From an optimization exercise on the open Yosys and OpenROAD flow, aimed at small area, a short achievable clock period and few clock cycles; shortcuts taken in it are not production practice. Where RTL was checked, it was by simulation tests only, not by an equivalence proof against the original. Some runs may be left out. An edit can pass the tests and still lose a function that they never use. No functional check of the RTL was part of runs 2 to 6 and 8.

File: flow/constraint.sdc
create_clock -name core_clock -period 8.0 [get_ports {clock}]
set_input_delay 1.6000 -clock core_clock [delete_from_list [all_inputs] [get_ports {clock}]]
set_output_delay 1.6000 -clock core_clock [all_outputs]
set_load 0.01 [all_outputs]
File: flow/config.mk
export PLATFORM = sky130hd
export DESIGN_NAME = my_chip
export DESIGN_NICKNAME = my_chip
export VERILOG_FILES = /design/flow/design.v
export SDC_FILE = /design/flow/constraint.sdc
export NUM_CORES = 4
export LEC_CHECK = 0
export CAP_MARGIN = 20
export CORE_MARGIN = 2
export CORE_UTILIZATION = 40
export SLEW_MARGIN = 20
File: flow/run.sh
#!/bin/bash
# synth_recipe.tcl (not shown) runs the flow's synth.tcl, then flattens the netlist and writes it again
# the make line also repeats each setting of config.mk as NAME=value (left out here)
make -C /OpenROAD-flow-scripts/flow DESIGN_CONFIG=/design/flow/config.mk WORK_HOME=/design/flow/orfs CLKGATE_MAP_FILE= SYNTH_SCRIPT=/design/flow/synth_recipe.tcl finish
File: flow/design.v
`default_nettype none
module alu (
    input  logic signed [11:0] a, b,
    input  logic [3:0] opcode,
    output logic [11:0] result,
    output logic zero_flag, positive_flag
);
    parameter [11:0] NOP = 12'b101100010001;  
    parameter [3:0] HALT   = 4'b0000;  
    parameter [3:0] LOAD   = 4'b0001;  
    parameter [3:0] STOREL = 4'b0110;  
    parameter [3:0] STOREU = 4'b0111;  
    parameter [3:0] ADD    = 4'b1000;  
    parameter [3:0] SUB    = 4'b1001;  
    parameter [3:0] AND    = 4'b1010;  
    parameter [3:0] OR     = 4'b1011;  
    parameter [3:0] XOR    = 4'b1100;  
    parameter [3:0] SL     = 4'b1101;  
    parameter [3:0] SRL    = 4'b1110;  
    parameter [3:0] SRA    = 4'b1111;  
    parameter [3:0] NOT    = 4'b0101;  
    parameter [3:0] LI     = 4'b0100;  
    parameter [3:0] JUMP   = 4'b0010;  
    parameter [3:0] BRANCH = 4'b0011;  
    always_comb begin
        case (opcode)
            4'b1000: result = a + b;  
            4'b1001: result = b - a;  
            4'b1010: result = a & b;  
            4'b1011: result = a | b;  
            4'b1100: result = a ^ b;  
            4'b1101: result = a << b;     
            4'b1110: result = a >> b;     
            4'b1111: result = a >>> b;    
            4'b0101: result = ~b;  
            4'b0011: result = a + b;  
            4'b0010: result = a + b;  
            default: result = 12'b0;   
        endcase
        zero_flag = (result == 12'b0);
        positive_flag = (result[11] == 1'b0) & ~zero_flag;  
    end
endmodule
`default_nettype wire
`default_nettype none
module branch_jump (
    input  logic [9:0] pc_plus_1, alu_result,
    input  logic branch_op, jump_op, prev_zero_flag, prev_positive_flag, 
    input logic branch_type,  
    output logic [9:0] next_pc, 
    output logic take_branch
);
    always_comb begin
        take_branch = 1'b0;
        next_pc = alu_result;
        if (branch_op) begin
            if (branch_type & prev_positive_flag) begin 
                take_branch = 1'b1;
            end else if (~branch_type & prev_zero_flag) begin 
                take_branch = 1'b1;
            end
        end else if (jump_op) begin 
            take_branch = 1'b1;
        end
    end
endmodule
`default_nettype wire
`default_nettype none
module control (
    input  logic [9:0] pc,
    input  logic [9:0] mem_address,
    input logic [5:0] mem_write_data,  
    input logic mem_store,  
    input logic mem_load,  
    input logic mem_store_commit,  
    input logic [11:0] instruction_ex_stage,
    input logic [11:0] instruction_c_stage,
    input logic [11:0] mem_result,  
    output logic pc_enable,
    output logic FE_reg_enable,
    output logic FE_reg_clear,
    output logic EC_reg_enable,
    output logic EC_reg_clear,
    output logic write_commit,  
    output logic mem_read_write,  
    output logic [9:0] mem_bus_out  
);
    parameter [3:0] HALT   = 4'b0000;  
    always_comb begin
        pc_enable = 1;
        FE_reg_enable = 0;
        FE_reg_clear = 0;
        EC_reg_enable = 0;
        EC_reg_clear = 0;
        write_commit = 0;
        mem_read_write = 1;  
        mem_bus_out = '0;
        if (mem_store_commit) begin
            mem_read_write = 0;
            mem_bus_out[5:0] = mem_write_data[5:0];
            if (instruction_c_stage[8] == 1) begin
                mem_bus_out[6] = 1;
            end
            write_commit = 1;
            pc_enable = 0;
            FE_reg_enable = 0;
            EC_reg_enable = 0;
            EC_reg_clear = 1;
        end
        else if (mem_store | mem_load) begin 
            mem_read_write = ~mem_store; 
            mem_bus_out = mem_address;
            write_commit = 0;
            pc_enable = 0;
            FE_reg_enable = 0;
            FE_reg_clear = 1; 
            EC_reg_enable = 1;
        end
        else if (instruction_ex_stage[11:9] == 3'b001) begin
            pc_enable = 0;
            FE_reg_enable = 0;
            write_commit = 0;
            FE_reg_clear = 1; 
            EC_reg_enable = 1;
        end
        else begin
            if (mem_result[11:8] == HALT) begin
                pc_enable = 0;
            end else begin
                pc_enable = 1;
            end
            FE_reg_enable = 1;
            EC_reg_enable = 1;
            mem_read_write = 1;
            mem_bus_out = pc;
        end
        if (instruction_c_stage[11:8] == HALT) begin
            mem_read_write = 1;
            write_commit = 1;
        end
    end
endmodule
`default_nettype wire
`default_nettype none
module decode (
    input  logic [11:0] instruction,
    output logic flag_write_enable,
    output logic jump_op,
    output logic branch_op,
    output logic load_imm,
    output logic reg_write_enable,
    output logic mem_load,
    output logic mem_store,
    output logic mem_store_upper
);
    parameter [11:0] NOP = 12'b101100010001;  
    parameter [3:0] HALT   = 4'b0000;  
    parameter [3:0] LOAD   = 4'b0001;  
    parameter [3:0] STOREL = 4'b0110;  
    parameter [3:0] STOREU = 4'b0111;  
    parameter [3:0] ADD    = 4'b1000;  
    parameter [3:0] SUB    = 4'b1001;  
    parameter [3:0] AND    = 4'b1010;  
    parameter [3:0] OR     = 4'b1011;  
    parameter [3:0] XOR    = 4'b1100;  
    parameter [3:0] SL     = 4'b1101;  
    parameter [3:0] SRL    = 4'b1110;  
    parameter [3:0] SRA    = 4'b1111;  
    parameter [3:0] NOT    = 4'b0101;  
    parameter [3:0] LI     = 4'b0100;  
    parameter [3:0] JUMP   = 4'b0010;  
    parameter [3:0] BRANCH = 4'b0011;  
    logic [3:0] opcode;
    assign opcode = instruction[11:8];
    assign flag_write_enable = (opcode[3] | opcode == NOT) & instruction != NOP;
    assign jump_op = opcode == JUMP;
    assign branch_op = opcode == BRANCH;
    assign load_imm = opcode == LI;
    assign reg_write_enable = (opcode == LOAD) | (opcode == LI) | opcode[3] | (opcode == NOT);
    assign mem_load = (opcode == LOAD);
    assign mem_store = (opcode == STOREL) | (opcode == STOREU);
    assign mem_store_upper = opcode[0];
endmodule
`default_nettype wire
`default_nettype none
module ec_pipe_reg (
    input  logic clk,
    input  logic rst,
    input  logic write_enable_EC,
    input  logic clear_EC,
    input  logic mem_store_EC_in,
    input  logic reg_write_en_EC_in,
    input  logic [3:0] reg_write_addr_EC_in,
    input  logic [11:0] execute_result_EC_in,
    input  logic [11:0] instruction_EC_in,
    input  logic [9:0] pc_plus_1_EC_in,
    output  logic mem_store_EC_out,
    output  logic reg_write_en_EC_out,
    output  logic [3:0] reg_write_addr_EC_out,
    output  logic [11:0] execute_result_EC_out,
    output  logic [11:0] instruction_EC_out,
    output  logic [9:0] pc_plus_1_EC_out
);
    parameter [11:0] NOP = 12'b101100010001;  
    logic [3:0] opcode_EC_in, opcode_EC_out;
    assign opcode_EC_in = instruction_EC_in[11:8];
    assign opcode_EC_out = instruction_EC_out[11:8];
    always_ff @(posedge clk or posedge rst) begin
        if (rst) begin
            mem_store_EC_out <= 1'b0;
            reg_write_en_EC_out <= 1'b0;
            reg_write_addr_EC_out <= 4'b0;
            execute_result_EC_out <= 12'b0;
            instruction_EC_out <= NOP;
            pc_plus_1_EC_out <= '0;
        end else begin 
            if (clear_EC) begin
                mem_store_EC_out <= 1'b0;
                reg_write_en_EC_out <= 1'b0;
                reg_write_addr_EC_out <= 4'b0;
                execute_result_EC_out <= 12'b0;
                instruction_EC_out <= NOP;
                pc_plus_1_EC_out <= '0;
            end else if (write_enable_EC) begin
                mem_store_EC_out <= mem_store_EC_in;
                reg_write_en_EC_out <= reg_write_en_EC_in;
                reg_write_addr_EC_out <= reg_write_addr_EC_in;
                execute_result_EC_out <= execute_result_EC_in;
                instruction_EC_out <= instruction_EC_in;
                pc_plus_1_EC_out <= pc_plus_1_EC_in;
            end
        end
    end
endmodule
`default_nettype wire
`default_nettype none
module execute (
    input  logic [11:0] instruction_FE_out,
    input  logic [9:0] pc_plus_1_FE_out,
    input logic [11:0] mem_result,
    input logic current_p_flag, current_z_flag,
    input logic reg_write_en,
    input logic [3:0] reg_write_addr,
    input logic [11:0] reg_write_data,
    input logic clk,
    input logic rst,
    output logic [11:0] execute_result,
    output logic [3:0] reg_write_addr_EC_in,
    output logic reg_write_en_EC_in,
    output logic [9:0] next_pc,
    output logic take_branch,
    output logic flag_write_enable,
    output logic new_p_flag, new_z_flag,
    output logic mem_store,
    output logic mem_load,
    output logic [9:0] Rs
);
    logic jump_op, branch_op, load_imm, mem_store_upper;
    decode decode_mod (
        .instruction(instruction_FE_out),
        .flag_write_enable(flag_write_enable),
        .jump_op(jump_op),
        .branch_op(branch_op),
        .load_imm(load_imm),
        .reg_write_enable(reg_write_en_EC_in),
        .mem_load(mem_load),
        .mem_store(mem_store), 
        .mem_store_upper(mem_store_upper)
    );
    logic [11:0] data_out_rs, data_out_rd;
    register_file i_reg_file(
        .clk(clk),
        .rst(rst),
        .rd_reg_addr(instruction_FE_out[7:4]),
        .rs_reg_addr(instruction_FE_out[3:0]),    
        .reg_write_addr(reg_write_addr),
        .reg_write_data(reg_write_data),   
        .reg_write_en(reg_write_en),
        .data_out_rs(data_out_rs),
        .data_out_rd(data_out_rd)
    );
    logic [11:0] alu_input_a, alu_input_b;
    assign alu_input_b = (jump_op | branch_op) ? {{2{pc_plus_1_FE_out[9]}}, pc_plus_1_FE_out} : data_out_rs;
    assign alu_input_a = (branch_op) ? {{5{instruction_FE_out[6]}}, instruction_FE_out[6:0]} : data_out_rd;
    logic [11:0] ALU_out;
    alu alu_mod (
        .a(alu_input_a),
        .b(alu_input_b),
        .opcode(instruction_FE_out[11:8]),
        .result(ALU_out),
        .zero_flag(new_z_flag),
        .positive_flag(new_p_flag)
    );
    branch_jump bj_logic (
        .pc_plus_1(pc_plus_1_FE_out), 
        .alu_result(ALU_out[9:0]),
        .branch_op(branch_op), 
        .jump_op(jump_op), 
        .prev_zero_flag(current_z_flag), 
        .prev_positive_flag(current_p_flag), 
        .branch_type(instruction_FE_out[7]),  
        .next_pc(next_pc), 
        .take_branch(take_branch)
    );
    logic [11:0] ex_res_1, ex_res_2, mem_store_data;
    assign mem_store_data = (mem_store_upper) ? {6'b0, data_out_rd[11:6]} : {6'b0, data_out_rd[5:0]};
    assign ex_res_1 = (mem_store) ? mem_store_data : ALU_out;
    assign ex_res_2 = (mem_load) ? mem_result : ex_res_1;
    assign execute_result = (load_imm) ? {8'b0, instruction_FE_out[3:0]} : ex_res_2;
    assign reg_write_addr_EC_in = instruction_FE_out[7:4];
    assign Rs = data_out_rs[9:0];
endmodule
`default_nettype wire
`default_nettype none
module fe_pipe_reg (
    input  logic clk,
    input  logic rst,
    input  logic write_enable_FE,
    input  logic clear_FE,
    input  logic [11:0] instruction_FE_in,
    input  logic [9:0] pc_plus_1_FE_in,
    output logic [11:0] instruction_FE_out,
    output logic [9:0] pc_plus_1_FE_out
);
    parameter [11:0] NOP = 12'b101100010001;  
    logic [3:0] opcode_FE_in, opcode_FE_out;
    assign opcode_FE_in = instruction_FE_in[11:8];
    assign opcode_FE_out = instruction_FE_out[11:8];
    always_ff @(posedge clk or posedge rst) begin
        if (rst) begin
            instruction_FE_out <= NOP;
            pc_plus_1_FE_out <= '0;
        end
        else begin 
            if (clear_FE) begin
                instruction_FE_out <= NOP;
                pc_plus_1_FE_out <= '0;
            end else if (write_enable_FE) begin
                instruction_FE_out <= instruction_FE_in;
                pc_plus_1_FE_out <= pc_plus_1_FE_in;
            end
        end
    end
endmodule
`default_nettype wire
`default_nettype none
module fetch (
    input  logic clk,
    input  logic rst,
    input  logic pc_enable,
    input  logic [9:0] next_pc,
    input  logic [11:0] instruction_from_mem,
    input logic take_branch,
    output logic [9:0] pc_out, pc_plus_1_out
);
    assign pc_plus_1_out = pc_out + 1'b1;
    logic [9:0] next_pc_internal;
    assign next_pc_internal = take_branch ? next_pc : (pc_enable ? pc_plus_1_out : pc_out);  
    always_ff @(posedge clk or posedge rst) begin
        if (rst) begin
            pc_out <= '0;
        end else  begin
            pc_out <= next_pc_internal;
        end
    end
endmodule
`default_nettype wire
`default_nettype none
module flags_register (
    input  logic clk,
    input  logic rst,
    input  logic z_in, p_in,
    input logic flag_write_enable,
    output logic z_out, p_out   
);
    logic z_reg, p_reg;
    always_ff @(posedge clk or posedge rst) begin
        if (rst) begin
            z_reg <= 1'b0;   
            p_reg <= 1'b0;   
        end else if (flag_write_enable) begin
            z_reg <= z_in;   
            p_reg <= p_in;   
        end
    end
    assign z_out = z_reg;
    assign p_out = p_reg;
endmodule
`default_nettype wire
`default_nettype none
module register_file (
    input  logic clk,
    input  logic rst,
    input  logic [3:0] rd_reg_addr, rs_reg_addr,     
    input  logic [3:0] reg_write_addr,
    input  logic [11:0] reg_write_data,   
    input  logic reg_write_en,
    output logic [11:0] data_out_rs,
    output logic [11:0] data_out_rd
);
    logic [11:0] registers [15:0];  
    always_comb begin
        if (reg_write_en && reg_write_addr == rs_reg_addr) begin
            data_out_rs = reg_write_data;
        end else begin
            data_out_rs = registers[rs_reg_addr];
        end
        if (reg_write_en && reg_write_addr == rd_reg_addr) begin
            data_out_rd = reg_write_data;
        end else begin
            data_out_rd = registers[rd_reg_addr];
        end
    end
    always_ff @(posedge clk or posedge rst) begin
        if (rst) begin
            for (int i = 0; i < 16; i++) begin
                registers[i] <= 12'b0;
            end
        end else if (reg_write_en) begin
            registers[reg_write_addr] <= reg_write_data;
        end
    end
endmodule
`default_nettype wire
`default_nettype none
module my_chip (
    input logic [11:0] io_in,  
    output logic [11:0] io_out,  
    input logic clock, 
    input logic reset  
);
    logic clk; 
    logic rst; 
    logic [11:0] mem_result;
    logic [9:0] addr_data;
    logic read_write;
    logic write_commit;
    assign clk = clock;
    assign rst = reset;
    assign mem_result = io_in;
    assign io_out = {read_write, write_commit, addr_data};
    logic pc_enable;
    logic FE_reg_enable;
    logic FE_reg_clear;
    logic EC_reg_enable;
    logic EC_reg_clear;
    control i_control (
        .pc(pc),
        .mem_address(Rs),
        .mem_write_data(execute_result_EC_out[5:0]),
        .mem_store(mem_store),
        .mem_load(mem_load),
        .mem_store_commit(mem_store_EC_out),
        .instruction_ex_stage(instruction_FE_out),
        .instruction_c_stage(instruction_EC_out),
        .mem_result(mem_result),
        .pc_enable(pc_enable),
        .FE_reg_enable(FE_reg_enable),
        .FE_reg_clear(FE_reg_clear),
        .EC_reg_enable(EC_reg_enable),
        .EC_reg_clear(EC_reg_clear),
        .write_commit(write_commit),
        .mem_read_write(read_write),
        .mem_bus_out(addr_data)
    );
    logic [9:0] pc, pc_plus_1_out;
    fetch i_fetch (
        .clk(clk),
        .rst(rst),
        .pc_enable(pc_enable),
        .next_pc(next_pc),  
        .instruction_from_mem(mem_result),
        .take_branch(take_branch),
        .pc_out(pc),
        .pc_plus_1_out(pc_plus_1_out)
    );
    logic [11:0] instruction_FE_out;
    logic [9:0] pc_plus_1_FE_out;
    fe_pipe_reg i_fe_pipe_reg (
        .clk(clk),
        .rst(rst),
        .write_enable_FE(FE_reg_enable),
        .clear_FE(FE_reg_clear),
        .instruction_FE_in(mem_result),
        .pc_plus_1_FE_in(pc_plus_1_out),
        .instruction_FE_out(instruction_FE_out),
        .pc_plus_1_FE_out(pc_plus_1_FE_out)
    );
    logic [11:0] execute_result;
    logic [3:0] reg_write_addr_EC_in;
    logic reg_write_en_EC_in;
    logic mem_store_EC_in;
    logic [9:0] next_pc;
    logic take_branch;
    logic flag_write_enable;
    logic new_p_flag, new_z_flag;
    logic mem_store;
    logic mem_load;
    logic [9:0] Rs;
    execute i_execute (
        .instruction_FE_out(instruction_FE_out),
        .pc_plus_1_FE_out(pc_plus_1_FE_out),
        .mem_result(mem_result),
        .current_p_flag(current_p_flag),
        .current_z_flag(current_z_flag),
        .reg_write_en(reg_write_en_EC_out),
        .reg_write_addr(reg_write_addr_EC_out),
        .reg_write_data(execute_result_EC_out),
        .clk(clk),
        .rst(rst),
        .execute_result(execute_result),
        .reg_write_addr_EC_in(reg_write_addr_EC_in),
        .reg_write_en_EC_in(reg_write_en_EC_in),
        .next_pc(next_pc),
        .take_branch(take_branch),
        .flag_write_enable(flag_write_enable),
        .new_p_flag(new_p_flag),
        .new_z_flag(new_z_flag),
        .mem_store(mem_store),
        .mem_load(mem_load),
        .Rs(Rs)
    );
    logic current_z_flag, current_p_flag;
    flags_register i_flags_register (
        .clk(clk),
        .rst(rst),
        .z_in(new_z_flag),
        .p_in(new_p_flag),
        .flag_write_enable(flag_write_enable),
        .z_out(current_z_flag),
        .p_out(current_p_flag)
    );
    logic mem_store_EC_out;
    logic reg_write_en_EC_out;
    logic [3:0] reg_write_addr_EC_out;
    logic [11:0] execute_result_EC_out;
    logic [11:0] instruction_EC_out;
    logic [9:0] pc_plus_1_EC_out;
    ec_pipe_reg i_ec_pipe_reg (
        .clk(clk),
        .rst(rst),
        .write_enable_EC(EC_reg_enable),
        .clear_EC(EC_reg_clear),
        .mem_store_EC_in(mem_store),
        .reg_write_en_EC_in(reg_write_en_EC_in),
        .reg_write_addr_EC_in(reg_write_addr_EC_in),
        .execute_result_EC_in(execute_result),
        .instruction_EC_in(instruction_FE_out),
        .pc_plus_1_EC_in(pc_plus_1_FE_out),
        .mem_store_EC_out(mem_store_EC_out),
        .reg_write_en_EC_out(reg_write_en_EC_out),
        .reg_write_addr_EC_out(reg_write_addr_EC_out),
        .execute_result_EC_out(execute_result_EC_out),
        .instruction_EC_out(instruction_EC_out),
        .pc_plus_1_EC_out(pc_plus_1_EC_out)
    );
endmodule
`default_nettype wire
**Run 1: signal wires on met1**

The bar under the picture is 50 um long. Cells faint in the background.
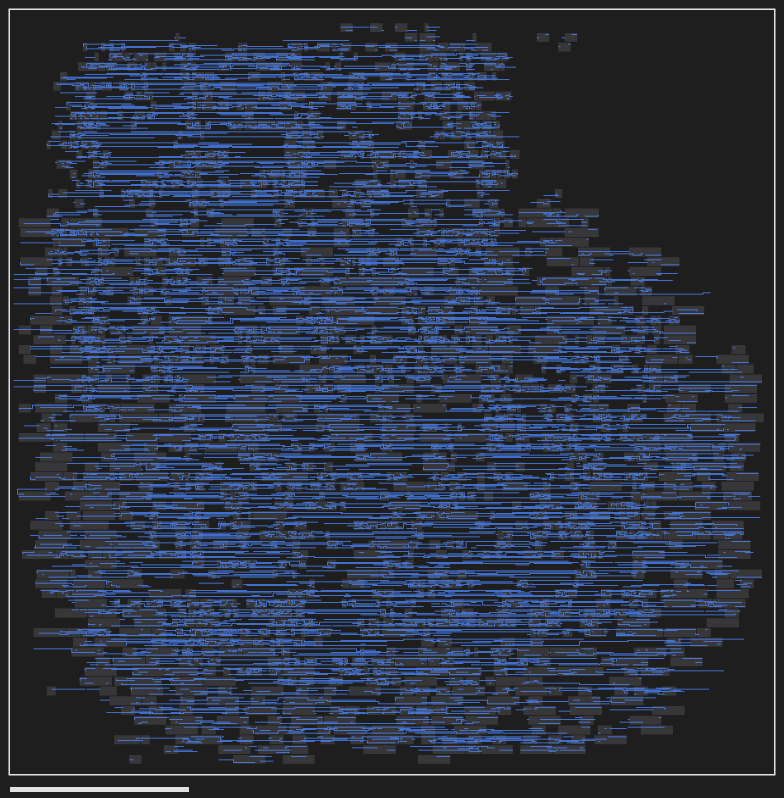
The layer carries 32.3 mm of wire. The longest straight run is 71.8 um. The layer holds 43% of the routed length. The wires run mostly horizontal.

**Run 1: the metal 2 layer**

Cells faint in the background.
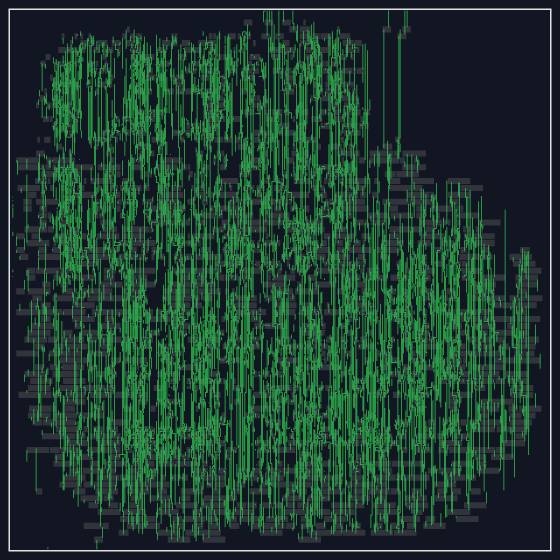
The wires run mostly vertical. The layer holds 40% of the routed length. 1543 nets have wire on it. The layer carries 30.1 mm of wire.
Total Wirelength: 74500 um
M2 GR Usage: 45.9%
via count: 16300

==> flow_metrics.py, run 1 <==
metrics = {
    "synth": {
        "syn_area_per_cell_um2": 9.31,
        "ys_types": 92,
        "yosys.area.top_type": "dfrtp_1",
        "ys_warn_count": 9,
        "syn_area_um2": 17500,
        "async_flop_share_pct": 100,
        "seq_area_frac_synth_pct": 35.6,
        "synth_edf_count": 0,
        "ys.flop_type": "dfrtp_1",
        "synth_commonest_cells": "240 x dfrtp_1, 198 x mux2_2, 128 x nor2_1",
    },
    "routing": {
        "wl_met1_um": 32300,
        "avgRoutedWirePerCell_um": 30.6,
        "vias_per_cell": 6.70,
        "first_pass_iters": 5,
        "dr_wl_met3_um": 9140,
        "ant_nets": 0,
    },
    "worst_hold_path": {
        "hold_end": "i_flags_register.z_reg",
        "hp-start": "i_flags_register.z_reg",
        "min_path_type": "reg2reg",
    },
    "placed_design": {
        "hpwl_um": 54100,
    },
    "critical_path": {
        "crit_end": "i_flags_register.p_reg",
        "cp.arrival_ns": 7.59,
        "r2r_end": "i_flags_register.p_reg",
        "endpoint_kind": "flip-flop",
        "r2r_slack_ns": 0.88,
        "worst_r2r_startpoint": "i_fe_pipe_reg.instruction_FE_out[6]",
    },
    "clock_network": {
        "numClockSinks": 248,
        "htreeDepth": 1,
        "clk_latency_ns": 0.59,
        "clock_path_buffers": 3,
        "cts_hold_buffers": 0,
        "cts_tree": "built",
        "path_clk_slew_ns": 0.07,
    },
    "timing": {
        "finalSetupTns_ns": 0,
        "setup_ws_ns": 0.876,
        "worst_slew_pin_slew_ns": 1.21,
        "hold_violations": 0,
        "min_period_over_period_pct": 89.1,
        "rsz0062_at_grt": "false",
        "slew_viol_final": 0,
        "fmax_mhz": 140,
    },
    "finish": {
        "fillers": 4194,
        "drive_gt1_share_pct": 20.8,
        "final_core_util_pct": 44.5,
        "area_growth_syn_to_layout_pct": 9.70,
        "finalNetCount": 1880,
        "num_antenna_cells": 0,
        "largest_reg_flops": 192,
    },
    "grt": {
        "grtUsageTotal_pct": 33.0,
        "grt_max_degree": 145,
        "antenna_found_initial": 0,
        "overflow": 0,
    },
    "floorplan": {
        "start_util_pct": 40.6,
        "die_x_um": 213,
        "row_count": 76,
        "core_area_um2": 43100,
    },
    "status": {
        "status": "timing/DRC/antenna clean",
    },
}
Testbench counts for the RTL of run 1, summed over its fixed seeds: cycles 156,036.
**Run 1: metal 3**

The bar under the picture is 50 um long. Cells faint in the background.
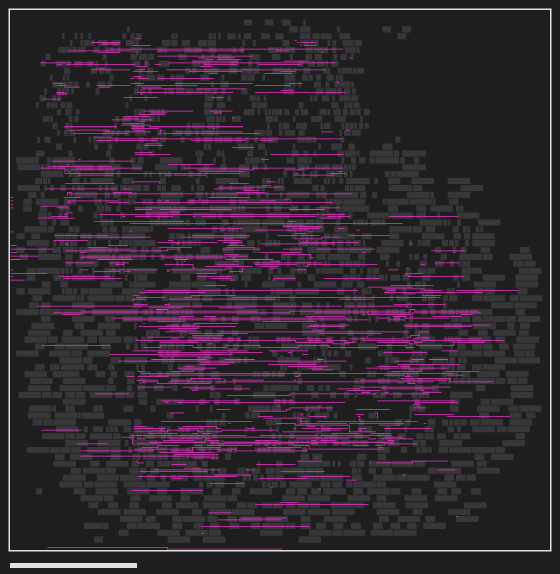
The layer carries 9140 um of wire. The layer holds 12% of the routed length. The longest straight run is 120 um.

**Run 1: signal wires on met4**

Cells faint in the background.
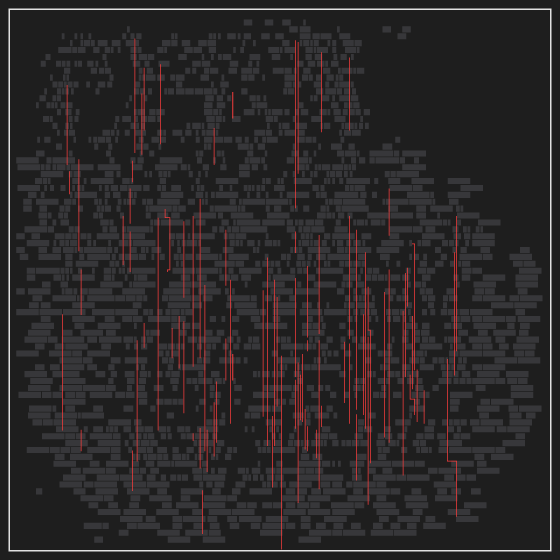
The wires run mostly vertical. 68 nets have wire on it. The layer carries 2880 um of wire. The layer holds 3.9% of the routed length.

-- run 1: critical path: stages (launching register included) --
cell and delay (ns):
dfrtp_2 1.01, nor2b_1 0.72, a22oi_1 0.24, o221ai_1 0.25, a211oi_1 0.17, o31ai_2 0.76
nor2_1 0.20, a31oi_1 0.47, xnor2_1 0.12, ha_1 0.22, or3_1 0.38, a211oi_1 0.31
o31a_1 0.22, xnor2_1 0.08, a22oi_1 0.15, nand3_1 0.19, a21o_1 0.23, nor3b_1 0.44
nor3b_1 0.24, nand4_1 0.13, nor4_2 0.35, a21oi_1 0.07
-- run 1: per-stage QoR --
step                      hold WS (ns)  instances  area, um^2
after floorplan                  0.446       1877       17500
after global placement           0.466       2386       18200
after detailed placement         0.481       2386       18200
after CTS                        0.498       2433       19200
after global routing             0.510       2433       19200
final                            0.504       2433       19200
-- run 1: logic make-up (layout without fill, tap and decap cells) --
family                   Yosys count  count (layout)  synth area share (%)
multiplexers                     285             285                  17.9
XOR/XNOR                          37              37                  1.85
adder cells (fa/ha/maj)           37              37                  2.69
AO/OA/AOI/OAI                    518             518                  20.7
flip-flops                       248             248                  35.6
AND/OR/NAND/NOR                  540             540                  15.8
buffers and inverters            212             183                  5.40
-- run 1: cell type report --
class	instances	area share, %
Clock inverter	14	1.12
Multi-Input combinational cell	1417	53.9
Timing Repair Buffer	85	3.79
Clock buffer	33	3.85
Tap cell	585	3.82
Sequential cell	248	32.5
Inverter	51	1.02
-- run 1: routing by layer --
| layer | global-route usage [%] | vias up |
|---|---|---|
| met5 | 0 | - |
| met4 | 11.0 | 0 |
| met2 | 45.9 | 1144 |
| li1 | - | 6910 |
| met1 | 48.4 | 8071 |
| met3 | 9.77 | 186 |
-- run 1: placed cells by master (no fill, tap or decap), types with 41 or more instances in the layout --
| cell | count |
|---|---|
| dfrtp_1 | 234 |
| mux2_2 | 198 |
| nand2_1 | 127 |
| nor2_1 | 127 |
| a21oi_1 | 110 |
| o21ai_0 | 84 |
| mux2i_1 | 81 |
| buf_4 | 58 |
| a22oi_1 | 47 |
| nand3_1 | 46 |
| inv_1 | 41 |
**Run 1: full-chip view from the flow's report step**

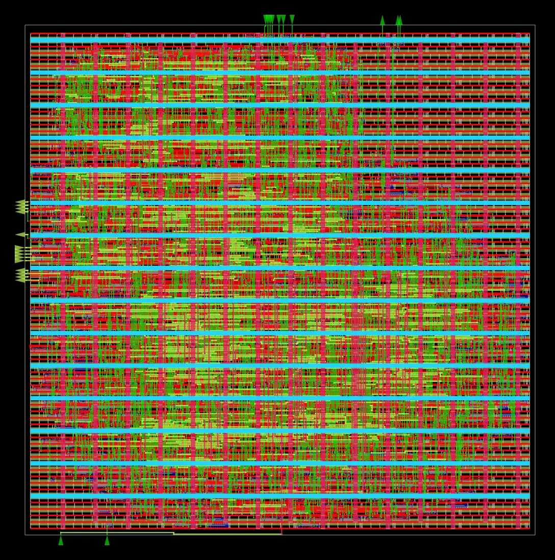

## Run 2: files that changed since run 1, shown whole
==> flow/design.v <==
`default_nettype none
module my_chip (
    input  logic [11:0] io_in,
    output logic [11:0] io_out,
    input  logic clock,
    input  logic reset
);
    localparam [11:0] NOP = 12'hB11;
    logic [9:0]  pc;         
    logic [11:0] ir;         
    logic        st_ph;      
    logic        zf, pf;     
    logic [11:0] rf [0:15];  
    wire [3:0] op = ir[11:8];
    wire [3:0] rd = ir[7:4];
    wire [3:0] rs = ir[3:0];
    wire [11:0] a = rf[rd];
    wire [11:0] b = rf[rs];
    wire is_halt  = (op == 4'b0000);
    wire is_load  = (op == 4'b0001);
    wire is_jump  = (op == 4'b0010);
    wire is_br    = (op == 4'b0011);
    wire is_store = (op[3:1] == 3'b011);
    wire big = |b[11:4] | (b[3:0] >= 4'd12);
    logic [11:0] shl, shr;
    always_comb begin
        shl = a << b[3:0];
        shr = $signed({op[0] & a[11], a}) >>> b[3:0];
        if (big) begin
            shl = 12'b0;
            shr = {12{op[0] & a[11]}};
        end
    end
    logic [11:0] res;
    always_comb begin
        case (op)
            4'b1000: res = a + b;
            4'b1001: res = b - a;
            4'b1010: res = a & b;
            4'b1011: res = a | b;
            4'b1100: res = a ^ b;
            4'b1101: res = shl;
            4'b1110: res = shr;
            4'b1111: res = shr;
            4'b0101: res = ~b;
            default: res = {8'b0, rs};  
        endcase
    end
    wire rf_we = op[3] | (op[3:1] == 3'b010) | is_load;  
    wire [11:0] rf_wd = is_load ? io_in : res;
    wire fl_we = (op[3] | (op == 4'b0101)) & (ir != NOP);
    wire res_z = (res == 12'b0);
    wire br_taken = is_br & (ir[7] ? pf : zf);
    wire [9:0] br_tgt = pc + {{3{ir[6]}}, ir[6:0]};
    wire [9:0] jp_tgt = pc + a[9:0];
    wire [9:0] faddr = is_jump ? jp_tgt : (br_taken ? br_tgt : pc);
    always_comb begin
        if (is_halt)
            io_out = {2'b11, 10'b0};
        else if (is_load)
            io_out = {2'b10, b[9:0]};
        else if (is_store)
            io_out = st_ph ? {2'b01, 3'b0, op[0], (op[0] ? a[11:6] : a[5:0])}
                           : {2'b00, b[9:0]};
        else
            io_out = {2'b10, faddr};
    end
    wire fetching = ~(is_halt | is_load | is_store);
    always_ff @(posedge clock or posedge reset) begin
        if (reset) begin
            pc    <= 10'b0;
            ir    <= NOP;
            st_ph <= 1'b0;
            zf    <= 1'b0;
            pf    <= 1'b0;
        end else begin
            if (fl_we) begin
                zf <= res_z;
                pf <= ~res[11] & ~res_z;
            end
            if (fetching) begin
                ir <= io_in;
                pc <= faddr + 10'd1;
            end else if (is_load | (is_store & st_ph)) begin
                ir <= NOP;
            end
            if (is_store) st_ph <= ~st_ph;
        end
    end
    always_ff @(posedge clock or posedge reset) begin
        if (reset) begin
            for (int i = 0; i < 16; i++) rf[i] <= 12'b0;
        end else if (rf_we) begin
            rf[rd] <= rf_wd;
        end
    end
endmodule
`default_nettype wire
**Run 2: full-chip view from the flow's report step**

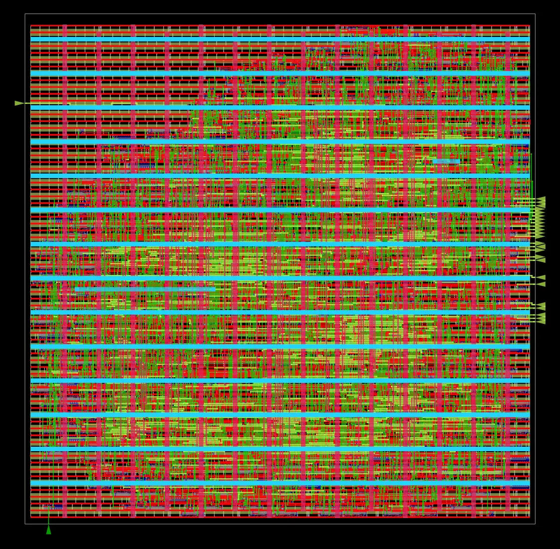
row count: 72
Total Wirelength: 69900 um
Die X: 203 um
Die ar.: 41300 um^2
non-filler cells in the finished layout: 2424

**Run 2: metal 3**

The bar under the picture is 50 um long. Cells faint in the background.
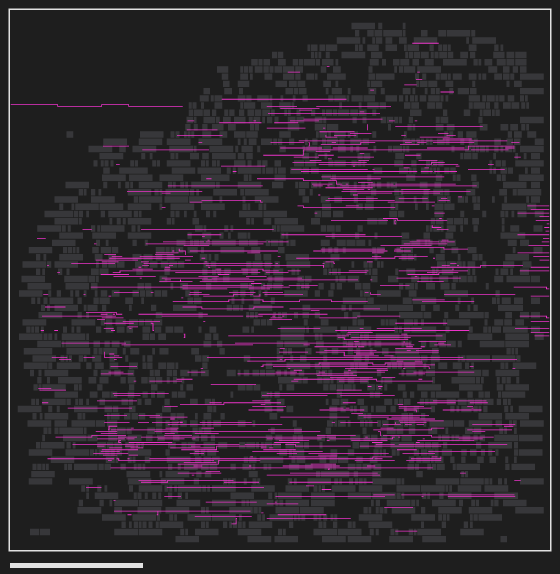
332 nets have wire on it. The layer holds 11% of the routed length. The layer carries 7470 um of wire.
via count: 15900
global-route met3 utilization: 7.94%

**Run 2: signal wires on met4**

Cells faint in the background.
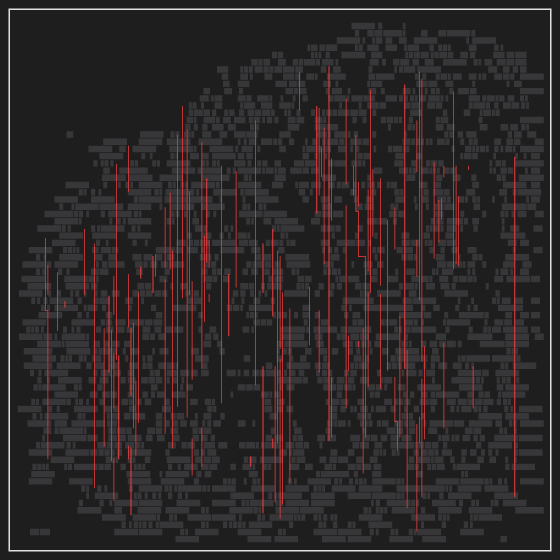
78 nets have wire on it. The layer carries 4180 um of wire. The wires run mostly vertical. The longest straight run is 141 um.

==> run 2 against run 1 <==
Synthesized cell count grew 2.1%. Critical path depth shrank 4. Clock skew shrank 0.022 ns. Count of clock-buffer cells in the layout shrank 2. Non-clock buffer count grew 15. Largest cell class unchanged.
==> flow_metrics.py, run 2 <==
metrics = {
    "status": {
        "status": "timing/DRC/antenna clean",
    },
    "synth": {
        "synthXorXnorAreaFrac_pct": 2.43,
        "syn_area_per_cell_um2": 8.29,
        "yosys.area.top_type": "dfrtp_1",
        "async_flop_share_pct": 100,
        "muxShareOfSynthArea_pct": 6.13,
        "seq_area_frac_synth_pct": 34.2,
        "synth_top_family_by_area": "compound AO/OA/AOI/OAI gates",
        "ys_types": 91,
        "synth_adder_area_share_pct": 4.71,
        "ys_warn_count": 2,
        "synth_commonest_cells": "291 x nand2_1, 248 x o21ai_0, 212 x dfrtp_1",
        "synth_edf_count": 0,
        "synth_compound_area_share_pct": 26.8,
        "synthSimpleGateAreaFrac_pct": 19.9,
        "ys.flop_type": "dfrtp_1",
    },
    "critical_path": {
        "cp_common_cell": "a21oi_1",
        "worst_r2r_startpoint": "ir[5]",
        "cp.arrival_ns": 5.95,
        "endpoint_kind": "output port",
        "r2r_slack_ns": 1.29,
        "crit_path_cell_trace": "buf_4, nand3b_1, a21oi_1, o32ai_1, a31oi_1, ha_1, fa_1, a21o_1, a21oi_1, o21bai_1, a21oi_1, xnor2_1, nor2_1, a21oi_1, nor2_1, a211oi_1, clkdlybuf4s50_1",
    },
    "finish": {
        "area_growth_syn_to_layout_pct": 11.0,
        "drive_gt1_share_pct": 10.5,
        "final_core_util_pct": 45.3,
        "largest_reg_flops": 192,
        "mostFrequentLayoutCells": "284 x nand2_1, 247 x o21ai_0, 206 x dfrtp_1",
        "layout_commonest_cell": "nand2_1",
        "finalNetCount": 1958,
        "num_antenna_cells": 0,
    },
    "timing": {
        "min_period_over_period_pct": 94.3,
        "hold_violations": 0,
        "slew_viol_final": 0,
        "whs_ns": 0.505,
        "rsz0062_at_grt": "false",
        "worst_slew_pin_slew_ns": 1.24,
        "fmax_mhz": 133,
    },
    "placed_design": {
        "hpwl_um": 51300,
    },
    "worst_hold_path": {
        "hp-start": "pc[9]",
        "min_path_type": "reg2reg",
    },
    "clock_network": {
        "cts_tree": "built",
        "htreeDepth": 1,
        "clock_path_buffers": 3,
        "cts_hold_buffers": 0,
        "cts_made_buffers": 26,
        "clk_latency_ns": 0.57,
    },
    "routing": {
        "ant_nets": 0,
        "vias_per_cell": 6.56,
        "avgRoutedWirePerCell_um": 28.8,
        "first_pass_iters": 6,
    },
    "grt": {
        "antenna_found_initial": 1,
        "grt_max_degree": 116,
        "grtUsageTotal_pct": 33.7,
        "overflow": 0,
    },
    "floorplan": {
        "core_area_um2": 38900,
        "start_util_pct": 40.8,
    },
}
## run 2: cell type report
| cell class | instances | area, um^2 |
|---|---|---|
| fill | 3911 | 21300 |
| inverter | 48 | 188 |
| clock buffer | 31 | 701 |
| multi-input combinational | 1493 | 9540 |
| sequential | 217 | 5440 |
| timing repair buffer | 100 | 813 |
| clock inverter | 17 | 283 |
| tap | 518 | 648 |
## run 2: worst min path at each step
| stage | endpoint | slack [ns] | cells after the start |
|---|---|---|---|
| final | pc[9] | 0.51 | 2 |
| after global routing | zf | 0.53 | 2 |
| after CTS | pc[9] | 0.51 | 2 |
| after detailed placement | zf | 0.49 | 2 |
| after global placement | zf | 0.48 | 2 |
| after floorplan | rf[4][11] | 0.46 | 2 |
## run 2: metal layers
layer	up-vias	share of wire, %	global-route usage [%]
li1	6971	-	-
met1	7716	42	46.9
met2	993	41	49.1
met3	227	11	7.94
met4	4	6.0	16.3
met5	-	0.090	0.833
## run 2: logic make-up (layout without fill, tap and decap cells)
group                      after synthesis  after routing
AOI/OAI and AO/OA                      650            650
xor gates and xnor gates                44             44
adders and majority gates               58             58
buffers and inverters                  206            196
DFF                                    217            217
muxes                                   94             94
and+or+nand+nor                        647            647
## run 2: worst max-delay path, delay by kind of cell, from the launching register on
family,cells,cell delay (ns)
compound gates,9,2.20
xor+xnor,1,0.15
fa+ha+maj,2,0.76
buf+inv,2,1.04
flops,1,0.90
simple gates,3,0.33
## run 2: stage by stage
stage / area (um^2) / cells / worst slack, ns
finish: 17600 / 2424 / 0.454
global route: 17600 / 2424 / 0.0813
CTS: 17600 / 2424 / 0.542
detailed placement: 16600 / 2376 / 1.16
global placement: 16600 / 2376 / 1.18
floorplan: 15900 / 1916 / 0.472
**Run 2: the metal 2 layer**

Cells faint in the background.
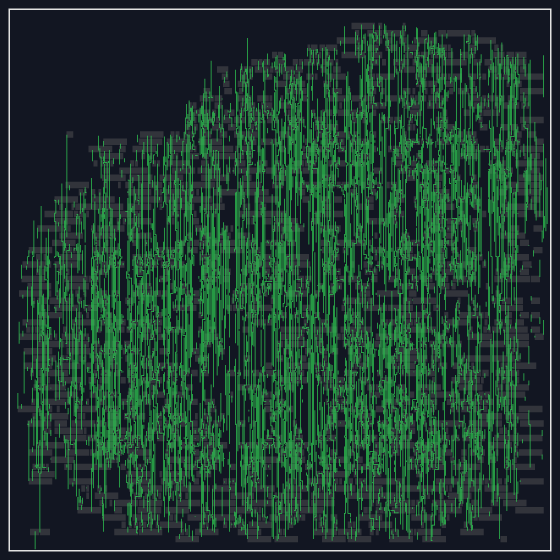

## Run 3: what changed since run 2
--- a/flow/design.v
+++ b/flow/design.v
@@ -53,7 +53,7 @@
     wire br_taken = is_br & (ir[7] ? pf : zf);
     wire [9:0] br_tgt = pc + {{3{ir[6]}}, ir[6:0]};
     wire [9:0] jp_tgt = pc + a[9:0];
-    wire [9:0] faddr = is_jump ? jp_tgt : (br_taken ? br_tgt : pc);
+    wire [9:0] faddr = br_taken ? br_tgt : pc;
     always_comb begin
         if (is_halt)
             io_out = {2'b11, 10'b0};
@@ -65,7 +65,7 @@
         else
             io_out = {2'b10, faddr};
     end
-    wire fetching = ~(is_halt | is_load | is_store);
+    wire fetching = ~(is_halt | is_load | is_store | is_jump);
     always_ff @(posedge clock or posedge reset) begin
         if (reset) begin
             pc    <= 10'b0;
@@ -81,6 +81,9 @@
             if (fetching) begin
                 ir <= io_in;
                 pc <= faddr + 10'd1;
+            end else if (is_jump) begin
+                ir <= NOP;
+                pc <= jp_tgt;
             end else if (is_load | (is_store & st_ph)) begin
                 ir <= NOP;
             end
--- a/flow/config.mk
+++ b/flow/config.mk
@@ -8,4 +8,5 @@
 export CAP_MARGIN = 20
 export CORE_MARGIN = 2
 export CORE_UTILIZATION = 40
+export SETUP_SLACK_MARGIN = 3
 export SLEW_MARGIN = 20
**Run 3: the metal 2 layer**

Cells faint in the background.
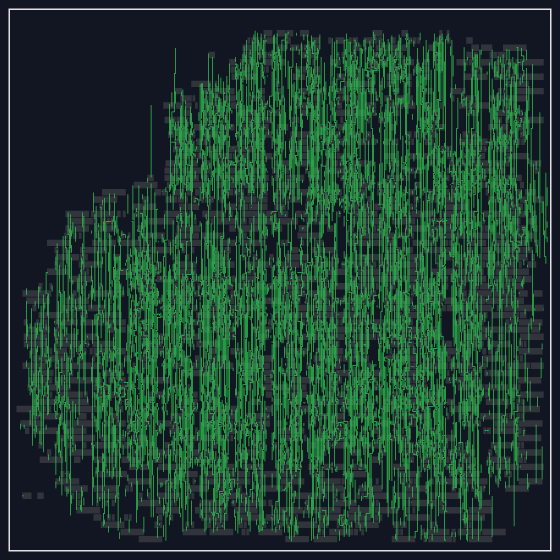
1681 nets have wire on it. The longest straight run is 106 um.

**Run 3: metal 3**

The bar under the picture is 50 um long. Cells faint in the background.
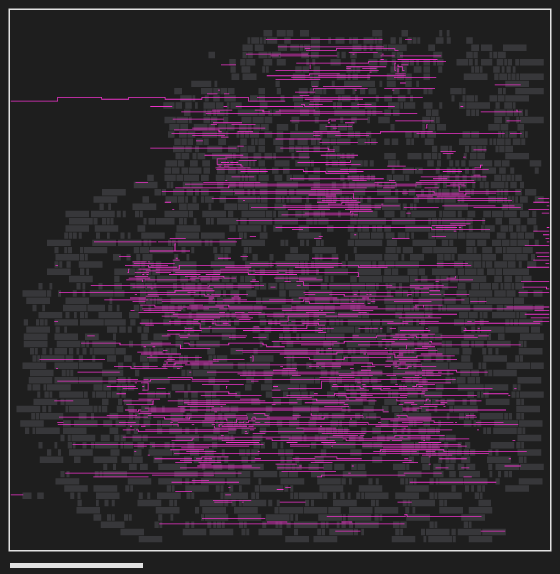
The longest straight run is 122 um. The wires run mostly horizontal. The layer holds 14% of the routed length. The layer carries 10200 um of wire.

**Run 3: signal wires on met1**

The bar under the picture is 50 um long. Cells faint in the background.
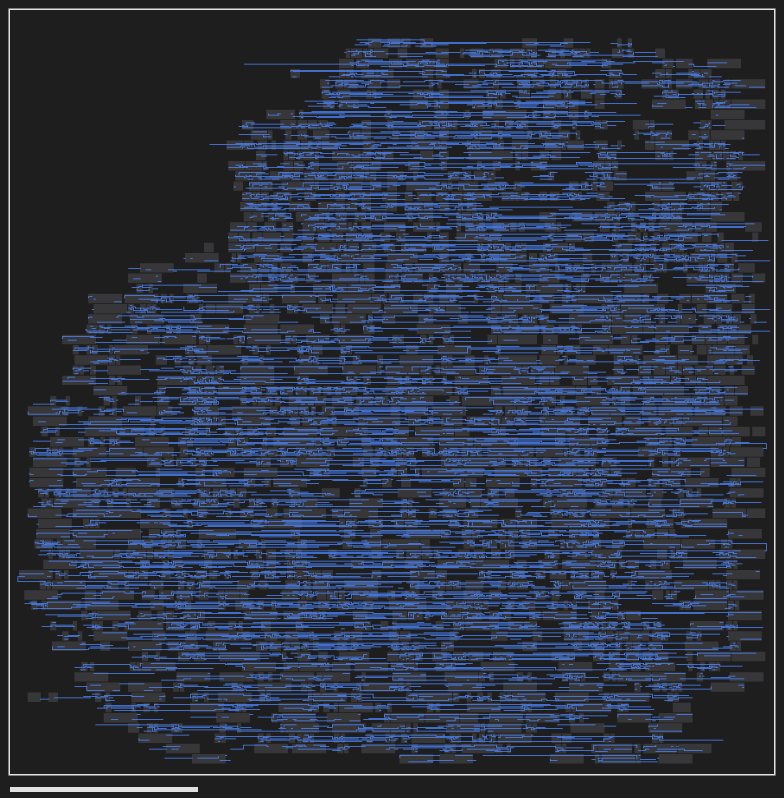
The layer carries 29.9 mm of wire. The wires run mostly horizontal. The longest straight run is 61.6 um.
met1 Track Usage GR: 48.2%
via count: 17000
Total Wirelength: 75300 um

==> run 3 against run 2 <==
Worst hold slack worse by 0.018 ns. Register-to-register slack better by 1.5 ns. Sequential share of layout area is 3.5 points lower. Critical path type is now reg2reg.
==> flow_metrics.py, run 3 <==
metrics = {
    "status": {
        "status": "timing/DRC/antenna clean",
    },
    "timing": {
        "fmax_mhz": 192,
        "min_period_over_period_pct": 65.2,
        "hold_violations": 0,
        "slew_viol_final": 0,
        "rsz0062_at_grt": "true",
        "worst_slew_pin_slew_ns": 1.02,
    },
    "critical_path": {
        "cp.arrival_ns": 5.63,
        "r2r_end": "pf",
        "cp_data_required_time_ns": 8.42,
        "crit_path_cell_trace": "buf_12, buf_4, clkinv_4, a21o_1, a32o_2, nor3b_4, nor2_4, inv_2, ha_4, nor2_4, xnor2_2, ha_1, nor2b_4, o21ai_2, a21oi_2, o21ai_2, nor2b_4, xnor2_2, a221o_1, or4b_4, nor4_4, and3_4, o31ai_1",
        "r2r_slack_ns": 2.79,
        "worst-path-stages": 23,
        "worst_r2r_startpoint": "ir[4]",
        "endpoint_kind": "flip-flop",
        "critical_path_class": "reg2reg",
        "cp_top_family": "simple AND/OR/NAND/NOR gates",
        "crit_end": "pf",
        "crit_buf_inv": 4,
    },
    "placed_design": {
        "hpwl_um": 49300,
        "port_buffers": 25,
        "place_area_um2": 16700,
        "dp.cells": 2358,
    },
    "finish": {
        "area_growth_syn_to_layout_pct": 25.6,
        "design_area_um2": 20000,
        "finalNonFillerCells": 2543,
        "mostFrequentLayoutCells": "274 x nand2_1, 208 x o21ai_0, 206 x dfrtp_1",
        "finalNetCount": 2076,
        "layout_commonest_cell": "nand2_1",
        "drive_gt1_share_pct": 23.8,
        "largest_reg_flops": 192,
    },
    "routing": {
        "avgRoutedWirePerCell_um": 29.6,
        "ant_nets": 0,
        "first_pass_iters": 6,
    },
    "worst_hold_path": {
        "min_path_type": "reg2reg",
        "hp-start": "pf",
        "hold-path-cell-count": 2,
    },
    "floorplan": {
        "row_count": 72,
        "die_x_um": 203,
        "die_area_um2": 41300,
        "core_area_um2": 38900,
        "start_util_pct": 40.8,
    },
    "clock_network": {
        "cts_hold_buffers": 0,
        "clk_latency_ns": 0.57,
        "clock_path_buffers": 3,
        "htreeDepth": 1,
        "cts_made_buffers": 26,
        "cts_tree": "built",
    },
    "synth": {
        "synth_edf_count": 0,
        "ys_types": 97,
        "ys_warn_count": 2,
        "synth_commonest_cells": "281 x nand2_1, 246 x o21ai_0, 212 x dfrtp_1",
        "yosys.area.top_type": "dfrtp_1",
        "async_flop_share_pct": 100,
        "seq_area_frac_synth_pct": 34.2,
        "ys.flop_type": "dfrtp_1",
        "syn_area_per_cell_um2": 8.37,
    },
    "grt": {
        "overflow": 0,
        "grt_max_degree": 69,
        "grt_pass1_vias": 16100,
        "grtUsageTotal_pct": 35.2,
        "antenna_found_initial": 1,
    },
}
run 3: cell types whose count changed after synthesis, sizes merged, moves of 7 or more:
| cell | before | now |
|---|---|---|
| a22oi | 43 | 31 |
| nand2 | 292 | 281 |
| a31oi | 29 | 19 |
| a311oi | 10 | 2 |
| mux4 | 0 | 8 |
| nand2b | 17 | 25 |
| nand4 | 6 | 13 |
run 3: per-layer routing:
metal	global-route usage [%]	wire [um]
met1	48.2	29900
met2	50.6	31100
met3	11.2	10200
met4	15.8	4140
met5	0	14
run 3: worst min path at each step:
stage | endpoint | slack (ns)
finish | pf | 0.49
global route | pf | 0.52
CTS | pf | 0.49
detailed placement | pf | 0.48
global placement | pf | 0.47
floorplan | pf | 0.45
run 3: area by class of cell:
type	instances	area (um^2)
multi-input combinational	1483	10500
fill	3662	19000
inverter	49	220
clock inverter	13	165
tap	518	648
timing repair buffer	227	2210
sequential	217	5470
clock buffer	35	776
antenna	1	2.50
run 3: through the flow:
step / util (%) / setup WS, ns / hold WS, ns
3_3_place_gp: 42.8 / 1.82 / 0.473
2_1_floorplan: - / 3.03 / 0.448
3_5_place_dp: 42.9 / 1.60 / 0.479
6_report: 51.3 / 2.79 / 0.487
5_1_grt: 51.3 / 2.64 / 0.519
4_1_cts: 48.7 / 2.76 / 0.489
run 3: tightest hold or removal path, delay by kind of cell (launching register included):
family             cells  cell delay, ns
DFF                    1            0.34
and+or+nand+nor        1            0.05
AOI/OAI and AO/OA      1            0.06
run 3: cells by family (layout without fill, tap and decap cells):
logic type      count (synthesis)  count (layout)  share of synthesized area, %
mux                           108             108                          7.74
xor+xnor                       43              43                          2.37
other cells                     0               1                             0
compound gates                623             624                          25.5
flops                         217             217                          34.2
fa+ha+maj                      58              58                          4.71
buf+inv                       198             324                          5.40
simple gates                  650             650                          20.0
run 3: what timing repair did:
action | in CTS | in global routing
setup endpoints to repair | 205 | 151
cloned | 6 | 6
gates resized for setup | 178 | 145
pin swaps | 31 | 76
buffers inserted | 63 | 61
**Run 3: signal wires on met4**

Cells faint in the background.
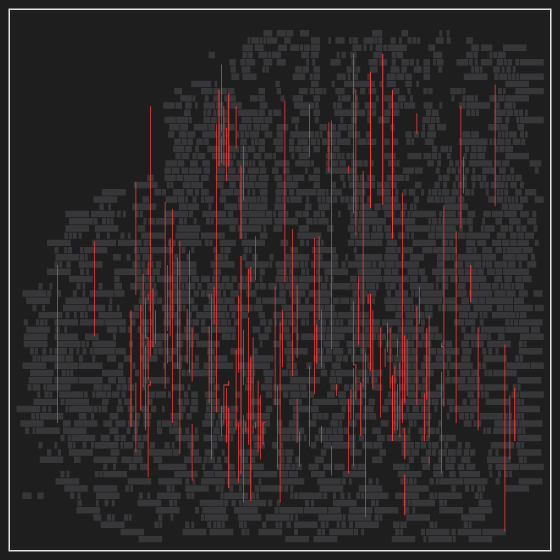

## Run 4: what changed since run 3
--- a/flow/config.mk
+++ b/flow/config.mk
@@ -8,5 +8,5 @@
 export CAP_MARGIN = 20
 export CORE_MARGIN = 2
 export CORE_UTILIZATION = 40
-export SETUP_SLACK_MARGIN = 3
+export SETUP_SLACK_MARGIN = 4.5
 export SLEW_MARGIN = 20
**Run 4: signal wires on met4**

Cells faint in the background.
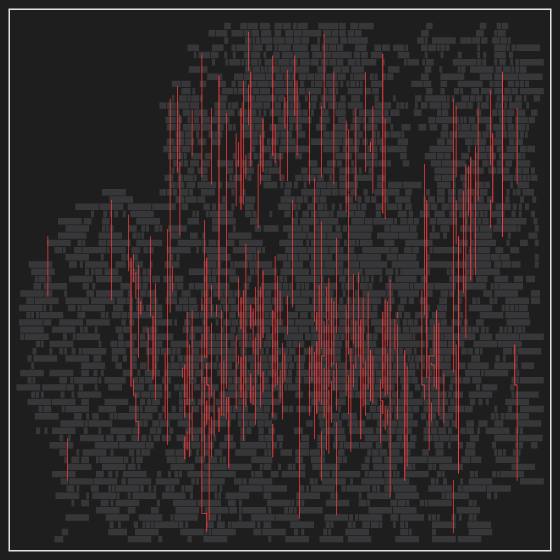
The layer carries 5460 um of wire. The longest straight run is 103 um.

**Run 4: signal wires on met1**

The bar under the picture is 50 um long. Cells faint in the background.
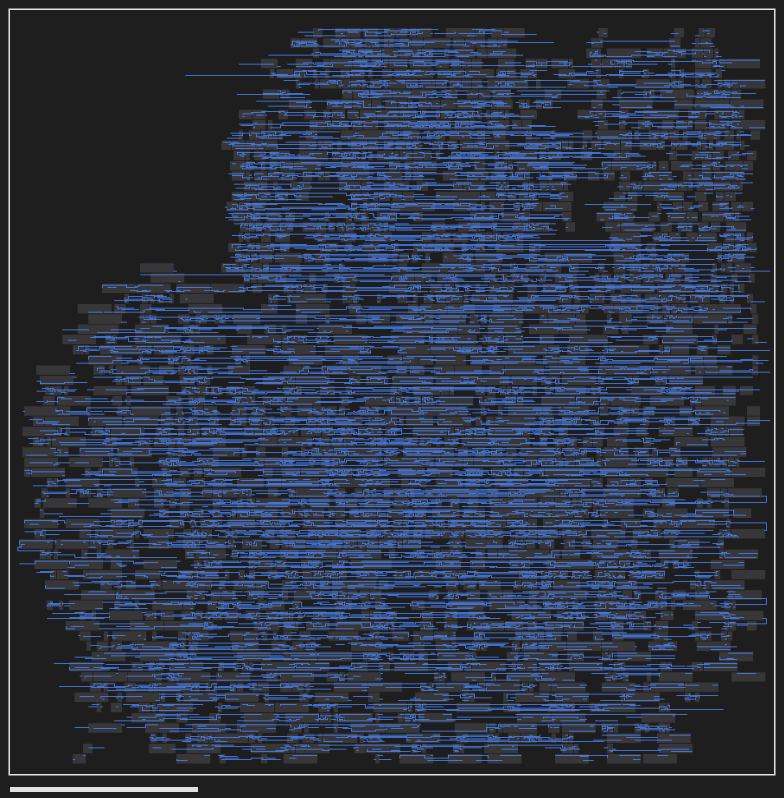
2059 nets have wire on it. The wires run mostly horizontal. The layer holds 39% of the routed length. The layer carries 30.8 mm of wire. The longest straight run is 72.7 um.

==> run 4 against run 3 <==
Critical path depth fell by 1. Non-clock buffer count rose by 103. Via count rose by 5.5%. Final cell count rose by 4.1%. Global-route usage rose by 2.4 points. Clock skew fell by 0.0031 ns. Highest routed layer is now met4.
==> flow_metrics.py, run 4 <==
metrics = {
    "finish": {
        "area_growth_syn_to_layout_pct": 40.1,
        "finalNonFillerCells": 2647,
        "fillers": 3426,
        "finalNetCount": 2183,
        "largest_reg_flops": 192,
        "mostFrequentLayoutCells": "267 x nand2_1, 204 x dfrtp_1, 204 x buf_4",
        "design_area_um2": 22200,
        "layout_commonest_cell": "nand2_1",
        "top_regs": "rf: 192 flops, ir: 12 flops, pc: 10 flops",
        "drive_gt1_share_pct": 35.6,
        "multi_input_area_um2": 11600,
        "regArea_um2": 5480,
    },
    "timing": {
        "fmax_mhz": 195,
        "slew_viol_final": 0,
        "min_period_over_period_pct": 64.2,
        "hold_violations": 0,
        "finalSetupTns_ns": 0,
        "worst_slew_pin_slew_ns": 1.22,
        "whs_ns": 0.513,
        "rsz0062_at_grt": "true",
        "finalSetupViolCount": 0,
    },
    "routing": {
        "ant_nets": 0,
        "drtIter0Drc": 2797,
        "first_pass_iters": 8,
        "avgRoutedWirePerCell_um": 30.1,
        "drc": 0,
    },
    "clock_network": {
        "cts_tree": "built",
        "htreeDepth": 1,
        "clockRootBuffer": "clkbuf_16",
        "clock_path_buffers": 3,
        "path_clk_slew_ns": 0.06,
        "clk_latency_ns": 0.56,
        "cts_made_buffers": 26,
        "post_cts_resized": 447,
        "cts_setup_buffers": 198,
        "cts_hold_buffers": 0,
    },
    "synth": {
        "seq_area_frac_synth_pct": 34.2,
        "ys.flop_type": "dfrtp_1",
        "syn_area_per_cell_um2": 8.37,
        "async_flop_share_pct": 100,
        "synth_edf_count": 0,
        "ys_top_cells_by_area": "dfrtp_1 33%, o21ai_0 7.8%, nand2_1 6.6%",
        "syn_area_um2": 15900,
        "synth_commonest_cells": "281 x nand2_1, 246 x o21ai_0, 212 x dfrtp_1",
        "synth_seq_cells": 217,
        "ys_warn_count": 2,
        "ys_types": 97,
        "yosys.area.top_type": "dfrtp_1",
    },
    "floorplan": {
        "io_pins": 26,
        "die_area_um2": 41300,
        "die_x_um": 203,
        "core_area_um2": 38900,
        "start_util_pct": 40.8,
        "row_count": 72,
    },
    "grt": {
        "grt_pass1_vias": 17000,
        "overflow": 0,
        "grt_first_pass_wirelength_um": 115000,
        "grt_max_degree": 127,
        "grtUsageTotal_pct": 37.6,
        "antenna_found_initial": 0,
    },
    "critical_path": {
        "cp.arrival_ns": 5.56,
        "critical_path_class": "reg2reg",
        "cp_data_required_time_ns": 8.43,
        "endpoint_kind": "flip-flop",
    },
    "placed_design": {
        "gp_congestion": 1.05,
        "place_area_um2": 17000,
        "hpwl_um": 49400,
        "port_buffers": 25,
        "dp.cells": 2342,
    },
    "worst_hold_path": {
        "min_path_type": "reg2reg",
    },
    "status": {
        "status": "timing/DRC/antenna clean",
    },
}
**Run 4: the metal 2 layer**

Cells faint in the background.
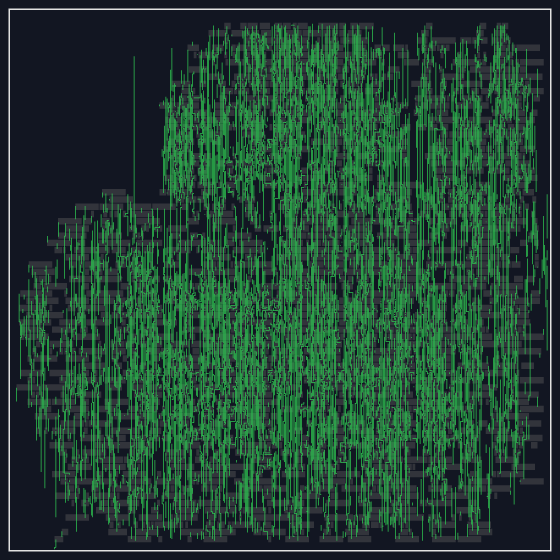
1840 nets have wire on it. The layer carries 32.5 mm of wire. The longest straight run is 78.5 um. The wires run mostly vertical.
M2 GR Usage: 54.3%
Total Wirelength: 79700 um
via count: 17900

run 4: cell type report:
type | instances | area share, %
Antenna cell | 1 | 0.0112
Clock buffer | 35 | 3.44
Clock inverter | 10 | 0.619
Inverter | 49 | 1.11
Multi-Input combinational cell | 1486 | 52.0
Sequential cell | 217 | 24.6
Tap cell | 518 | 2.91
Timing Repair Buffer | 330 | 15.3
Timing Repair inverter | 1 | 0.0394
run 4: kinds of logic (layout without fill, tap and decap cells):
logic type,Yosys count,count (layout),synth area share (%)
buf+inv,198,425,5.40
simple gates,650,650,20.0
mux,108,108,7.74
flops,217,217,34.2
xor+xnor,43,43,2.37
fa+ha+maj,58,58,4.71
other cells,0,1,0
compound gates,623,627,25.5
run 4: path summary, 6_finish.rpt:
check / cells past startpoint / slack, ns / to / start
worst max-delay path: 22 / 2.87 / pf / ir[4]
worst min-delay path: 2 / 0.51 / rf[4][8] / rf[4][8]
worst max register to register: 22 / 2.87 / pf / ir[4]
worst min register to register: 2 / 0.51 / rf[4][8] / rf[4][8]
max in group asynchronous: 3 / 5.19 / ir[2] / reset
min in group asynchronous: 2 / 1.42 / rf[14][10] / reset
run 4: metal layers:
layer,GRT usage [%],vias up,wire [um]
met1,50.1,8626,30800
met5,0,-,0
li1,-,7438,-
met4,18.6,0,5460
met2,54.3,1416,32500
met3,12.9,416,10900
run 4: worst max-delay path, cell delays in order, from the launching register on:
cell and delay [ns]:
dfstp_4 0.49, buf_12 0.14, buf_12 0.14, buf_4 0.14, or3_1 0.48, a21oi_2 0.22
nor4_4 0.07, o21ai_4 0.40, buf_4 0.24, xnor2_1 0.13, ha_1 0.27, buf_4 0.14
buf_4 0.13, o21ai_2 0.08, a21boi_2 0.10, o21ai_2 0.14, nor2b_4 0.17, xnor2_1 0.10
a221o_1 0.38, or4b_4 0.51, nor4_2 0.21, and3_1 0.21, o31ai_1 0.08
run 4: per-stage QoR:
stage | utilization, % | worst slack [ns]
global placement | 43.5 | 2.01
finish | 57.2 | 2.87
CTS | 55.0 | 3.01
detailed placement | 43.6 | 1.97
global route | 57.2 | 2.82
floorplan | - | 3.45
**Run 4: full-chip view from the flow's report step**

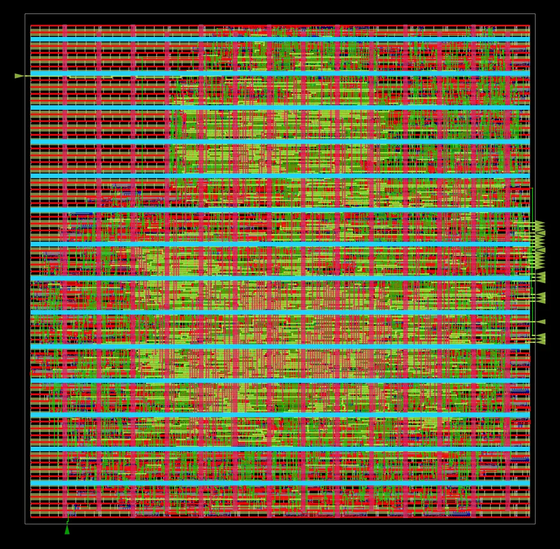

## Run 5: what changed since run 4
==> flow/design.v (replaced) <==
`default_nettype none
module my_chip (
    input  logic [11:0] io_in,
    output logic [11:0] io_out,
    input  logic clock,
    input  logic reset
);
    localparam [11:0] BUBBLE = 12'h300;  
    logic [11:0] cmd;         
    logic [9:0]  npc;         
    logic [11:0] xi;          
    logic [11:0] xa, xb;      
    logic        zf, pf;      
    logic [11:0] rf [0:15];   
    assign io_out = cmd;
    wire [3:0] xop = xi[11:8];
    wire [3:0] xrd = xi[7:4];
    wire x_load  = (xop == 4'b0001);
    wire x_jump  = (xop == 4'b0010);
    wire x_store = (xop[3:1] == 3'b011);
    wire x_halt  = (xop == 4'b0000);
    wire x_we    = xop[3] | (xop[3:1] == 3'b010);           
    wire x_fwe   = (xop[3] | (xop == 4'b0101)) & (xi != 12'hB11);
    wire big = |xb[11:4] | (xb[3:0] >= 4'd12);
    logic [11:0] shl, shr;
    always_comb begin
        shl = xa << xb[3:0];
        shr = $signed({xop[0] & xa[11], xa}) >>> xb[3:0];
        if (big) begin
            shl = 12'b0;
            shr = {12{xop[0] & xa[11]}};
        end
    end
    logic [11:0] res;
    always_comb begin
        case (xop)
            4'b1000: res = xa + xb;
            4'b1001: res = xb - xa;
            4'b1010: res = xa & xb;
            4'b1011: res = xa | xb;
            4'b1100: res = xa ^ xb;
            4'b1101: res = shl;
            4'b1110: res = shr;
            4'b1111: res = shr;
            4'b0101: res = ~xb;
            default: res = {8'b0, xi[3:0]};  
        endcase
    end
    wire res_z = (res == 12'b0);
    wire res_p = ~res[11] & ~res_z;
    wire zn = x_fwe ? res_z : zf;
    wire pn = x_fwe ? res_p : pf;
    wire fetch = cmd[11] & ~cmd[10] & ~x_load & ~x_jump;
    wire [3:0] iop = io_in[11:8];
    wire [3:0] ird = io_in[7:4];
    wire [3:0] irs = io_in[3:0];
    wire i_load  = (iop == 4'b0001);
    wire i_store = (iop[3:1] == 3'b011);
    wire i_halt  = (iop == 4'b0000);
    wire i_jump  = (iop == 4'b0010);
    wire i_br    = (iop == 4'b0011);
    wire [11:0] ra = (x_we && xrd == ird) ? res : rf[ird];
    wire [11:0] rb = (x_we && xrd == irs) ? res : rf[irs];
    wire br_taken = i_br & (io_in[7] ? pn : zn);
    wire [9:0] off = {{3{io_in[6]}}, io_in[6:0]};
    wire [9:0] br_t  = npc + off;
    wire [9:0] br_t1 = npc + off + 10'd1;
    wire [9:0] jp_t  = npc + xa[9:0];
    wire [9:0] jp_t1 = npc + xa[9:0] + 10'd1;
    wire [9:0] npc1  = npc + 10'd1;
    logic [11:0] cmd_n;
    logic [9:0]  npc_n;
    logic [11:0] xi_n;
    always_comb begin
        cmd_n = cmd;
        npc_n = npc;
        xi_n  = BUBBLE;
        if (fetch) begin
            xi_n = io_in;
            if (i_load)       cmd_n = {2'b10, rb[9:0]};
            else if (i_store) cmd_n = {2'b00, rb[9:0]};
            else if (i_halt)  cmd_n = {2'b11, 10'b0};
            else if (i_jump)  cmd_n = {2'b10, npc};
            else if (br_taken) begin
                cmd_n = {2'b10, br_t};
                npc_n = br_t1;
            end else begin
                cmd_n = {2'b10, npc};
                npc_n = npc1;
            end
        end else if (x_halt) begin
            xi_n = xi;
        end else if (x_store & ~cmd[10]) begin
            cmd_n = {2'b01, 3'b000, xop[0], (xop[0] ? xa[11:6] : xa[5:0])};
        end else if (x_jump) begin
            cmd_n = {2'b10, jp_t};
            npc_n = jp_t1;
        end else begin  
            cmd_n = {2'b10, npc};
            npc_n = npc1;
        end
    end
    always_ff @(posedge clock or posedge reset) begin
        if (reset) begin
            cmd <= {2'b10, 10'd0};
            npc <= 10'd1;
            xi  <= BUBBLE;
            zf  <= 1'b0;
            pf  <= 1'b0;
        end else begin
            cmd <= cmd_n;
            npc <= npc_n;
            xi  <= xi_n;
            zf  <= zn;
            pf  <= pn;
        end
    end
    always_ff @(posedge clock) begin
        xa <= ra;
        xb <= rb;
    end
    wire rf_we = x_we | x_load;
    wire [11:0] rf_wd = x_load ? io_in : res;
    always_ff @(posedge clock or posedge reset) begin
        if (reset) begin
            for (int i = 0; i < 16; i++) rf[i] <= 12'b0;
        end else if (rf_we) begin
            rf[xrd] <= rf_wd;
        end
    end
endmodule
`default_nettype wire
--- a/flow/config.mk
+++ b/flow/config.mk
@@ -8,5 +8,5 @@
 export CAP_MARGIN = 20
 export CORE_MARGIN = 2
 export CORE_UTILIZATION = 40
-export SETUP_SLACK_MARGIN = 4.5
+export SETUP_SLACK_MARGIN = 3
 export SLEW_MARGIN = 20
**Run 5: full-chip view from the flow's report step**

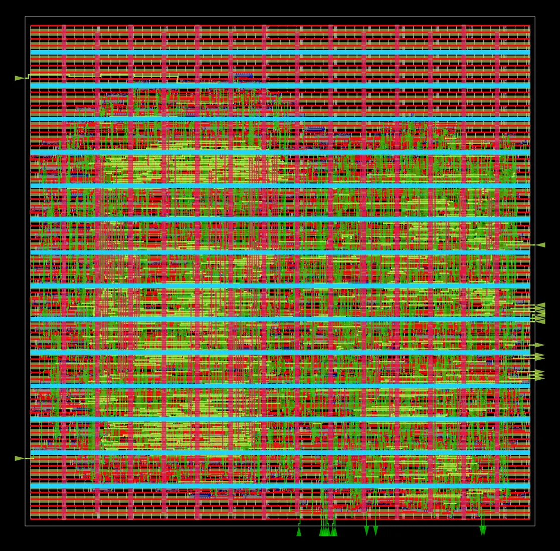
non-filler cells in the finished layout: 2466
IO Pins: 26
final core utilization: 45.3%
Total Wirelength: 66000 um
Die X: 208 um

**Run 5: metal 3**

The bar under the picture is 50 um long. Cells faint in the background.
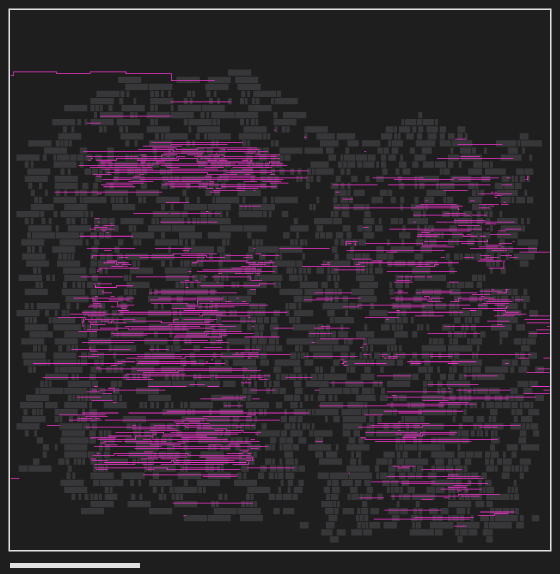
The layer holds 11% of the routed length. The layer carries 7470 um of wire. The longest straight run is 74.5 um. The wires run mostly horizontal.
global-route met3 utilization: 7.23%
via count: 16400

==> run 5 against run 4 <==
Clock skew grew 0.031 ns. Maximum frequency grew 6.5%. Register-to-register slack gained 0.31 ns. Critical path depth shrank 6. Critical endpoint is now npc[5].
==> flow_metrics.py, run 5 <==
metrics = {
    "worst_hold_path": {
        "hold-path-cell-count": 2,
        "hold_end": "zf",
        "hp-start": "zf",
        "min_path_type": "reg2reg",
    },
    "timing": {
        "worst_slew_pin_slew_ns": 1.19,
        "relSlewSlack_pct": 20.9,
        "finalSetupTns_ns": 0,
        "finalSetupViolCount": 0,
        "slew_viol_final": 0,
        "fin_crit_ns": 4.82,
        "skew_ns": 0.0539,
        "min_period_over_period_pct": 60.2,
        "rsz0062_at_grt": "false",
        "hold_violations": 0,
        "fmax_mhz": 207,
        "setup_ws_ns": 3.18,
        "whs_ns": 0.493,
    },
    "floorplan": {
        "core_area_um2": 40900,
        "die_area_um2": 43200,
        "row_count": 74,
        "start_util_pct": 40.6,
    },
    "critical_path": {
        "cp.arrival_ns": 5.25,
        "worst_r2r_startpoint": "xa[4]",
        "reg2reg_depth": 16,
        "r2r_slack_ns": 3.18,
        "start_kind": "flip-flop",
        "cp_data_required_time_ns": 8.43,
        "crit_fanout": 17,
        "endpoint_kind": "flip-flop",
        "critPathLaunch": "xa[4]",
        "r2r_end": "npc[5]",
        "critical_path_class": "reg2reg",
    },
    "routing": {
        "avgRoutedWirePerCell_um": 26.8,
        "ant_nets": 0,
        "drtIter0Drc": 2182,
        "vias_per_cell": 6.66,
        "drc": 0,
        "first_pass_iters": 6,
    },
    "synth": {
        "synth_seq_cells": 252,
        "netlist.area_leader.share_pct": 33.8,
        "syn_area_um2": 16600,
        "synthMostInstantiatedCell": "nand2_1",
        "syn_inst": 1953,
        "async_flop_share_pct": 90.5,
        "ys_warn_count": 2,
        "synth_nets": 2027,
        "yosys.area.top_type": "dfrtp_1",
        "syn_area_per_cell_um2": 8.50,
        "synth_edf_count": 0,
        "ys_types": 88,
        "synth_commonest_cells": "308 x nand2_1, 253 x o21ai_0, 224 x dfrtp_1",
        "seq_area_frac_synth_pct": 37.3,
        "ys.flop_type": "dfrtp_1",
        "ys_top_cells_by_area": "dfrtp_1 34%, o21ai_0 7.6%, nand2_1 7.0%",
    },
    "grt": {
        "grt_first_pass_wirelength_um": 98600,
        "grt_pass1_vias": 15600,
        "overflow": 0,
        "grt_max_degree": 74,
        "grtUsageTotal_pct": 29.5,
        "antenna_found_initial": 0,
    },
    "clock_network": {
        "cts_made_buffers": 28,
        "cts_tree": "built",
        "cts_hold_buffers": 0,
        "path_clk_slew_ns": 0.06,
        "clock_path_buffers": 3,
        "numClockSinks": 252,
        "htreeDepth": 1,
        "clockRootBuffer": "clkbuf_16",
        "clk_latency_ns": 0.59,
    },
    "placed_design": {
        "pre_cts_slack_ns": 2.34,
        "hpwl_um": 42600,
        "port_buffers": 25,
        "gp_congestion": 0.952,
        "dp.cells": 2406,
        "place_area_um2": 17400,
    },
    "flow_run": {
        "maxCapViolCount": 0,
    },
    "finish": {
        "area_growth_syn_to_layout_pct": 11.8,
        "layout_commonest_cell": "nand2_1",
        "finalNetCount": 1987,
        "num_antenna_cells": 0,
        "largest_reg_flops": 192,
        "drive_gt1_share_pct": 10.9,
        "largest-register": "rf",
        "design_area_um2": 18600,
        "mostFrequentLayoutCells": "307 x nand2_1, 252 x o21ai_0, 222 x dfrtp_1",
    },
    "status": {
        "status": "timing/DRC/antenna clean",
    },
}
**Run 5: signal wires on met1**

The bar under the picture is 50 um long. Cells faint in the background.
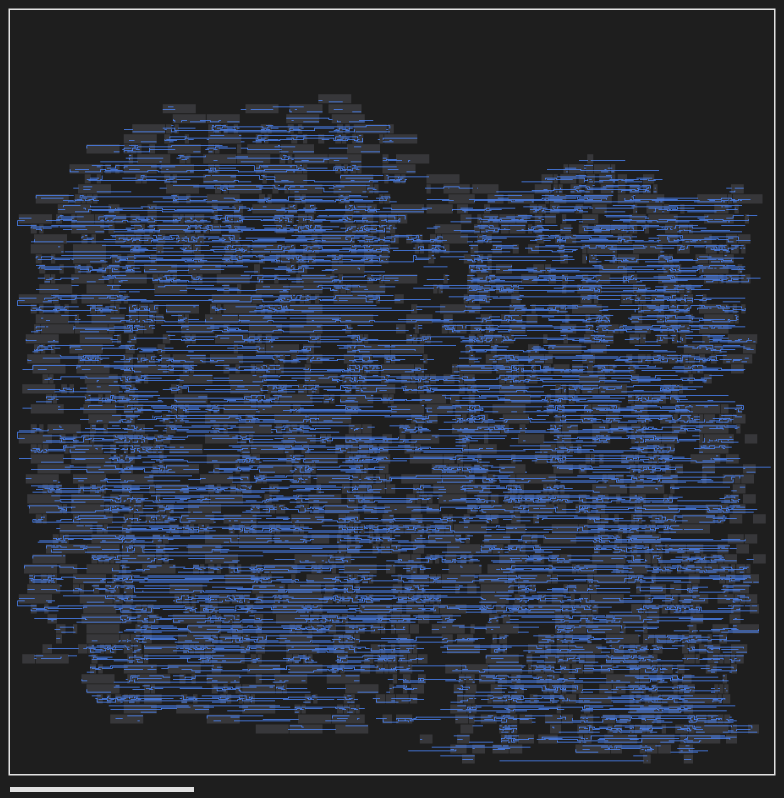
The wires run mostly horizontal. The longest straight run is 67.2 um. The layer holds 40% of the routed length.

run 5: what timing repair did:
item / 4_1_cts / 5_1_grt
setup buffers: 0 / 7
resized for setup: 10 / 10
setup endpoints to repair: 36 / 20
gates cloned: 0 / 2
pin swaps: 0 / 3
run 5: kinds of logic (layout without fill, tap and decap cells):
logic type / Yosys count / after routing / share of synthesized area, %
muxes: 57 / 57 / 5.21
buffers and inverters: 196 / 175 / 4.75
AOI/OAI and AO/OA: 693 / 695 / 27.0
DFF: 252 / 252 / 37.3
adders and majority gates: 60 / 60 / 4.66
xor gates and xnor gates: 64 / 64 / 3.38
and+or+nand+nor: 631 / 631 / 17.7
run 5: layout make-up:
| class | instances | area [um^2] |
|---|---|---|
| fill | 3995 | 22400 |
| multi-input combinational | 1507 | 9830 |
| sequential | 252 | 6210 |
| clock buffer | 39 | 792 |
| timing repair buffer | 83 | 716 |
| tap | 532 | 666 |
| clock inverter | 12 | 190 |
| inverter | 41 | 158 |
run 5: per-layer routing:
layer  share of wire (%)  wire [um]  global-route usage, %
met1                  40      26500                   39.6
met5                   0          0                  0.445
met3                  11       7470                   7.23
met4                 4.6       3070                   12.0
met2                  44      29000                   45.8
run 5: how the worst max path moves through the flow:
stage / to / slack (ns)
3_5_place_dp: npc[5] / 2.34
4_1_cts: npc[8] / 3.04
6_report: npc[5] / 3.18
3_3_place_gp: npc[5] / 2.43
2_1_floorplan: npc[9] / 3.10
5_1_grt: npc[6] / 2.99
run 5: critical path, cell delays in order, from the launching register on:
cell and delay [ns]:
dfxtp_1 0.57, inv_1 0.28, nand3_1 0.12, or3_1 0.38, o21ai_0 0.22, xnor2_1 0.17
ha_1 0.33, a41oi_1 0.20, o21ai_0 0.13, a221oi_1 0.36, xor2_1 0.22, o211ai_2 0.19
a2111oi_4 0.39, nand4_4 0.24, a31oi_4 0.39, a211oi_1 0.14, o32a_1 0.37
**Run 5: signal wires on met4**

Cells faint in the background.
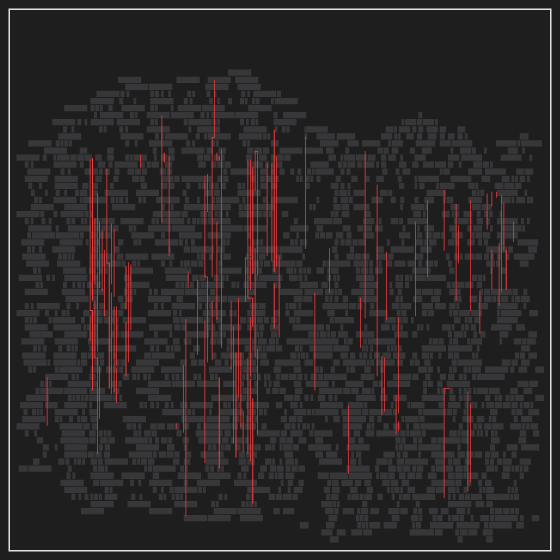

--- run 6 (changed files replaced; the others as in run 5) ---
==> flow/design.v <==
`default_nettype none
module my_chip (
    input  logic [11:0] io_in,
    output logic [11:0] io_out,
    input  logic clock,
    input  logic reset
);
    localparam [11:0] BUBBLE = 12'h300;  
    logic [11:0] cmd;         
    logic [9:0]  rpc;         
    logic [11:0] xi;          
    logic [11:0] xa, xb;      
    logic        zf, pf;      
    logic [11:0] rf [0:15];   
    assign io_out = cmd;
    logic x_add, x_sub, x_and, x_or, x_xor, x_shl, x_shr, x_not, x_li;
    logic x_we, x_fwe;
    wire [3:0] xop = xi[11:8];
    wire [3:0] xrd = xi[7:4];
    wire x_load  = (xop == 4'b0001);
    wire x_jump  = (xop == 4'b0010);
    wire x_store = (xop[3:1] == 3'b011);
    wire x_halt  = (xop == 4'b0000);
    wire big = |xb[11:4] | (xb[3:0] >= 4'd12);
    logic [11:0] shl, shr;
    always_comb begin
        shl = xa << xb[3:0];
        shr = $signed({xop[0] & xa[11], xa}) >>> xb[3:0];
        if (big) begin
            shl = 12'b0;
            shr = {12{xop[0] & xa[11]}};
        end
    end
    wire [11:0] sum  = xa + xb;
    wire [11:0] diff = xb - xa;
    wire [11:0] res = ({12{x_add}} & sum)
                    | ({12{x_sub}} & diff)
                    | ({12{x_and}} & (xa & xb))
                    | ({12{x_or}}  & (xa | xb))
                    | ({12{x_xor}} & (xa ^ xb))
                    | ({12{x_shl}} & shl)
                    | ({12{x_shr}} & shr)
                    | ({12{x_not}} & ~xb)
                    | ({12{x_li}}  & {8'b0, xi[3:0]});
    wire [11:0] ab_x = xa ^ xb;
    wire z_add = (ab_x == {xa[10:0] | xb[10:0], 1'b0});
    wire z_eq  = (ab_x == 12'b0);               
    wire z_and = ((xa & xb) == 12'b0);
    wire z_or  = ((xa | xb) == 12'b0);
    wire z_not = (xb == 12'hFFF);
    wire z_shl = (shl == 12'b0);
    wire z_shr = (shr == 12'b0);
    wire res_z = (x_add & z_add) | ((x_sub | x_xor) & z_eq) | (x_and & z_and)
               | (x_or & z_or) | (x_not & z_not) | (x_shl & z_shl) | (x_shr & z_shr);
    wire res_p = ~res[11] & ~res_z;
    wire zn = x_fwe ? res_z : zf;
    wire pn = x_fwe ? res_p : pf;
    wire fetch = cmd[11] & ~cmd[10] & ~x_load & ~x_jump;
    wire [3:0] iop = io_in[11:8];
    wire [3:0] ird = io_in[7:4];
    wire [3:0] irs = io_in[3:0];
    wire i_load  = (iop == 4'b0001);
    wire i_store = (iop[3:1] == 3'b011);
    wire i_halt  = (iop == 4'b0000);
    wire i_jump  = (iop == 4'b0010);
    wire i_br    = (iop == 4'b0011);
    wire [11:0] ra = (x_we && xrd == ird) ? res : rf[ird];
    wire [11:0] rb = (x_we && xrd == irs) ? res : rf[irs];
    wire br_taken = i_br & (io_in[7] ? pn : zn);
    wire [9:0] fa  = cmd[9:0];
    wire [9:0] fa1 = fa + 10'd1;
    wire [7:0] lo = {1'b0, fa[6:0]} + {1'b0, io_in[6:0]} + 8'd1;
    wire [2:0] hi_p = fa[9:7] + 3'd1;
    wire [2:0] hi_m = fa[9:7] - 3'd1;
    wire [2:0] hi = lo[7] ? (io_in[6] ? fa[9:7] : hi_p)
                          : (io_in[6] ? hi_m : fa[9:7]);
    wire [9:0] br_t = {hi, lo[6:0]};
    wire [9:0] jp_t = rpc + xa[9:0];
    logic [11:0] cmd_n;
    logic [9:0]  rpc_n;
    logic [11:0] xi_n;
    always_comb begin
        cmd_n = cmd;
        rpc_n = rpc;
        xi_n  = BUBBLE;
        if (fetch) begin
            xi_n = io_in;
            rpc_n = fa1;
            if (i_load)       cmd_n = {2'b10, rb[9:0]};
            else if (i_store) cmd_n = {2'b00, rb[9:0]};
            else if (i_halt)  cmd_n = {2'b11, 10'b0};
            else if (i_jump)  cmd_n = {2'b10, fa1};
            else if (br_taken) cmd_n = {2'b10, br_t};
            else               cmd_n = {2'b10, fa1};
        end else if (x_halt) begin
            xi_n = xi;
        end else if (x_store & ~cmd[10]) begin
            cmd_n = {2'b01, 3'b000, xop[0], (xop[0] ? xa[11:6] : xa[5:0])};
        end else if (x_jump) begin
            cmd_n = {2'b10, jp_t};
        end else begin  
            cmd_n = {2'b10, rpc};
        end
    end
    always_ff @(posedge clock or posedge reset) begin
        if (reset) begin
            cmd <= {2'b10, 10'd0};
            rpc <= 10'd0;
            xi  <= BUBBLE;
            zf  <= 1'b0;
            pf  <= 1'b0;
        end else begin
            cmd <= cmd_n;
            rpc <= rpc_n;
            xi  <= xi_n;
            zf  <= zn;
            pf  <= pn;
        end
    end
    always_ff @(posedge clock) begin
        xa <= ra;
        xb <= rb;
    end
    wire [3:0] nop_ = xi_n[11:8];
    always_ff @(posedge clock or posedge reset) begin
        if (reset) begin
            {x_add, x_sub, x_and, x_or, x_xor, x_shl, x_shr, x_not, x_li, x_we, x_fwe} <= '0;
        end else begin
            x_add <= (nop_ == 4'b1000);
            x_sub <= (nop_ == 4'b1001);
            x_and <= (nop_ == 4'b1010);
            x_or  <= (nop_ == 4'b1011);
            x_xor <= (nop_ == 4'b1100);
            x_shl <= (nop_ == 4'b1101);
            x_shr <= (nop_[3:1] == 3'b111);
            x_not <= (nop_ == 4'b0101);
            x_li  <= (nop_ == 4'b0100);
            x_we  <= nop_[3] | (nop_[3:1] == 3'b010);
            x_fwe <= (nop_[3] | (nop_ == 4'b0101)) & (xi_n != 12'hB11);
        end
    end
    wire rf_we = x_we | x_load;
    wire [11:0] rf_wd = x_load ? io_in : res;
    always_ff @(posedge clock or posedge reset) begin
        if (reset) begin
            for (int i = 0; i < 16; i++) rf[i] <= 12'b0;
        end else if (rf_we) begin
            rf[xrd] <= rf_wd;
        end
    end
endmodule
`default_nettype wire
==> flow/config.mk <==
export PLATFORM = sky130hd
export DESIGN_NAME = my_chip
export DESIGN_NICKNAME = my_chip
export VERILOG_FILES = /design/flow/design.v
export SDC_FILE = /design/flow/constraint.sdc
export NUM_CORES = 4
export LEC_CHECK = 0
export CAP_MARGIN = 20
export CORE_MARGIN = 2
export CORE_UTILIZATION = 40
export SETUP_SLACK_MARGIN = 3.5
export SLEW_MARGIN = 20
**Run 6: signal wires on met4**

Cells faint in the background.
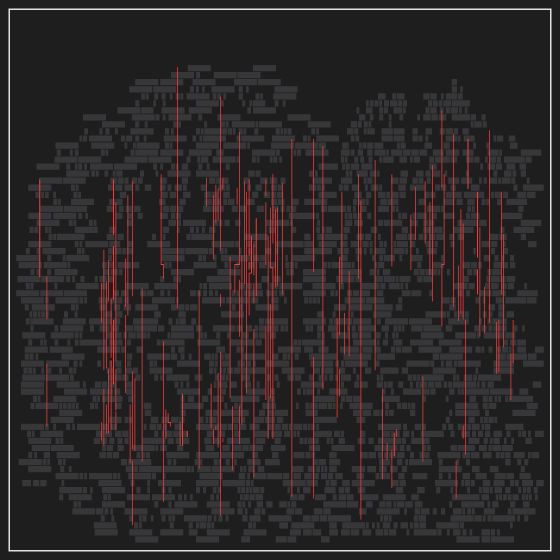
85 nets have wire on it. The wires run mostly vertical.
Total Wirelength: 67400 um
via count: 16300

**Run 6: signal wires on met1**

The bar under the picture is 50 um long. Cells faint in the background.
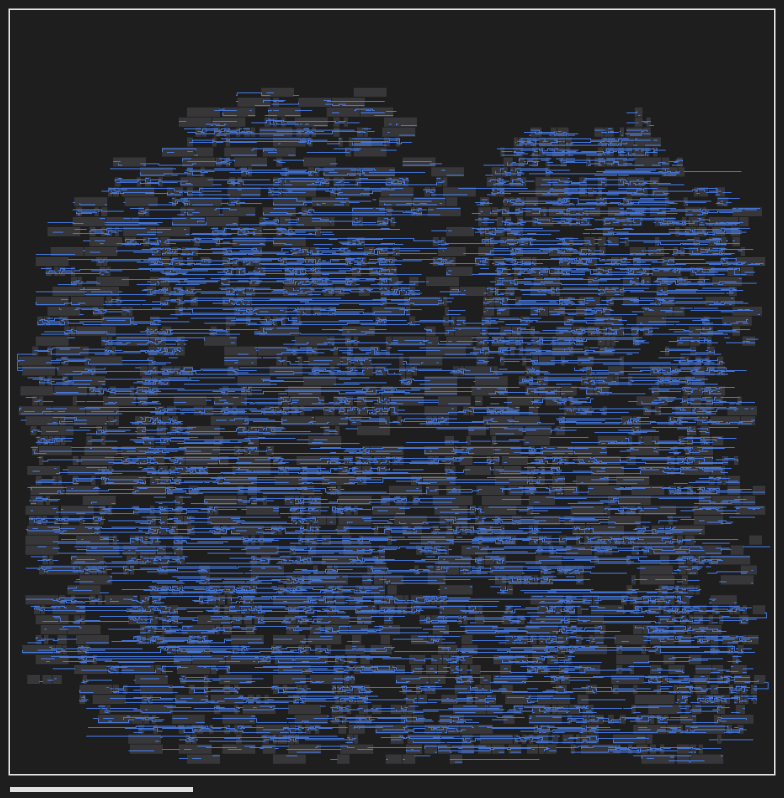
The layer carries 26.9 mm of wire. The longest straight run is 88.3 um. The wires run mostly horizontal. 1888 nets have wire on it. The layer holds 40% of the routed length.

**Run 6: metal 3**

The bar under the picture is 50 um long. Cells faint in the background.
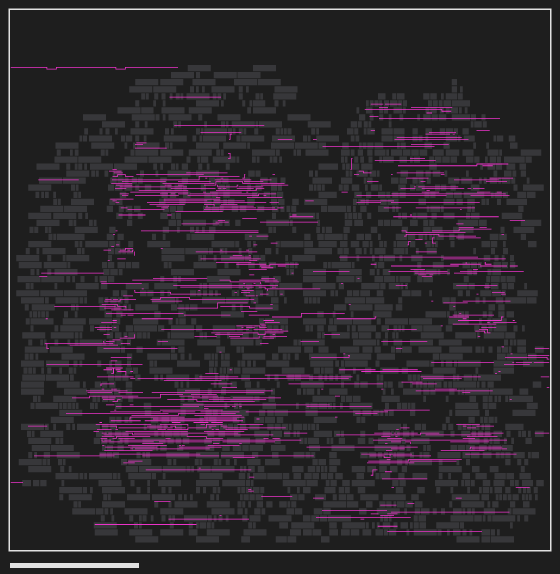
The layer carries 6200 um of wire. The wires run mostly horizontal. The layer holds 9.2% of the routed length. 278 nets have wire on it.
global-route met3 utilization: 5.97%

==> run 6 against run 5 <==
Still clean. Clock skew decreased by 0.023 ns. Routed wire length increased by 2.1%. Final cell count increased by 0.36%. Maximum frequency increased by 9.3%. Die area increased by 1.0%. Synthesized cell count increased by 0.10%. Critical path depth decreased by 5. Core utilization decreased by 0.12 points. Sequential share of layout area increased by 0.89 points. Register-to-register slack improved by 0.58 ns. Critical endpoint is now cmd[4]. Largest cell class unchanged.
==> flow_metrics.py, run 6 <==
metrics = {
    "synth": {
        "synth_edf_count": 0,
        "syn_inst": 1955,
        "synthXorXnorAreaFrac_pct": 2.56,
        "netlist.area_leader.share_pct": 35.2,
        "muxShareOfSynthArea_pct": 4.82,
        "ys_top_cells_by_area": "dfrtp_1 35%, o21ai_0 8.0%, nand2_1 6.9%",
        "async_flop_share_pct": 90.9,
        "yosys.area.top_type": "dfrtp_1",
        "synth_nets": 2026,
        "synth_compound_area_share_pct": 27.3,
        "synthSimpleGateAreaFrac_pct": 17.2,
        "ys_types": 89,
        "syn_area_per_cell_um2": 8.58,
        "synth_seq_cells": 263,
        "synthMostInstantiatedCell": "nand2_1",
        "ys_warn_count": 2,
        "ys.flop_type": "dfrtp_1",
    },
    "critical_path": {
        "crit_path_cell_trace": "clkdlybuf4s50_1, inv_1, nor4b_2, buf_4, a22oi_1, nand4_1, o22ai_1, mux2_2, o31a_1, o211a_1, a221oi_2",
        "start_kind": "input port",
        "cp_top_family": "buffers and inverters",
        "r2r_slack_ns": 3.76,
        "crit_slowest_cell": "clkdlybuf4s50_1",
        "crit_fanout": 16,
        "cp_data_required_time_ns": 8.48,
        "crit_buf_inv": 3,
        "cp.arrival_ns": 4.89,
        "critical-path-max-stage-delay_ns": 0.91,
    },
    "finish": {
        "mostFrequentLayoutCells": "305 x nand2_1, 268 x o21ai_0, 236 x dfrtp_1",
        "design_area_um2": 18800,
        "fillers": 4127,
        "multi_input_area_um2": 9630,
        "area_growth_syn_to_layout_pct": 12.3,
        "num_antenna_cells": 0,
        "finalNetCount": 1985,
        "layout_commonest_cell": "nand2_1",
        "regArea_um2": 6470,
        "largest_reg_flops": 192,
    },
    "timing": {
        "worst_slew_pin_slew_ns": 1.28,
        "finalSetupViolCount": 0,
        "finalSetupTns_ns": 0,
        "fmax_mhz": 227,
        "slew_viol_final": 0,
        "hold_violations": 0,
        "fin_crit_ns": 4.41,
    },
    "floorplan": {
        "row_count": 75,
        "core_area_um2": 41700,
        "die_x_um": 209,
        "die_area_um2": 43600,
    },
    "worst_hold_path": {
        "min_path_type": "reg2reg",
    },
    "grt": {
        "overflow": 0,
        "grt_pass1_vias": 15700,
        "antenna_found_initial": 0,
        "grt_first_pass_wirelength_um": 101000,
        "grt_max_degree": 179,
        "grtUsageTotal_pct": 30.6,
    },
    "clock_network": {
        "path_clk_slew_ns": 0.06,
        "cts_tree": "built",
        "numClockSinks": 263,
        "clk_latency_ns": 0.60,
        "htreeDepth": 1,
        "cts_made_buffers": 30,
        "cts_hold_buffers": 0,
        "clockRootBuffer": "clkbuf_16",
    },
    "routing": {
        "drc": 0,
        "ant_nets": 0,
        "vias_per_cell": 6.58,
        "avgRoutedWirePerCell_um": 27.2,
        "drtIter0Drc": 2121,
    },
    "placed_design": {
        "dp.cells": 2418,
        "port_buffers": 25,
        "place_area_um2": 17700,
        "hpwl_um": 45900,
        "gp_congestion": 0.975,
    },
    "status": {
        "status": "timing/DRC/antenna clean",
    },
}
[run 6: changes by cell type in the layout (fill, tap and decap cells not counted), sizes merged, moves of 7 or more]
cell,before,now
a21oi,89,66
a221oi,20,30
a22oi,144,131
a31oi,22,13
and3,14,7
dfrtp,224,236
inv,38,60
nor2,98,72
nor4,11,19
o211ai,11,19
o21ai,253,271
xor2,23,13
[run 6: worst min-delay path, cell delays in order, from the launching register on]
cell and delay (ns):
dfrtp_1 0.36, nand2_1 0.05, o21ai_0 0.06
[run 6: stage by stage]
stage	utilization, %	setup slack (ns)
4_1_cts	45.0	3.56
2_1_floorplan	-	3.27
6_report	45.2	3.59
3_3_place_gp	42.3	3.09
3_5_place_dp	42.4	2.98
5_1_grt	45.2	3.51
[run 6: kinds of logic after synthesis]
kind of cell    Yosys count
compound gates          704
simple gates            608
flops                   263
buf+inv                 219
fa+ha+maj                57
mux                      55
xor+xnor                 49
[run 6: area by class of cell]
cell class	instances	share of cell area [%]
timing repair buffer	83	3.91
clock buffer	36	4.37
multi-input combinational	1473	51.1
tap	539	3.58
inverter	63	1.29
clock inverter	18	1.41
sequential	263	34.3
[run 6: timing repair]
item | CTS | global route
resized for setup | 3 | 15
buffers inserted | 0 | 1
endpoints found under the setup margin | 6 | 9
endpoints found under the hold margin | 0 | 0
[run 6: routing by layer]
metal  GRT usage [%]  up-vias  part of all wire (%)
met4            16.1        0                   5.8
met3            5.97      280                   9.2
li1                -     7182                     -
met2            48.7      958                    45
met1            39.7     7874                    40
met5               0        -                     0
[run 6: path summary, 6_finish.rpt]
check                      cells after the start        end  startpoint
max                                           11     cmd[4]    io_in[1]
min                                            2   rf[4][9]    rf[4][9]
max reg2reg                                   12     cmd[3]       xb[3]
min reg2reg                                    2   rf[4][9]    rf[4][9]
max in group asynchronous                      5  rf[13][5]       reset
min in group asynchronous                      3   rf[2][0]       reset
**Run 6: the metal 2 layer**

Cells faint in the background.
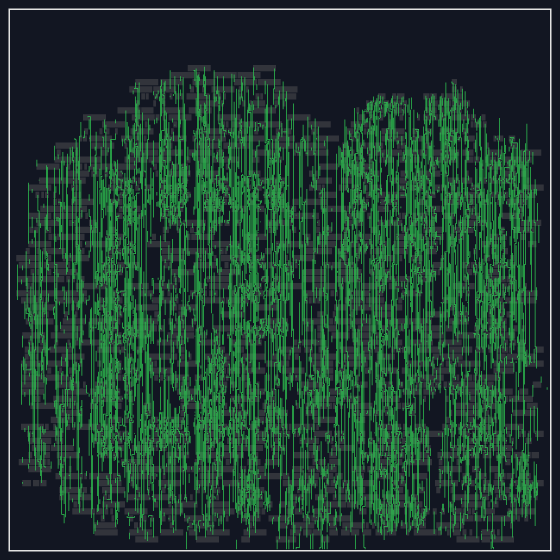

## Run 7: what changed since run 6
--- a/flow/design.v
+++ b/flow/design.v
@@ -23,9 +23,10 @@
     wire x_halt  = (xop == 4'b0000);
     wire big = |xb[11:4] | (xb[3:0] >= 4'd12);
     logic [11:0] shl, shr;
+    wire [23:0] shr_w = {{12{xop[0] & xa[11]}}, xa} >> xb[3:0];
     always_comb begin
         shl = xa << xb[3:0];
-        shr = $signed({xop[0] & xa[11], xa}) >>> xb[3:0];
+        shr = shr_w[11:0];
         if (big) begin
             shl = 12'b0;
             shr = {12{xop[0] & xa[11]}};
**Run 7: the metal 2 layer**

Cells faint in the background.
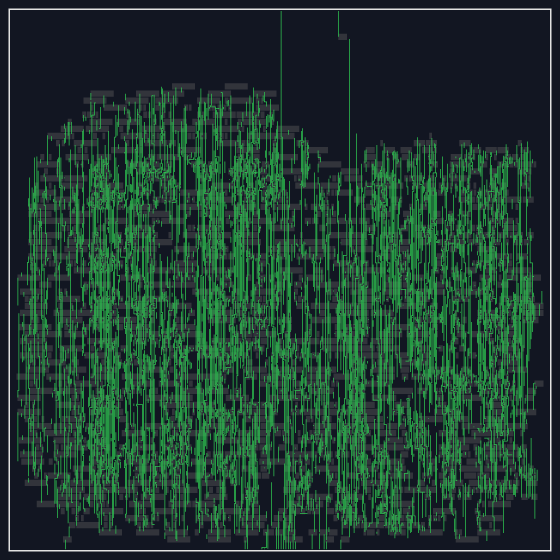
The wires run mostly vertical. 1530 nets have wire on it.
via count: 15900
Total Wirelength: 63600 um
M2 GR Usage: 44.3%

**Run 7: metal 3**

The bar under the picture is 50 um long. Cells faint in the background.
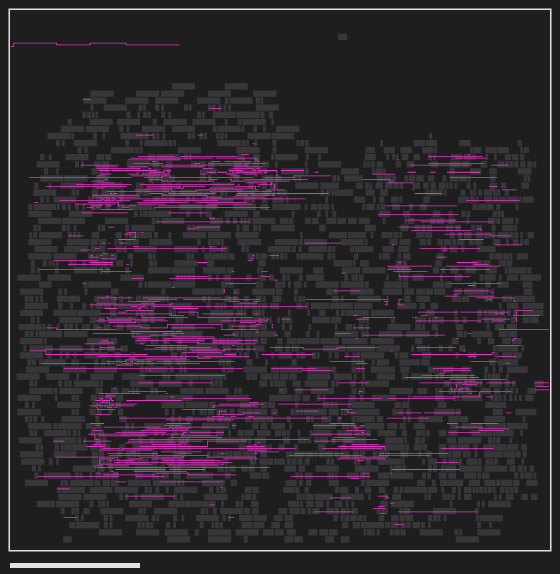
The layer carries 6470 um of wire. The wires run mostly horizontal. 250 nets have wire on it.
global-route met3 utilization: 6.02%

**Run 7: signal wires on met1**

The bar under the picture is 50 um long. Cells faint in the background.
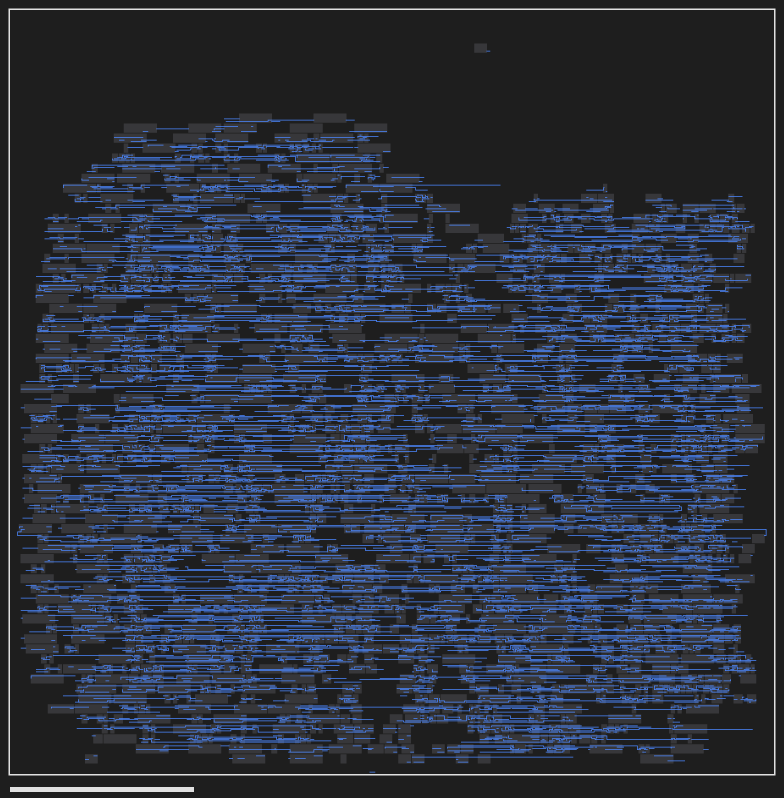
1834 nets have wire on it. The layer carries 25.8 mm of wire. The wires run mostly horizontal. The layer holds 41% of the routed length.

==> run 7 against run 6 <==
Die area shrank 1.2%. Non-clock buffer count grew 5. Routed wire length down 5.6%. Register-to-register slack worse by 0.04 ns. Clock skew increased by 0.049 ns. Largest cell class unchanged.
==> flow_metrics.py, run 7 <==
metrics = {
    "placed_design": {
        "gp_congestion": 0.959,
        "place_area_um2": 17500,
        "hpwl_um": 42200,
        "port_buffers": 25,
    },
    "synth": {
        "ys_top_cells_by_area": "dfrtp_1 36%, o21ai_0 8.3%, nand2_1 7.3%",
        "synth_nets": 1995,
        "ys.flop_type": "dfrtp_1",
        "syn_inst": 1924,
        "synth_edf_count": 0,
        "syn_area_per_cell_um2": 8.61,
        "netlist.area_leader.share_pct": 35.6,
        "synth_seq_cells": 263,
        "ys_types": 80,
        "syn_area_um2": 16600,
        "yosys.area.top_type": "dfrtp_1",
        "synthMostInstantiatedCell": "nand2_1",
        "ys_warn_count": 2,
        "async_flop_share_pct": 90.9,
    },
    "critical_path": {
        "cp_data_required_time_ns": 8.40,
        "endpoint_kind": "flip-flop",
        "critical_path_class": "in2reg",
        "crit_fanout": 11,
        "crit_buf_inv": 2,
        "critical-path-max-stage-delay_ns": 0.69,
        "crit_path_cell_trace": "clkdlybuf4s50_1, ha_1, o21ai_0, a21oi_1, nor4_1, nor3_1, inv_1, fa_1, xnor2_1, xnor2_1, nor3_1, a21oi_1, a31oi_1",
        "crit_slowest_cell": "clkdlybuf4s50_1",
        "r2r_slack_ns": 3.72,
        "cp_top_family": "adder cells",
        "start_kind": "input port",
        "cp.arrival_ns": 4.68,
    },
    "timing": {
        "slew_viol_final": 0,
        "rsz0062_at_grt": "true",
        "hold_violations": 0,
        "fmax_mhz": 234,
        "worst_slew_pin_slew_ns": 1.22,
        "finalSetupTns_ns": 0,
        "fin_crit_ns": 4.28,
        "min_period_over_period_pct": 53.5,
        "finalSetupViolCount": 0,
        "skew_ns": 0.0792,
    },
    "finish": {
        "fillers": 3966,
        "mostFrequentLayoutCells": "321 x nand2_1, 274 x o21ai_0, 236 x dfrtp_1",
        "regArea_um2": 6470,
        "num_antenna_cells": 0,
        "layout_commonest_cell": "nand2_1",
        "final_core_util_pct": 45.3,
        "largest-register": "rf",
        "largest_reg_flops": 192,
        "area_growth_syn_to_layout_pct": 11.5,
        "design_area_um2": 18500,
        "multi_input_area_um2": 9450,
        "drive_gt1_share_pct": 10.4,
        "finalNetCount": 1960,
    },
    "grt": {
        "grtUsageTotal_pct": 28.9,
        "grt_max_degree": 186,
        "antenna_found_initial": 0,
        "grt_pass1_vias": 15100,
        "overflow": 0,
        "grt_first_pass_wirelength_um": 96100,
    },
    "floorplan": {
        "die_area_um2": 43100,
        "row_count": 74,
        "core_area_um2": 40800,
        "die_height_um": 208,
        "io_pins": 26,
        "start_util_pct": 40.6,
        "die_x_um": 208,
    },
    "worst_hold_path": {
        "min_path_type": "reg2reg",
    },
    "clock_network": {
        "numClockSinks": 263,
        "htreeDepth": 1,
        "clk_latency_ns": 0.61,
        "clock_path_buffers": 3,
        "cts_made_buffers": 28,
        "clockRootBuffer": "clkbuf_16",
        "cts_tree": "built",
        "path_clk_slew_ns": 0.06,
    },
    "routing": {
        "dr_wl_met3_um": 6470,
        "top_layer_used": "met4",
        "met2_length_um": 27800,
        "avgRoutedWirePerCell_um": 26.1,
        "drtIter0Drc": 2255,
        "vias_per_cell": 6.51,
        "wl_met1_um": 25800,
        "ant_nets": 0,
        "first_pass_iters": 6,
        "drc": 0,
    },
    "status": {
        "status": "timing/DRC/antenna clean",
    },
    "flow_run": {
        "maxCapViolCount": 0,
    },
}
Testbench counts for the RTL of run 7, summed over its fixed seeds: cycles 144,292.
-- run 7: cells by family (layout without fill, tap and decap cells) --
family | Yosys count | count (layout) | synth area share [%]
compound gates | 654 | 654 | 25.6
xor+xnor | 50 | 50 | 2.64
fa+ha+maj | 57 | 57 | 4.53
buf+inv | 210 | 196 | 5.03
flops | 263 | 263 | 39.0
mux | 71 | 71 | 5.97
simple gates | 619 | 619 | 17.2
-- run 7: final timing paths --
check,cells after the start,from,to
setup / recovery,13,io_in[4],cmd[9]
hold reg to reg,1,zf,zf
setup reg to reg,12,xa[4],cmd[8]
min in group asynchronous,2,reset,rf[8][0]
max in group asynchronous,4,reset,rf[5][8]
hold / removal,1,zf,zf
-- run 7: metrics by stage --
step	setup WS [ns]	hold slack (ns)	instances
2_1_floorplan	3.27	0.465	1924
3_3_place_gp	2.76	0.474	2384
3_5_place_dp	2.69	0.481	2384
4_1_cts	3.50	0.495	2440
5_1_grt	3.48	0.518	2442
6_report	3.72	0.494	2442
-- run 7: area by class of cell --
cell class,count,area share (%)
multi-input cells,1451,51.1
flip-flops and latches,263,35.0
clock buffers,43,4.42
repair buffers,88,4.25
well taps,532,3.60
inverters,57,1.23
clock inverters,8,0.379
-- run 7: layer usage --
| layer | track usage (%) | vias to the layer above |
|---|---|---|
| met5 | 0 | - |
| met4 | 13.7 | 0 |
| met3 | 6.02 | 252 |
| met2 | 44.3 | 987 |
| met1 | 39.1 | 7660 |
| li1 | - | 7009 |
-- run 7: what timing repair did --
| action | 4_1_cts | 5_1_grt |
|---|---|---|
| pin swaps | 1 | 0 |
| hold buffers | 0 | 0 |
| gates cloned | 0 | 0 |
| endpoints found under the setup margin | 10 | 10 |
| setup buffers | 5 | 0 |
| resized for setup | 6 | 8 |
**Run 7: full-chip view from the flow's report step**

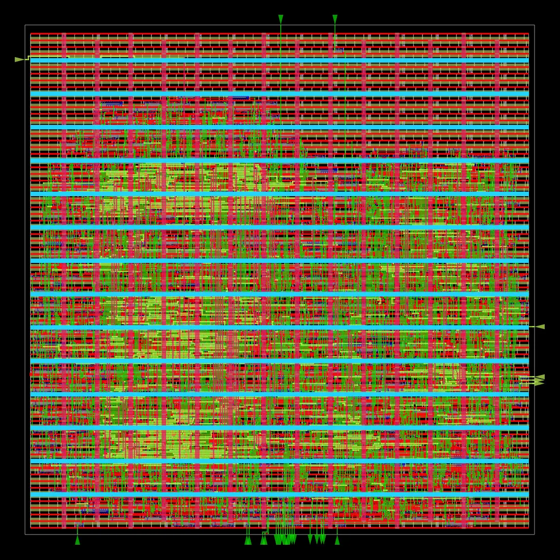

## Run 8: what changed since run 7
--- a/flow/design.v
+++ b/flow/design.v
@@ -23,10 +23,9 @@
     wire x_halt  = (xop == 4'b0000);
     wire big = |xb[11:4] | (xb[3:0] >= 4'd12);
     logic [11:0] shl, shr;
-    wire [23:0] shr_w = {{12{xop[0] & xa[11]}}, xa} >> xb[3:0];
     always_comb begin
         shl = xa << xb[3:0];
-        shr = shr_w[11:0];
+        shr = $signed({xop[0] & xa[11], xa}) >>> xb[3:0];
         if (big) begin
             shl = 12'b0;
             shr = {12{xop[0] & xa[11]}};
@@ -70,12 +69,37 @@
     wire br_taken = i_br & (io_in[7] ? pn : zn);
     wire [9:0] fa  = cmd[9:0];
     wire [9:0] fa1 = fa + 10'd1;
-    wire [7:0] lo = {1'b0, fa[6:0]} + {1'b0, io_in[6:0]} + 8'd1;
-    wire [2:0] hi_p = fa[9:7] + 3'd1;
-    wire [2:0] hi_m = fa[9:7] - 3'd1;
-    wire [2:0] hi = lo[7] ? (io_in[6] ? fa[9:7] : hi_p)
-                          : (io_in[6] ? hi_m : fa[9:7]);
-    wire [9:0] br_t = {hi, lo[6:0]};
+    wire [6:0] bg = fa1[6:0] & io_in[6:0];
+    wire [6:0] bp = fa1[6:0] ^ io_in[6:0];
+    wire [6:0] g1, p1, g2, p2, g3;
+    genvar k;
+    generate
+        for (k = 0; k < 7; k++) begin : pfx
+            if (k % 2 == 1) begin
+                assign g1[k] = bg[k] | (bp[k] & bg[k-1]);
+                assign p1[k] = bp[k] & bp[k-1];
+            end else begin
+                assign g1[k] = bg[k];
+                assign p1[k] = bp[k];
+            end
+            if (k % 4 >= 2) begin
+                assign g2[k] = g1[k] | (p1[k] & g1[(k/4)*4+1]);
+                assign p2[k] = p1[k] & p1[(k/4)*4+1];
+            end else begin
+                assign g2[k] = g1[k];
+                assign p2[k] = p1[k];
+            end
+            if (k >= 4) assign g3[k] = g2[k] | (p2[k] & g2[3]);
+            else        assign g3[k] = g2[k];
+        end
+    endgenerate
+    wire [6:0] lo = bp ^ {g3[5:0], 1'b0};
+    wire c7 = g3[6];
+    wire [2:0] hi_p = fa1[9:7] + 3'd1;
+    wire [2:0] hi_m = fa1[9:7] - 3'd1;
+    wire [2:0] hi = c7 ? (io_in[6] ? fa1[9:7] : hi_p)
+                       : (io_in[6] ? hi_m : fa1[9:7]);
+    wire [9:0] br_t = {hi, lo};
     wire [9:0] jp_t = rpc + xa[9:0];
     logic [11:0] cmd_n;
     logic [9:0]  rpc_n;
--- a/flow/config.mk
+++ b/flow/config.mk
@@ -8,5 +8,5 @@
 export CAP_MARGIN = 20
 export CORE_MARGIN = 2
 export CORE_UTILIZATION = 40
-export SETUP_SLACK_MARGIN = 3.5
+export SETUP_SLACK_MARGIN = 4.0
 export SLEW_MARGIN = 20
**Run 8: full-chip view from the flow's report step**

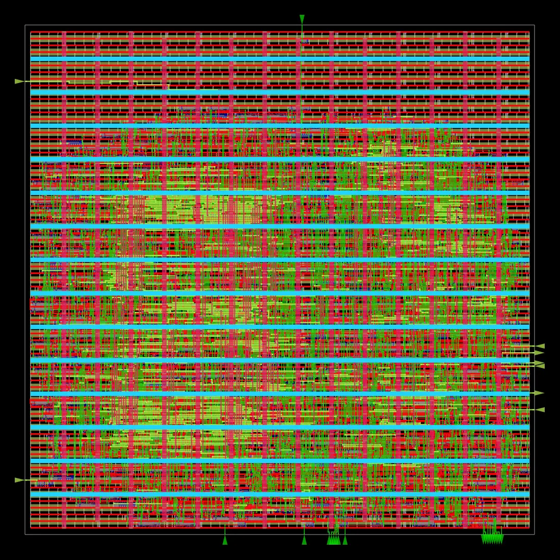
final core utilization: 45.5%
Total Wirelength: 65200 um
non-filler cells in the finished layout: 2457

**Run 8: the metal 2 layer**

Cells faint in the background.
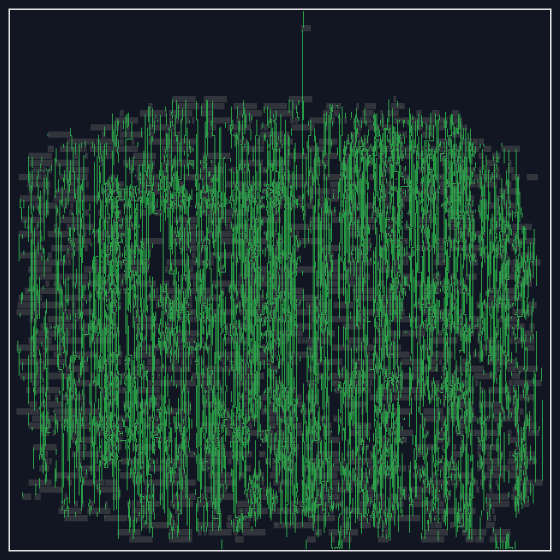
The layer carries 28.8 mm of wire. The layer holds 44% of the routed length. 1540 nets have wire on it. The longest straight run is 91.3 um.
via count: 16000
M2 GR Usage: 48.7%

==> run 8 against run 7 <==
Worst setup slack improved by 0.31 ns. Largest cell class unchanged. Final cell count is 0.61% higher. Cell area grew 0.25%. Highest routed layer unchanged. Sequential share of layout area is essentially flat. Still clean on timing, DRC and antenna. Global-route usage rose by 1.6 points. Routed wire length increased by 2.4%. Worst hold slack got worse by 0.0014 ns. Via count grew 0.53%. Count of clock-buffer cells in the layout is the same.
==> flow_metrics.py, run 8 <==
metrics = {
    "status": {
        "status": "timing/DRC/antenna clean",
    },
    "synth": {
        "synthMostInstantiatedCell": "nand2_1",
        "ys.flop_type": "dfrtp_1",
        "synthSimpleGateAreaFrac_pct": 17.0,
        "ys_warn_count": 2,
        "synth_seq_cells": 263,
        "synth_edf_count": 0,
        "synthXorXnorAreaFrac_pct": 1.97,
        "syn_inst": 1930,
        "syn_area_um2": 16500,
        "muxShareOfSynthArea_pct": 5.10,
        "ys_top_cells_by_area": "dfrtp_1 36%, o21ai_0 7.7%, nand2_1 6.9%",
        "synth_nets": 2003,
        "synth_compound_area_share_pct": 26.8,
        "netlist.area_leader.share_pct": 35.9,
        "ys_types": 87,
        "synth_adder_area_share_pct": 4.76,
        "yosys.area.top_type": "dfrtp_1",
        "syn_area_per_cell_um2": 8.53,
        "async_flop_share_pct": 90.9,
        "synth_top_family_by_area": "compound AO/OA/AOI/OAI gates",
    },
    "routing": {
        "vias_per_cell": 6.51,
        "drtIter0Drc": 2291,
        "ant_nets": 0,
        "avgRoutedWirePerCell_um": 26.5,
        "first_pass_iters": 7,
        "drc": 0,
    },
    "floorplan": {
        "io_pins": 26,
        "die_height_um": 207,
        "start_util_pct": 40.4,
        "core_area_um2": 40700,
        "die_x_um": 207,
        "die_area_um2": 42800,
        "row_count": 74,
    },
    "critical_path": {
        "endpoint_kind": "flip-flop",
        "critical_path_class": "in2reg",
        "r2r_slack_ns": 4.08,
        "reg2reg_depth": 12,
        "r2r_end": "cmd[0]",
        "worst_r2r_startpoint": "xa[1]",
        "cp_data_required_time_ns": 8.46,
        "cp.arrival_ns": 4.42,
        "crit_fanout": 15,
    },
    "finish": {
        "mostFrequentLayoutCells": "299 x nand2_1, 249 x o21ai_0, 236 x dfrtp_1",
        "drive_gt1_share_pct": 11.1,
        "largest-register": "rf",
        "finalNetCount": 1975,
        "largest_reg_flops": 192,
        "layout_commonest_cell": "nand2_1",
        "area_growth_syn_to_layout_pct": 12.6,
        "num_antenna_cells": 0,
    },
    "worst_hold_path": {
        "hold_end": "pf",
        "hp-start": "pf",
        "min_path_type": "reg2reg",
        "hold-path-cell-count": 2,
    },
    "placed_design": {
        "gp_congestion": 1.02,
        "port_buffers": 25,
        "pre_cts_slack_ns": 2.99,
        "hpwl_um": 43400,
    },
    "grt": {
        "antenna_found_initial": 0,
        "grt_max_degree": 79,
        "overflow": 0,
        "grt_first_pass_wirelength_um": 97800,
        "grt_pass1_vias": 15400,
        "grtUsageTotal_pct": 30.6,
    },
    "timing": {
        "finalSetupViolCount": 0,
        "rsz0062_at_grt": "true",
        "setup_ws_ns": 4.03,
        "min_period_over_period_pct": 49.6,
        "finalSetupTns_ns": 0,
        "worst_slew_pin_slew_ns": 1.13,
        "fin_crit_ns": 3.97,
        "fmax_mhz": 252,
        "slew_viol_final": 0,
        "hold_violations": 0,
        "skew_ns": 0.0299,
        "whs_ns": 0.492,
    },
    "clock_network": {
        "htreeDepth": 1,
        "cts_made_buffers": 29,
        "cts_hold_buffers": 0,
        "clk_latency_ns": 0.59,
        "clockRootBuffer": "clkbuf_16",
        "clock_path_buffers": 3,
        "cts_tree": "built",
        "numClockSinks": 263,
        "path_clk_slew_ns": 0.06,
    },
    "flow_run": {
        "maxCapViolCount": 0,
    },
}
**Run 8: signal wires on met4**

Cells faint in the background.
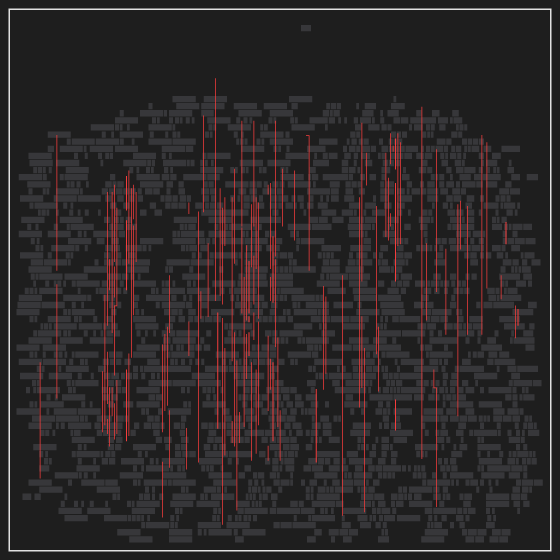
The longest straight run is 135 um. The wires run mostly vertical. The layer holds 6.0% of the routed length.

## run 8: cell count changes in the layout (fill, tap and decap cells not counted), sizes merged, moves of 8 or more
cell	change
a21oi	+26
nand2	-22
a22oi	+21
inv	+19
a22o	-15
a221oi	-13
mux4	-9
and3	+8
nor4	-8
## run 8: critical path, stage by stage
cell	delay [ns]
clkdlybuf4s50_1	0.98
nand2_1	0.37
nor2_4	0.63
a22o_1	0.24
a221oi_1	0.04
nand3_1	0.10
o22ai_1	0.15
mux2i_1	0.30
## run 8: layer usage
| metal | up-vias | share of wire, % | GRT usage, % |
|---|---|---|---|
| met2 | 1011 | 44 | 48.7 |
| met4 | 0 | 6.0 | 15.1 |
| met1 | 7654 | 40 | 39.8 |
| met5 | - | 0 | 0 |
| li1 | 7049 | - | - |
| met3 | 279 | 10 | 5.84 |
## run 8: through the flow
| stage | cell area (um^2) | instances |
|---|---|---|
| 2_1_floorplan | 16500 | 1930 |
| 3_3_place_gp | 17300 | 2400 |
| 3_5_place_dp | 17300 | 2400 |
| 4_1_cts | 18400 | 2455 |
| 5_1_grt | 18500 | 2457 |
| 6_report | 18500 | 2457 |
## run 8: layout make-up
type                       count  area, um^2
clock buffer                  43         881
clock inverter                11         139
fill                        3968       22200
inverter                      72         282
multi-input combinational   1455        9390
sequential                   263        6480
tap                          532         666
timing repair buffer          81         694
## run 8: timing repair
item                       CTS  global route
setup endpoints to repair  112           100
resized for setup           29            31
cloned                       0             1
setup buffers                1             0
pin swaps                    0             1
## run 8: worst max-delay path by stage
stage          startpoint         to  slack (ns)  cells after the start
5_1_grt             xb[3]     cmd[0]        3.97                     12
3_3_place_gp     io_in[1]     cmd[5]        3.12                     10
4_1_cts             xb[0]  rf[12][6]        3.96                     15
6_report         io_in[6]      xa[2]        4.03                      8
3_5_place_dp     io_in[1]     cmd[8]        2.99                     13
2_1_floorplan       reset     cmd[0]        3.27                      1
## run 8: cell families after synthesis
group / after synthesis
mux: 67
fa+ha+maj: 59
simple gates: 605
xor+xnor: 37
buf+inv: 213
compound gates: 686
flops: 263

==> what the ideal ports hide <==
The results above use ideal ports. As a check the final layouts listed here were re-extracted and re-timed, cells and wires unchanged. Step 1, drivers: a clkbuf_16 drives clock and a buf_2 each remaining input, both assumed. Step 2, shift: input delay + t, output delay - t, t = (earliest + latest rising clock arrival at the registers) / 2. This alone moves slack from input paths to output paths. Slacks: no drivers / after step 1 / after step 2; pairs: no drivers / after step 1.
run | shift t [ns] | slack for setup (ns) | worst setup path after step 2 | clock arrival spread, ns | worst data-port slew with drivers (ns)
run 1 | 0.611 | 0.876 / 0.876 / 0.876 | register to register | 0.049 / 0.049 | 0.03
run 2 | 0.609 | 0.454 / 0.401 / 1.009 | register to output | 0.023 / 0.023 | 0.03
run 3 | 0.610 | 2.788 / 2.788 / 2.788 | register to register | 0.026 / 0.026 | 0.04
run 4 | 0.607 | 2.865 / 2.865 / 2.865 | register to register | 0.023 / 0.023 | 0.05
run 5 | 0.610 | 3.180 / 3.180 / 2.669 | input to register | 0.054 / 0.054 | 0.04
run 6 | 0.635 | 3.588 / 3.620 / 2.985 | input to register | 0.031 / 0.031 | 0.04
run 7 | 0.627 | 3.717 / 3.720 / 3.122 | input to register | 0.079 / 0.079 | 0.07
run 8 | 0.622 | 4.032 / 4.058 / 3.436 | input to register | 0.030 / 0.030 | 0.04
After both steps every run listed still meets setup and hold. For run 6, which loses most, drivers alone change the setup slack by +0.032 ns; drivers and shift together by -0.603 ns.
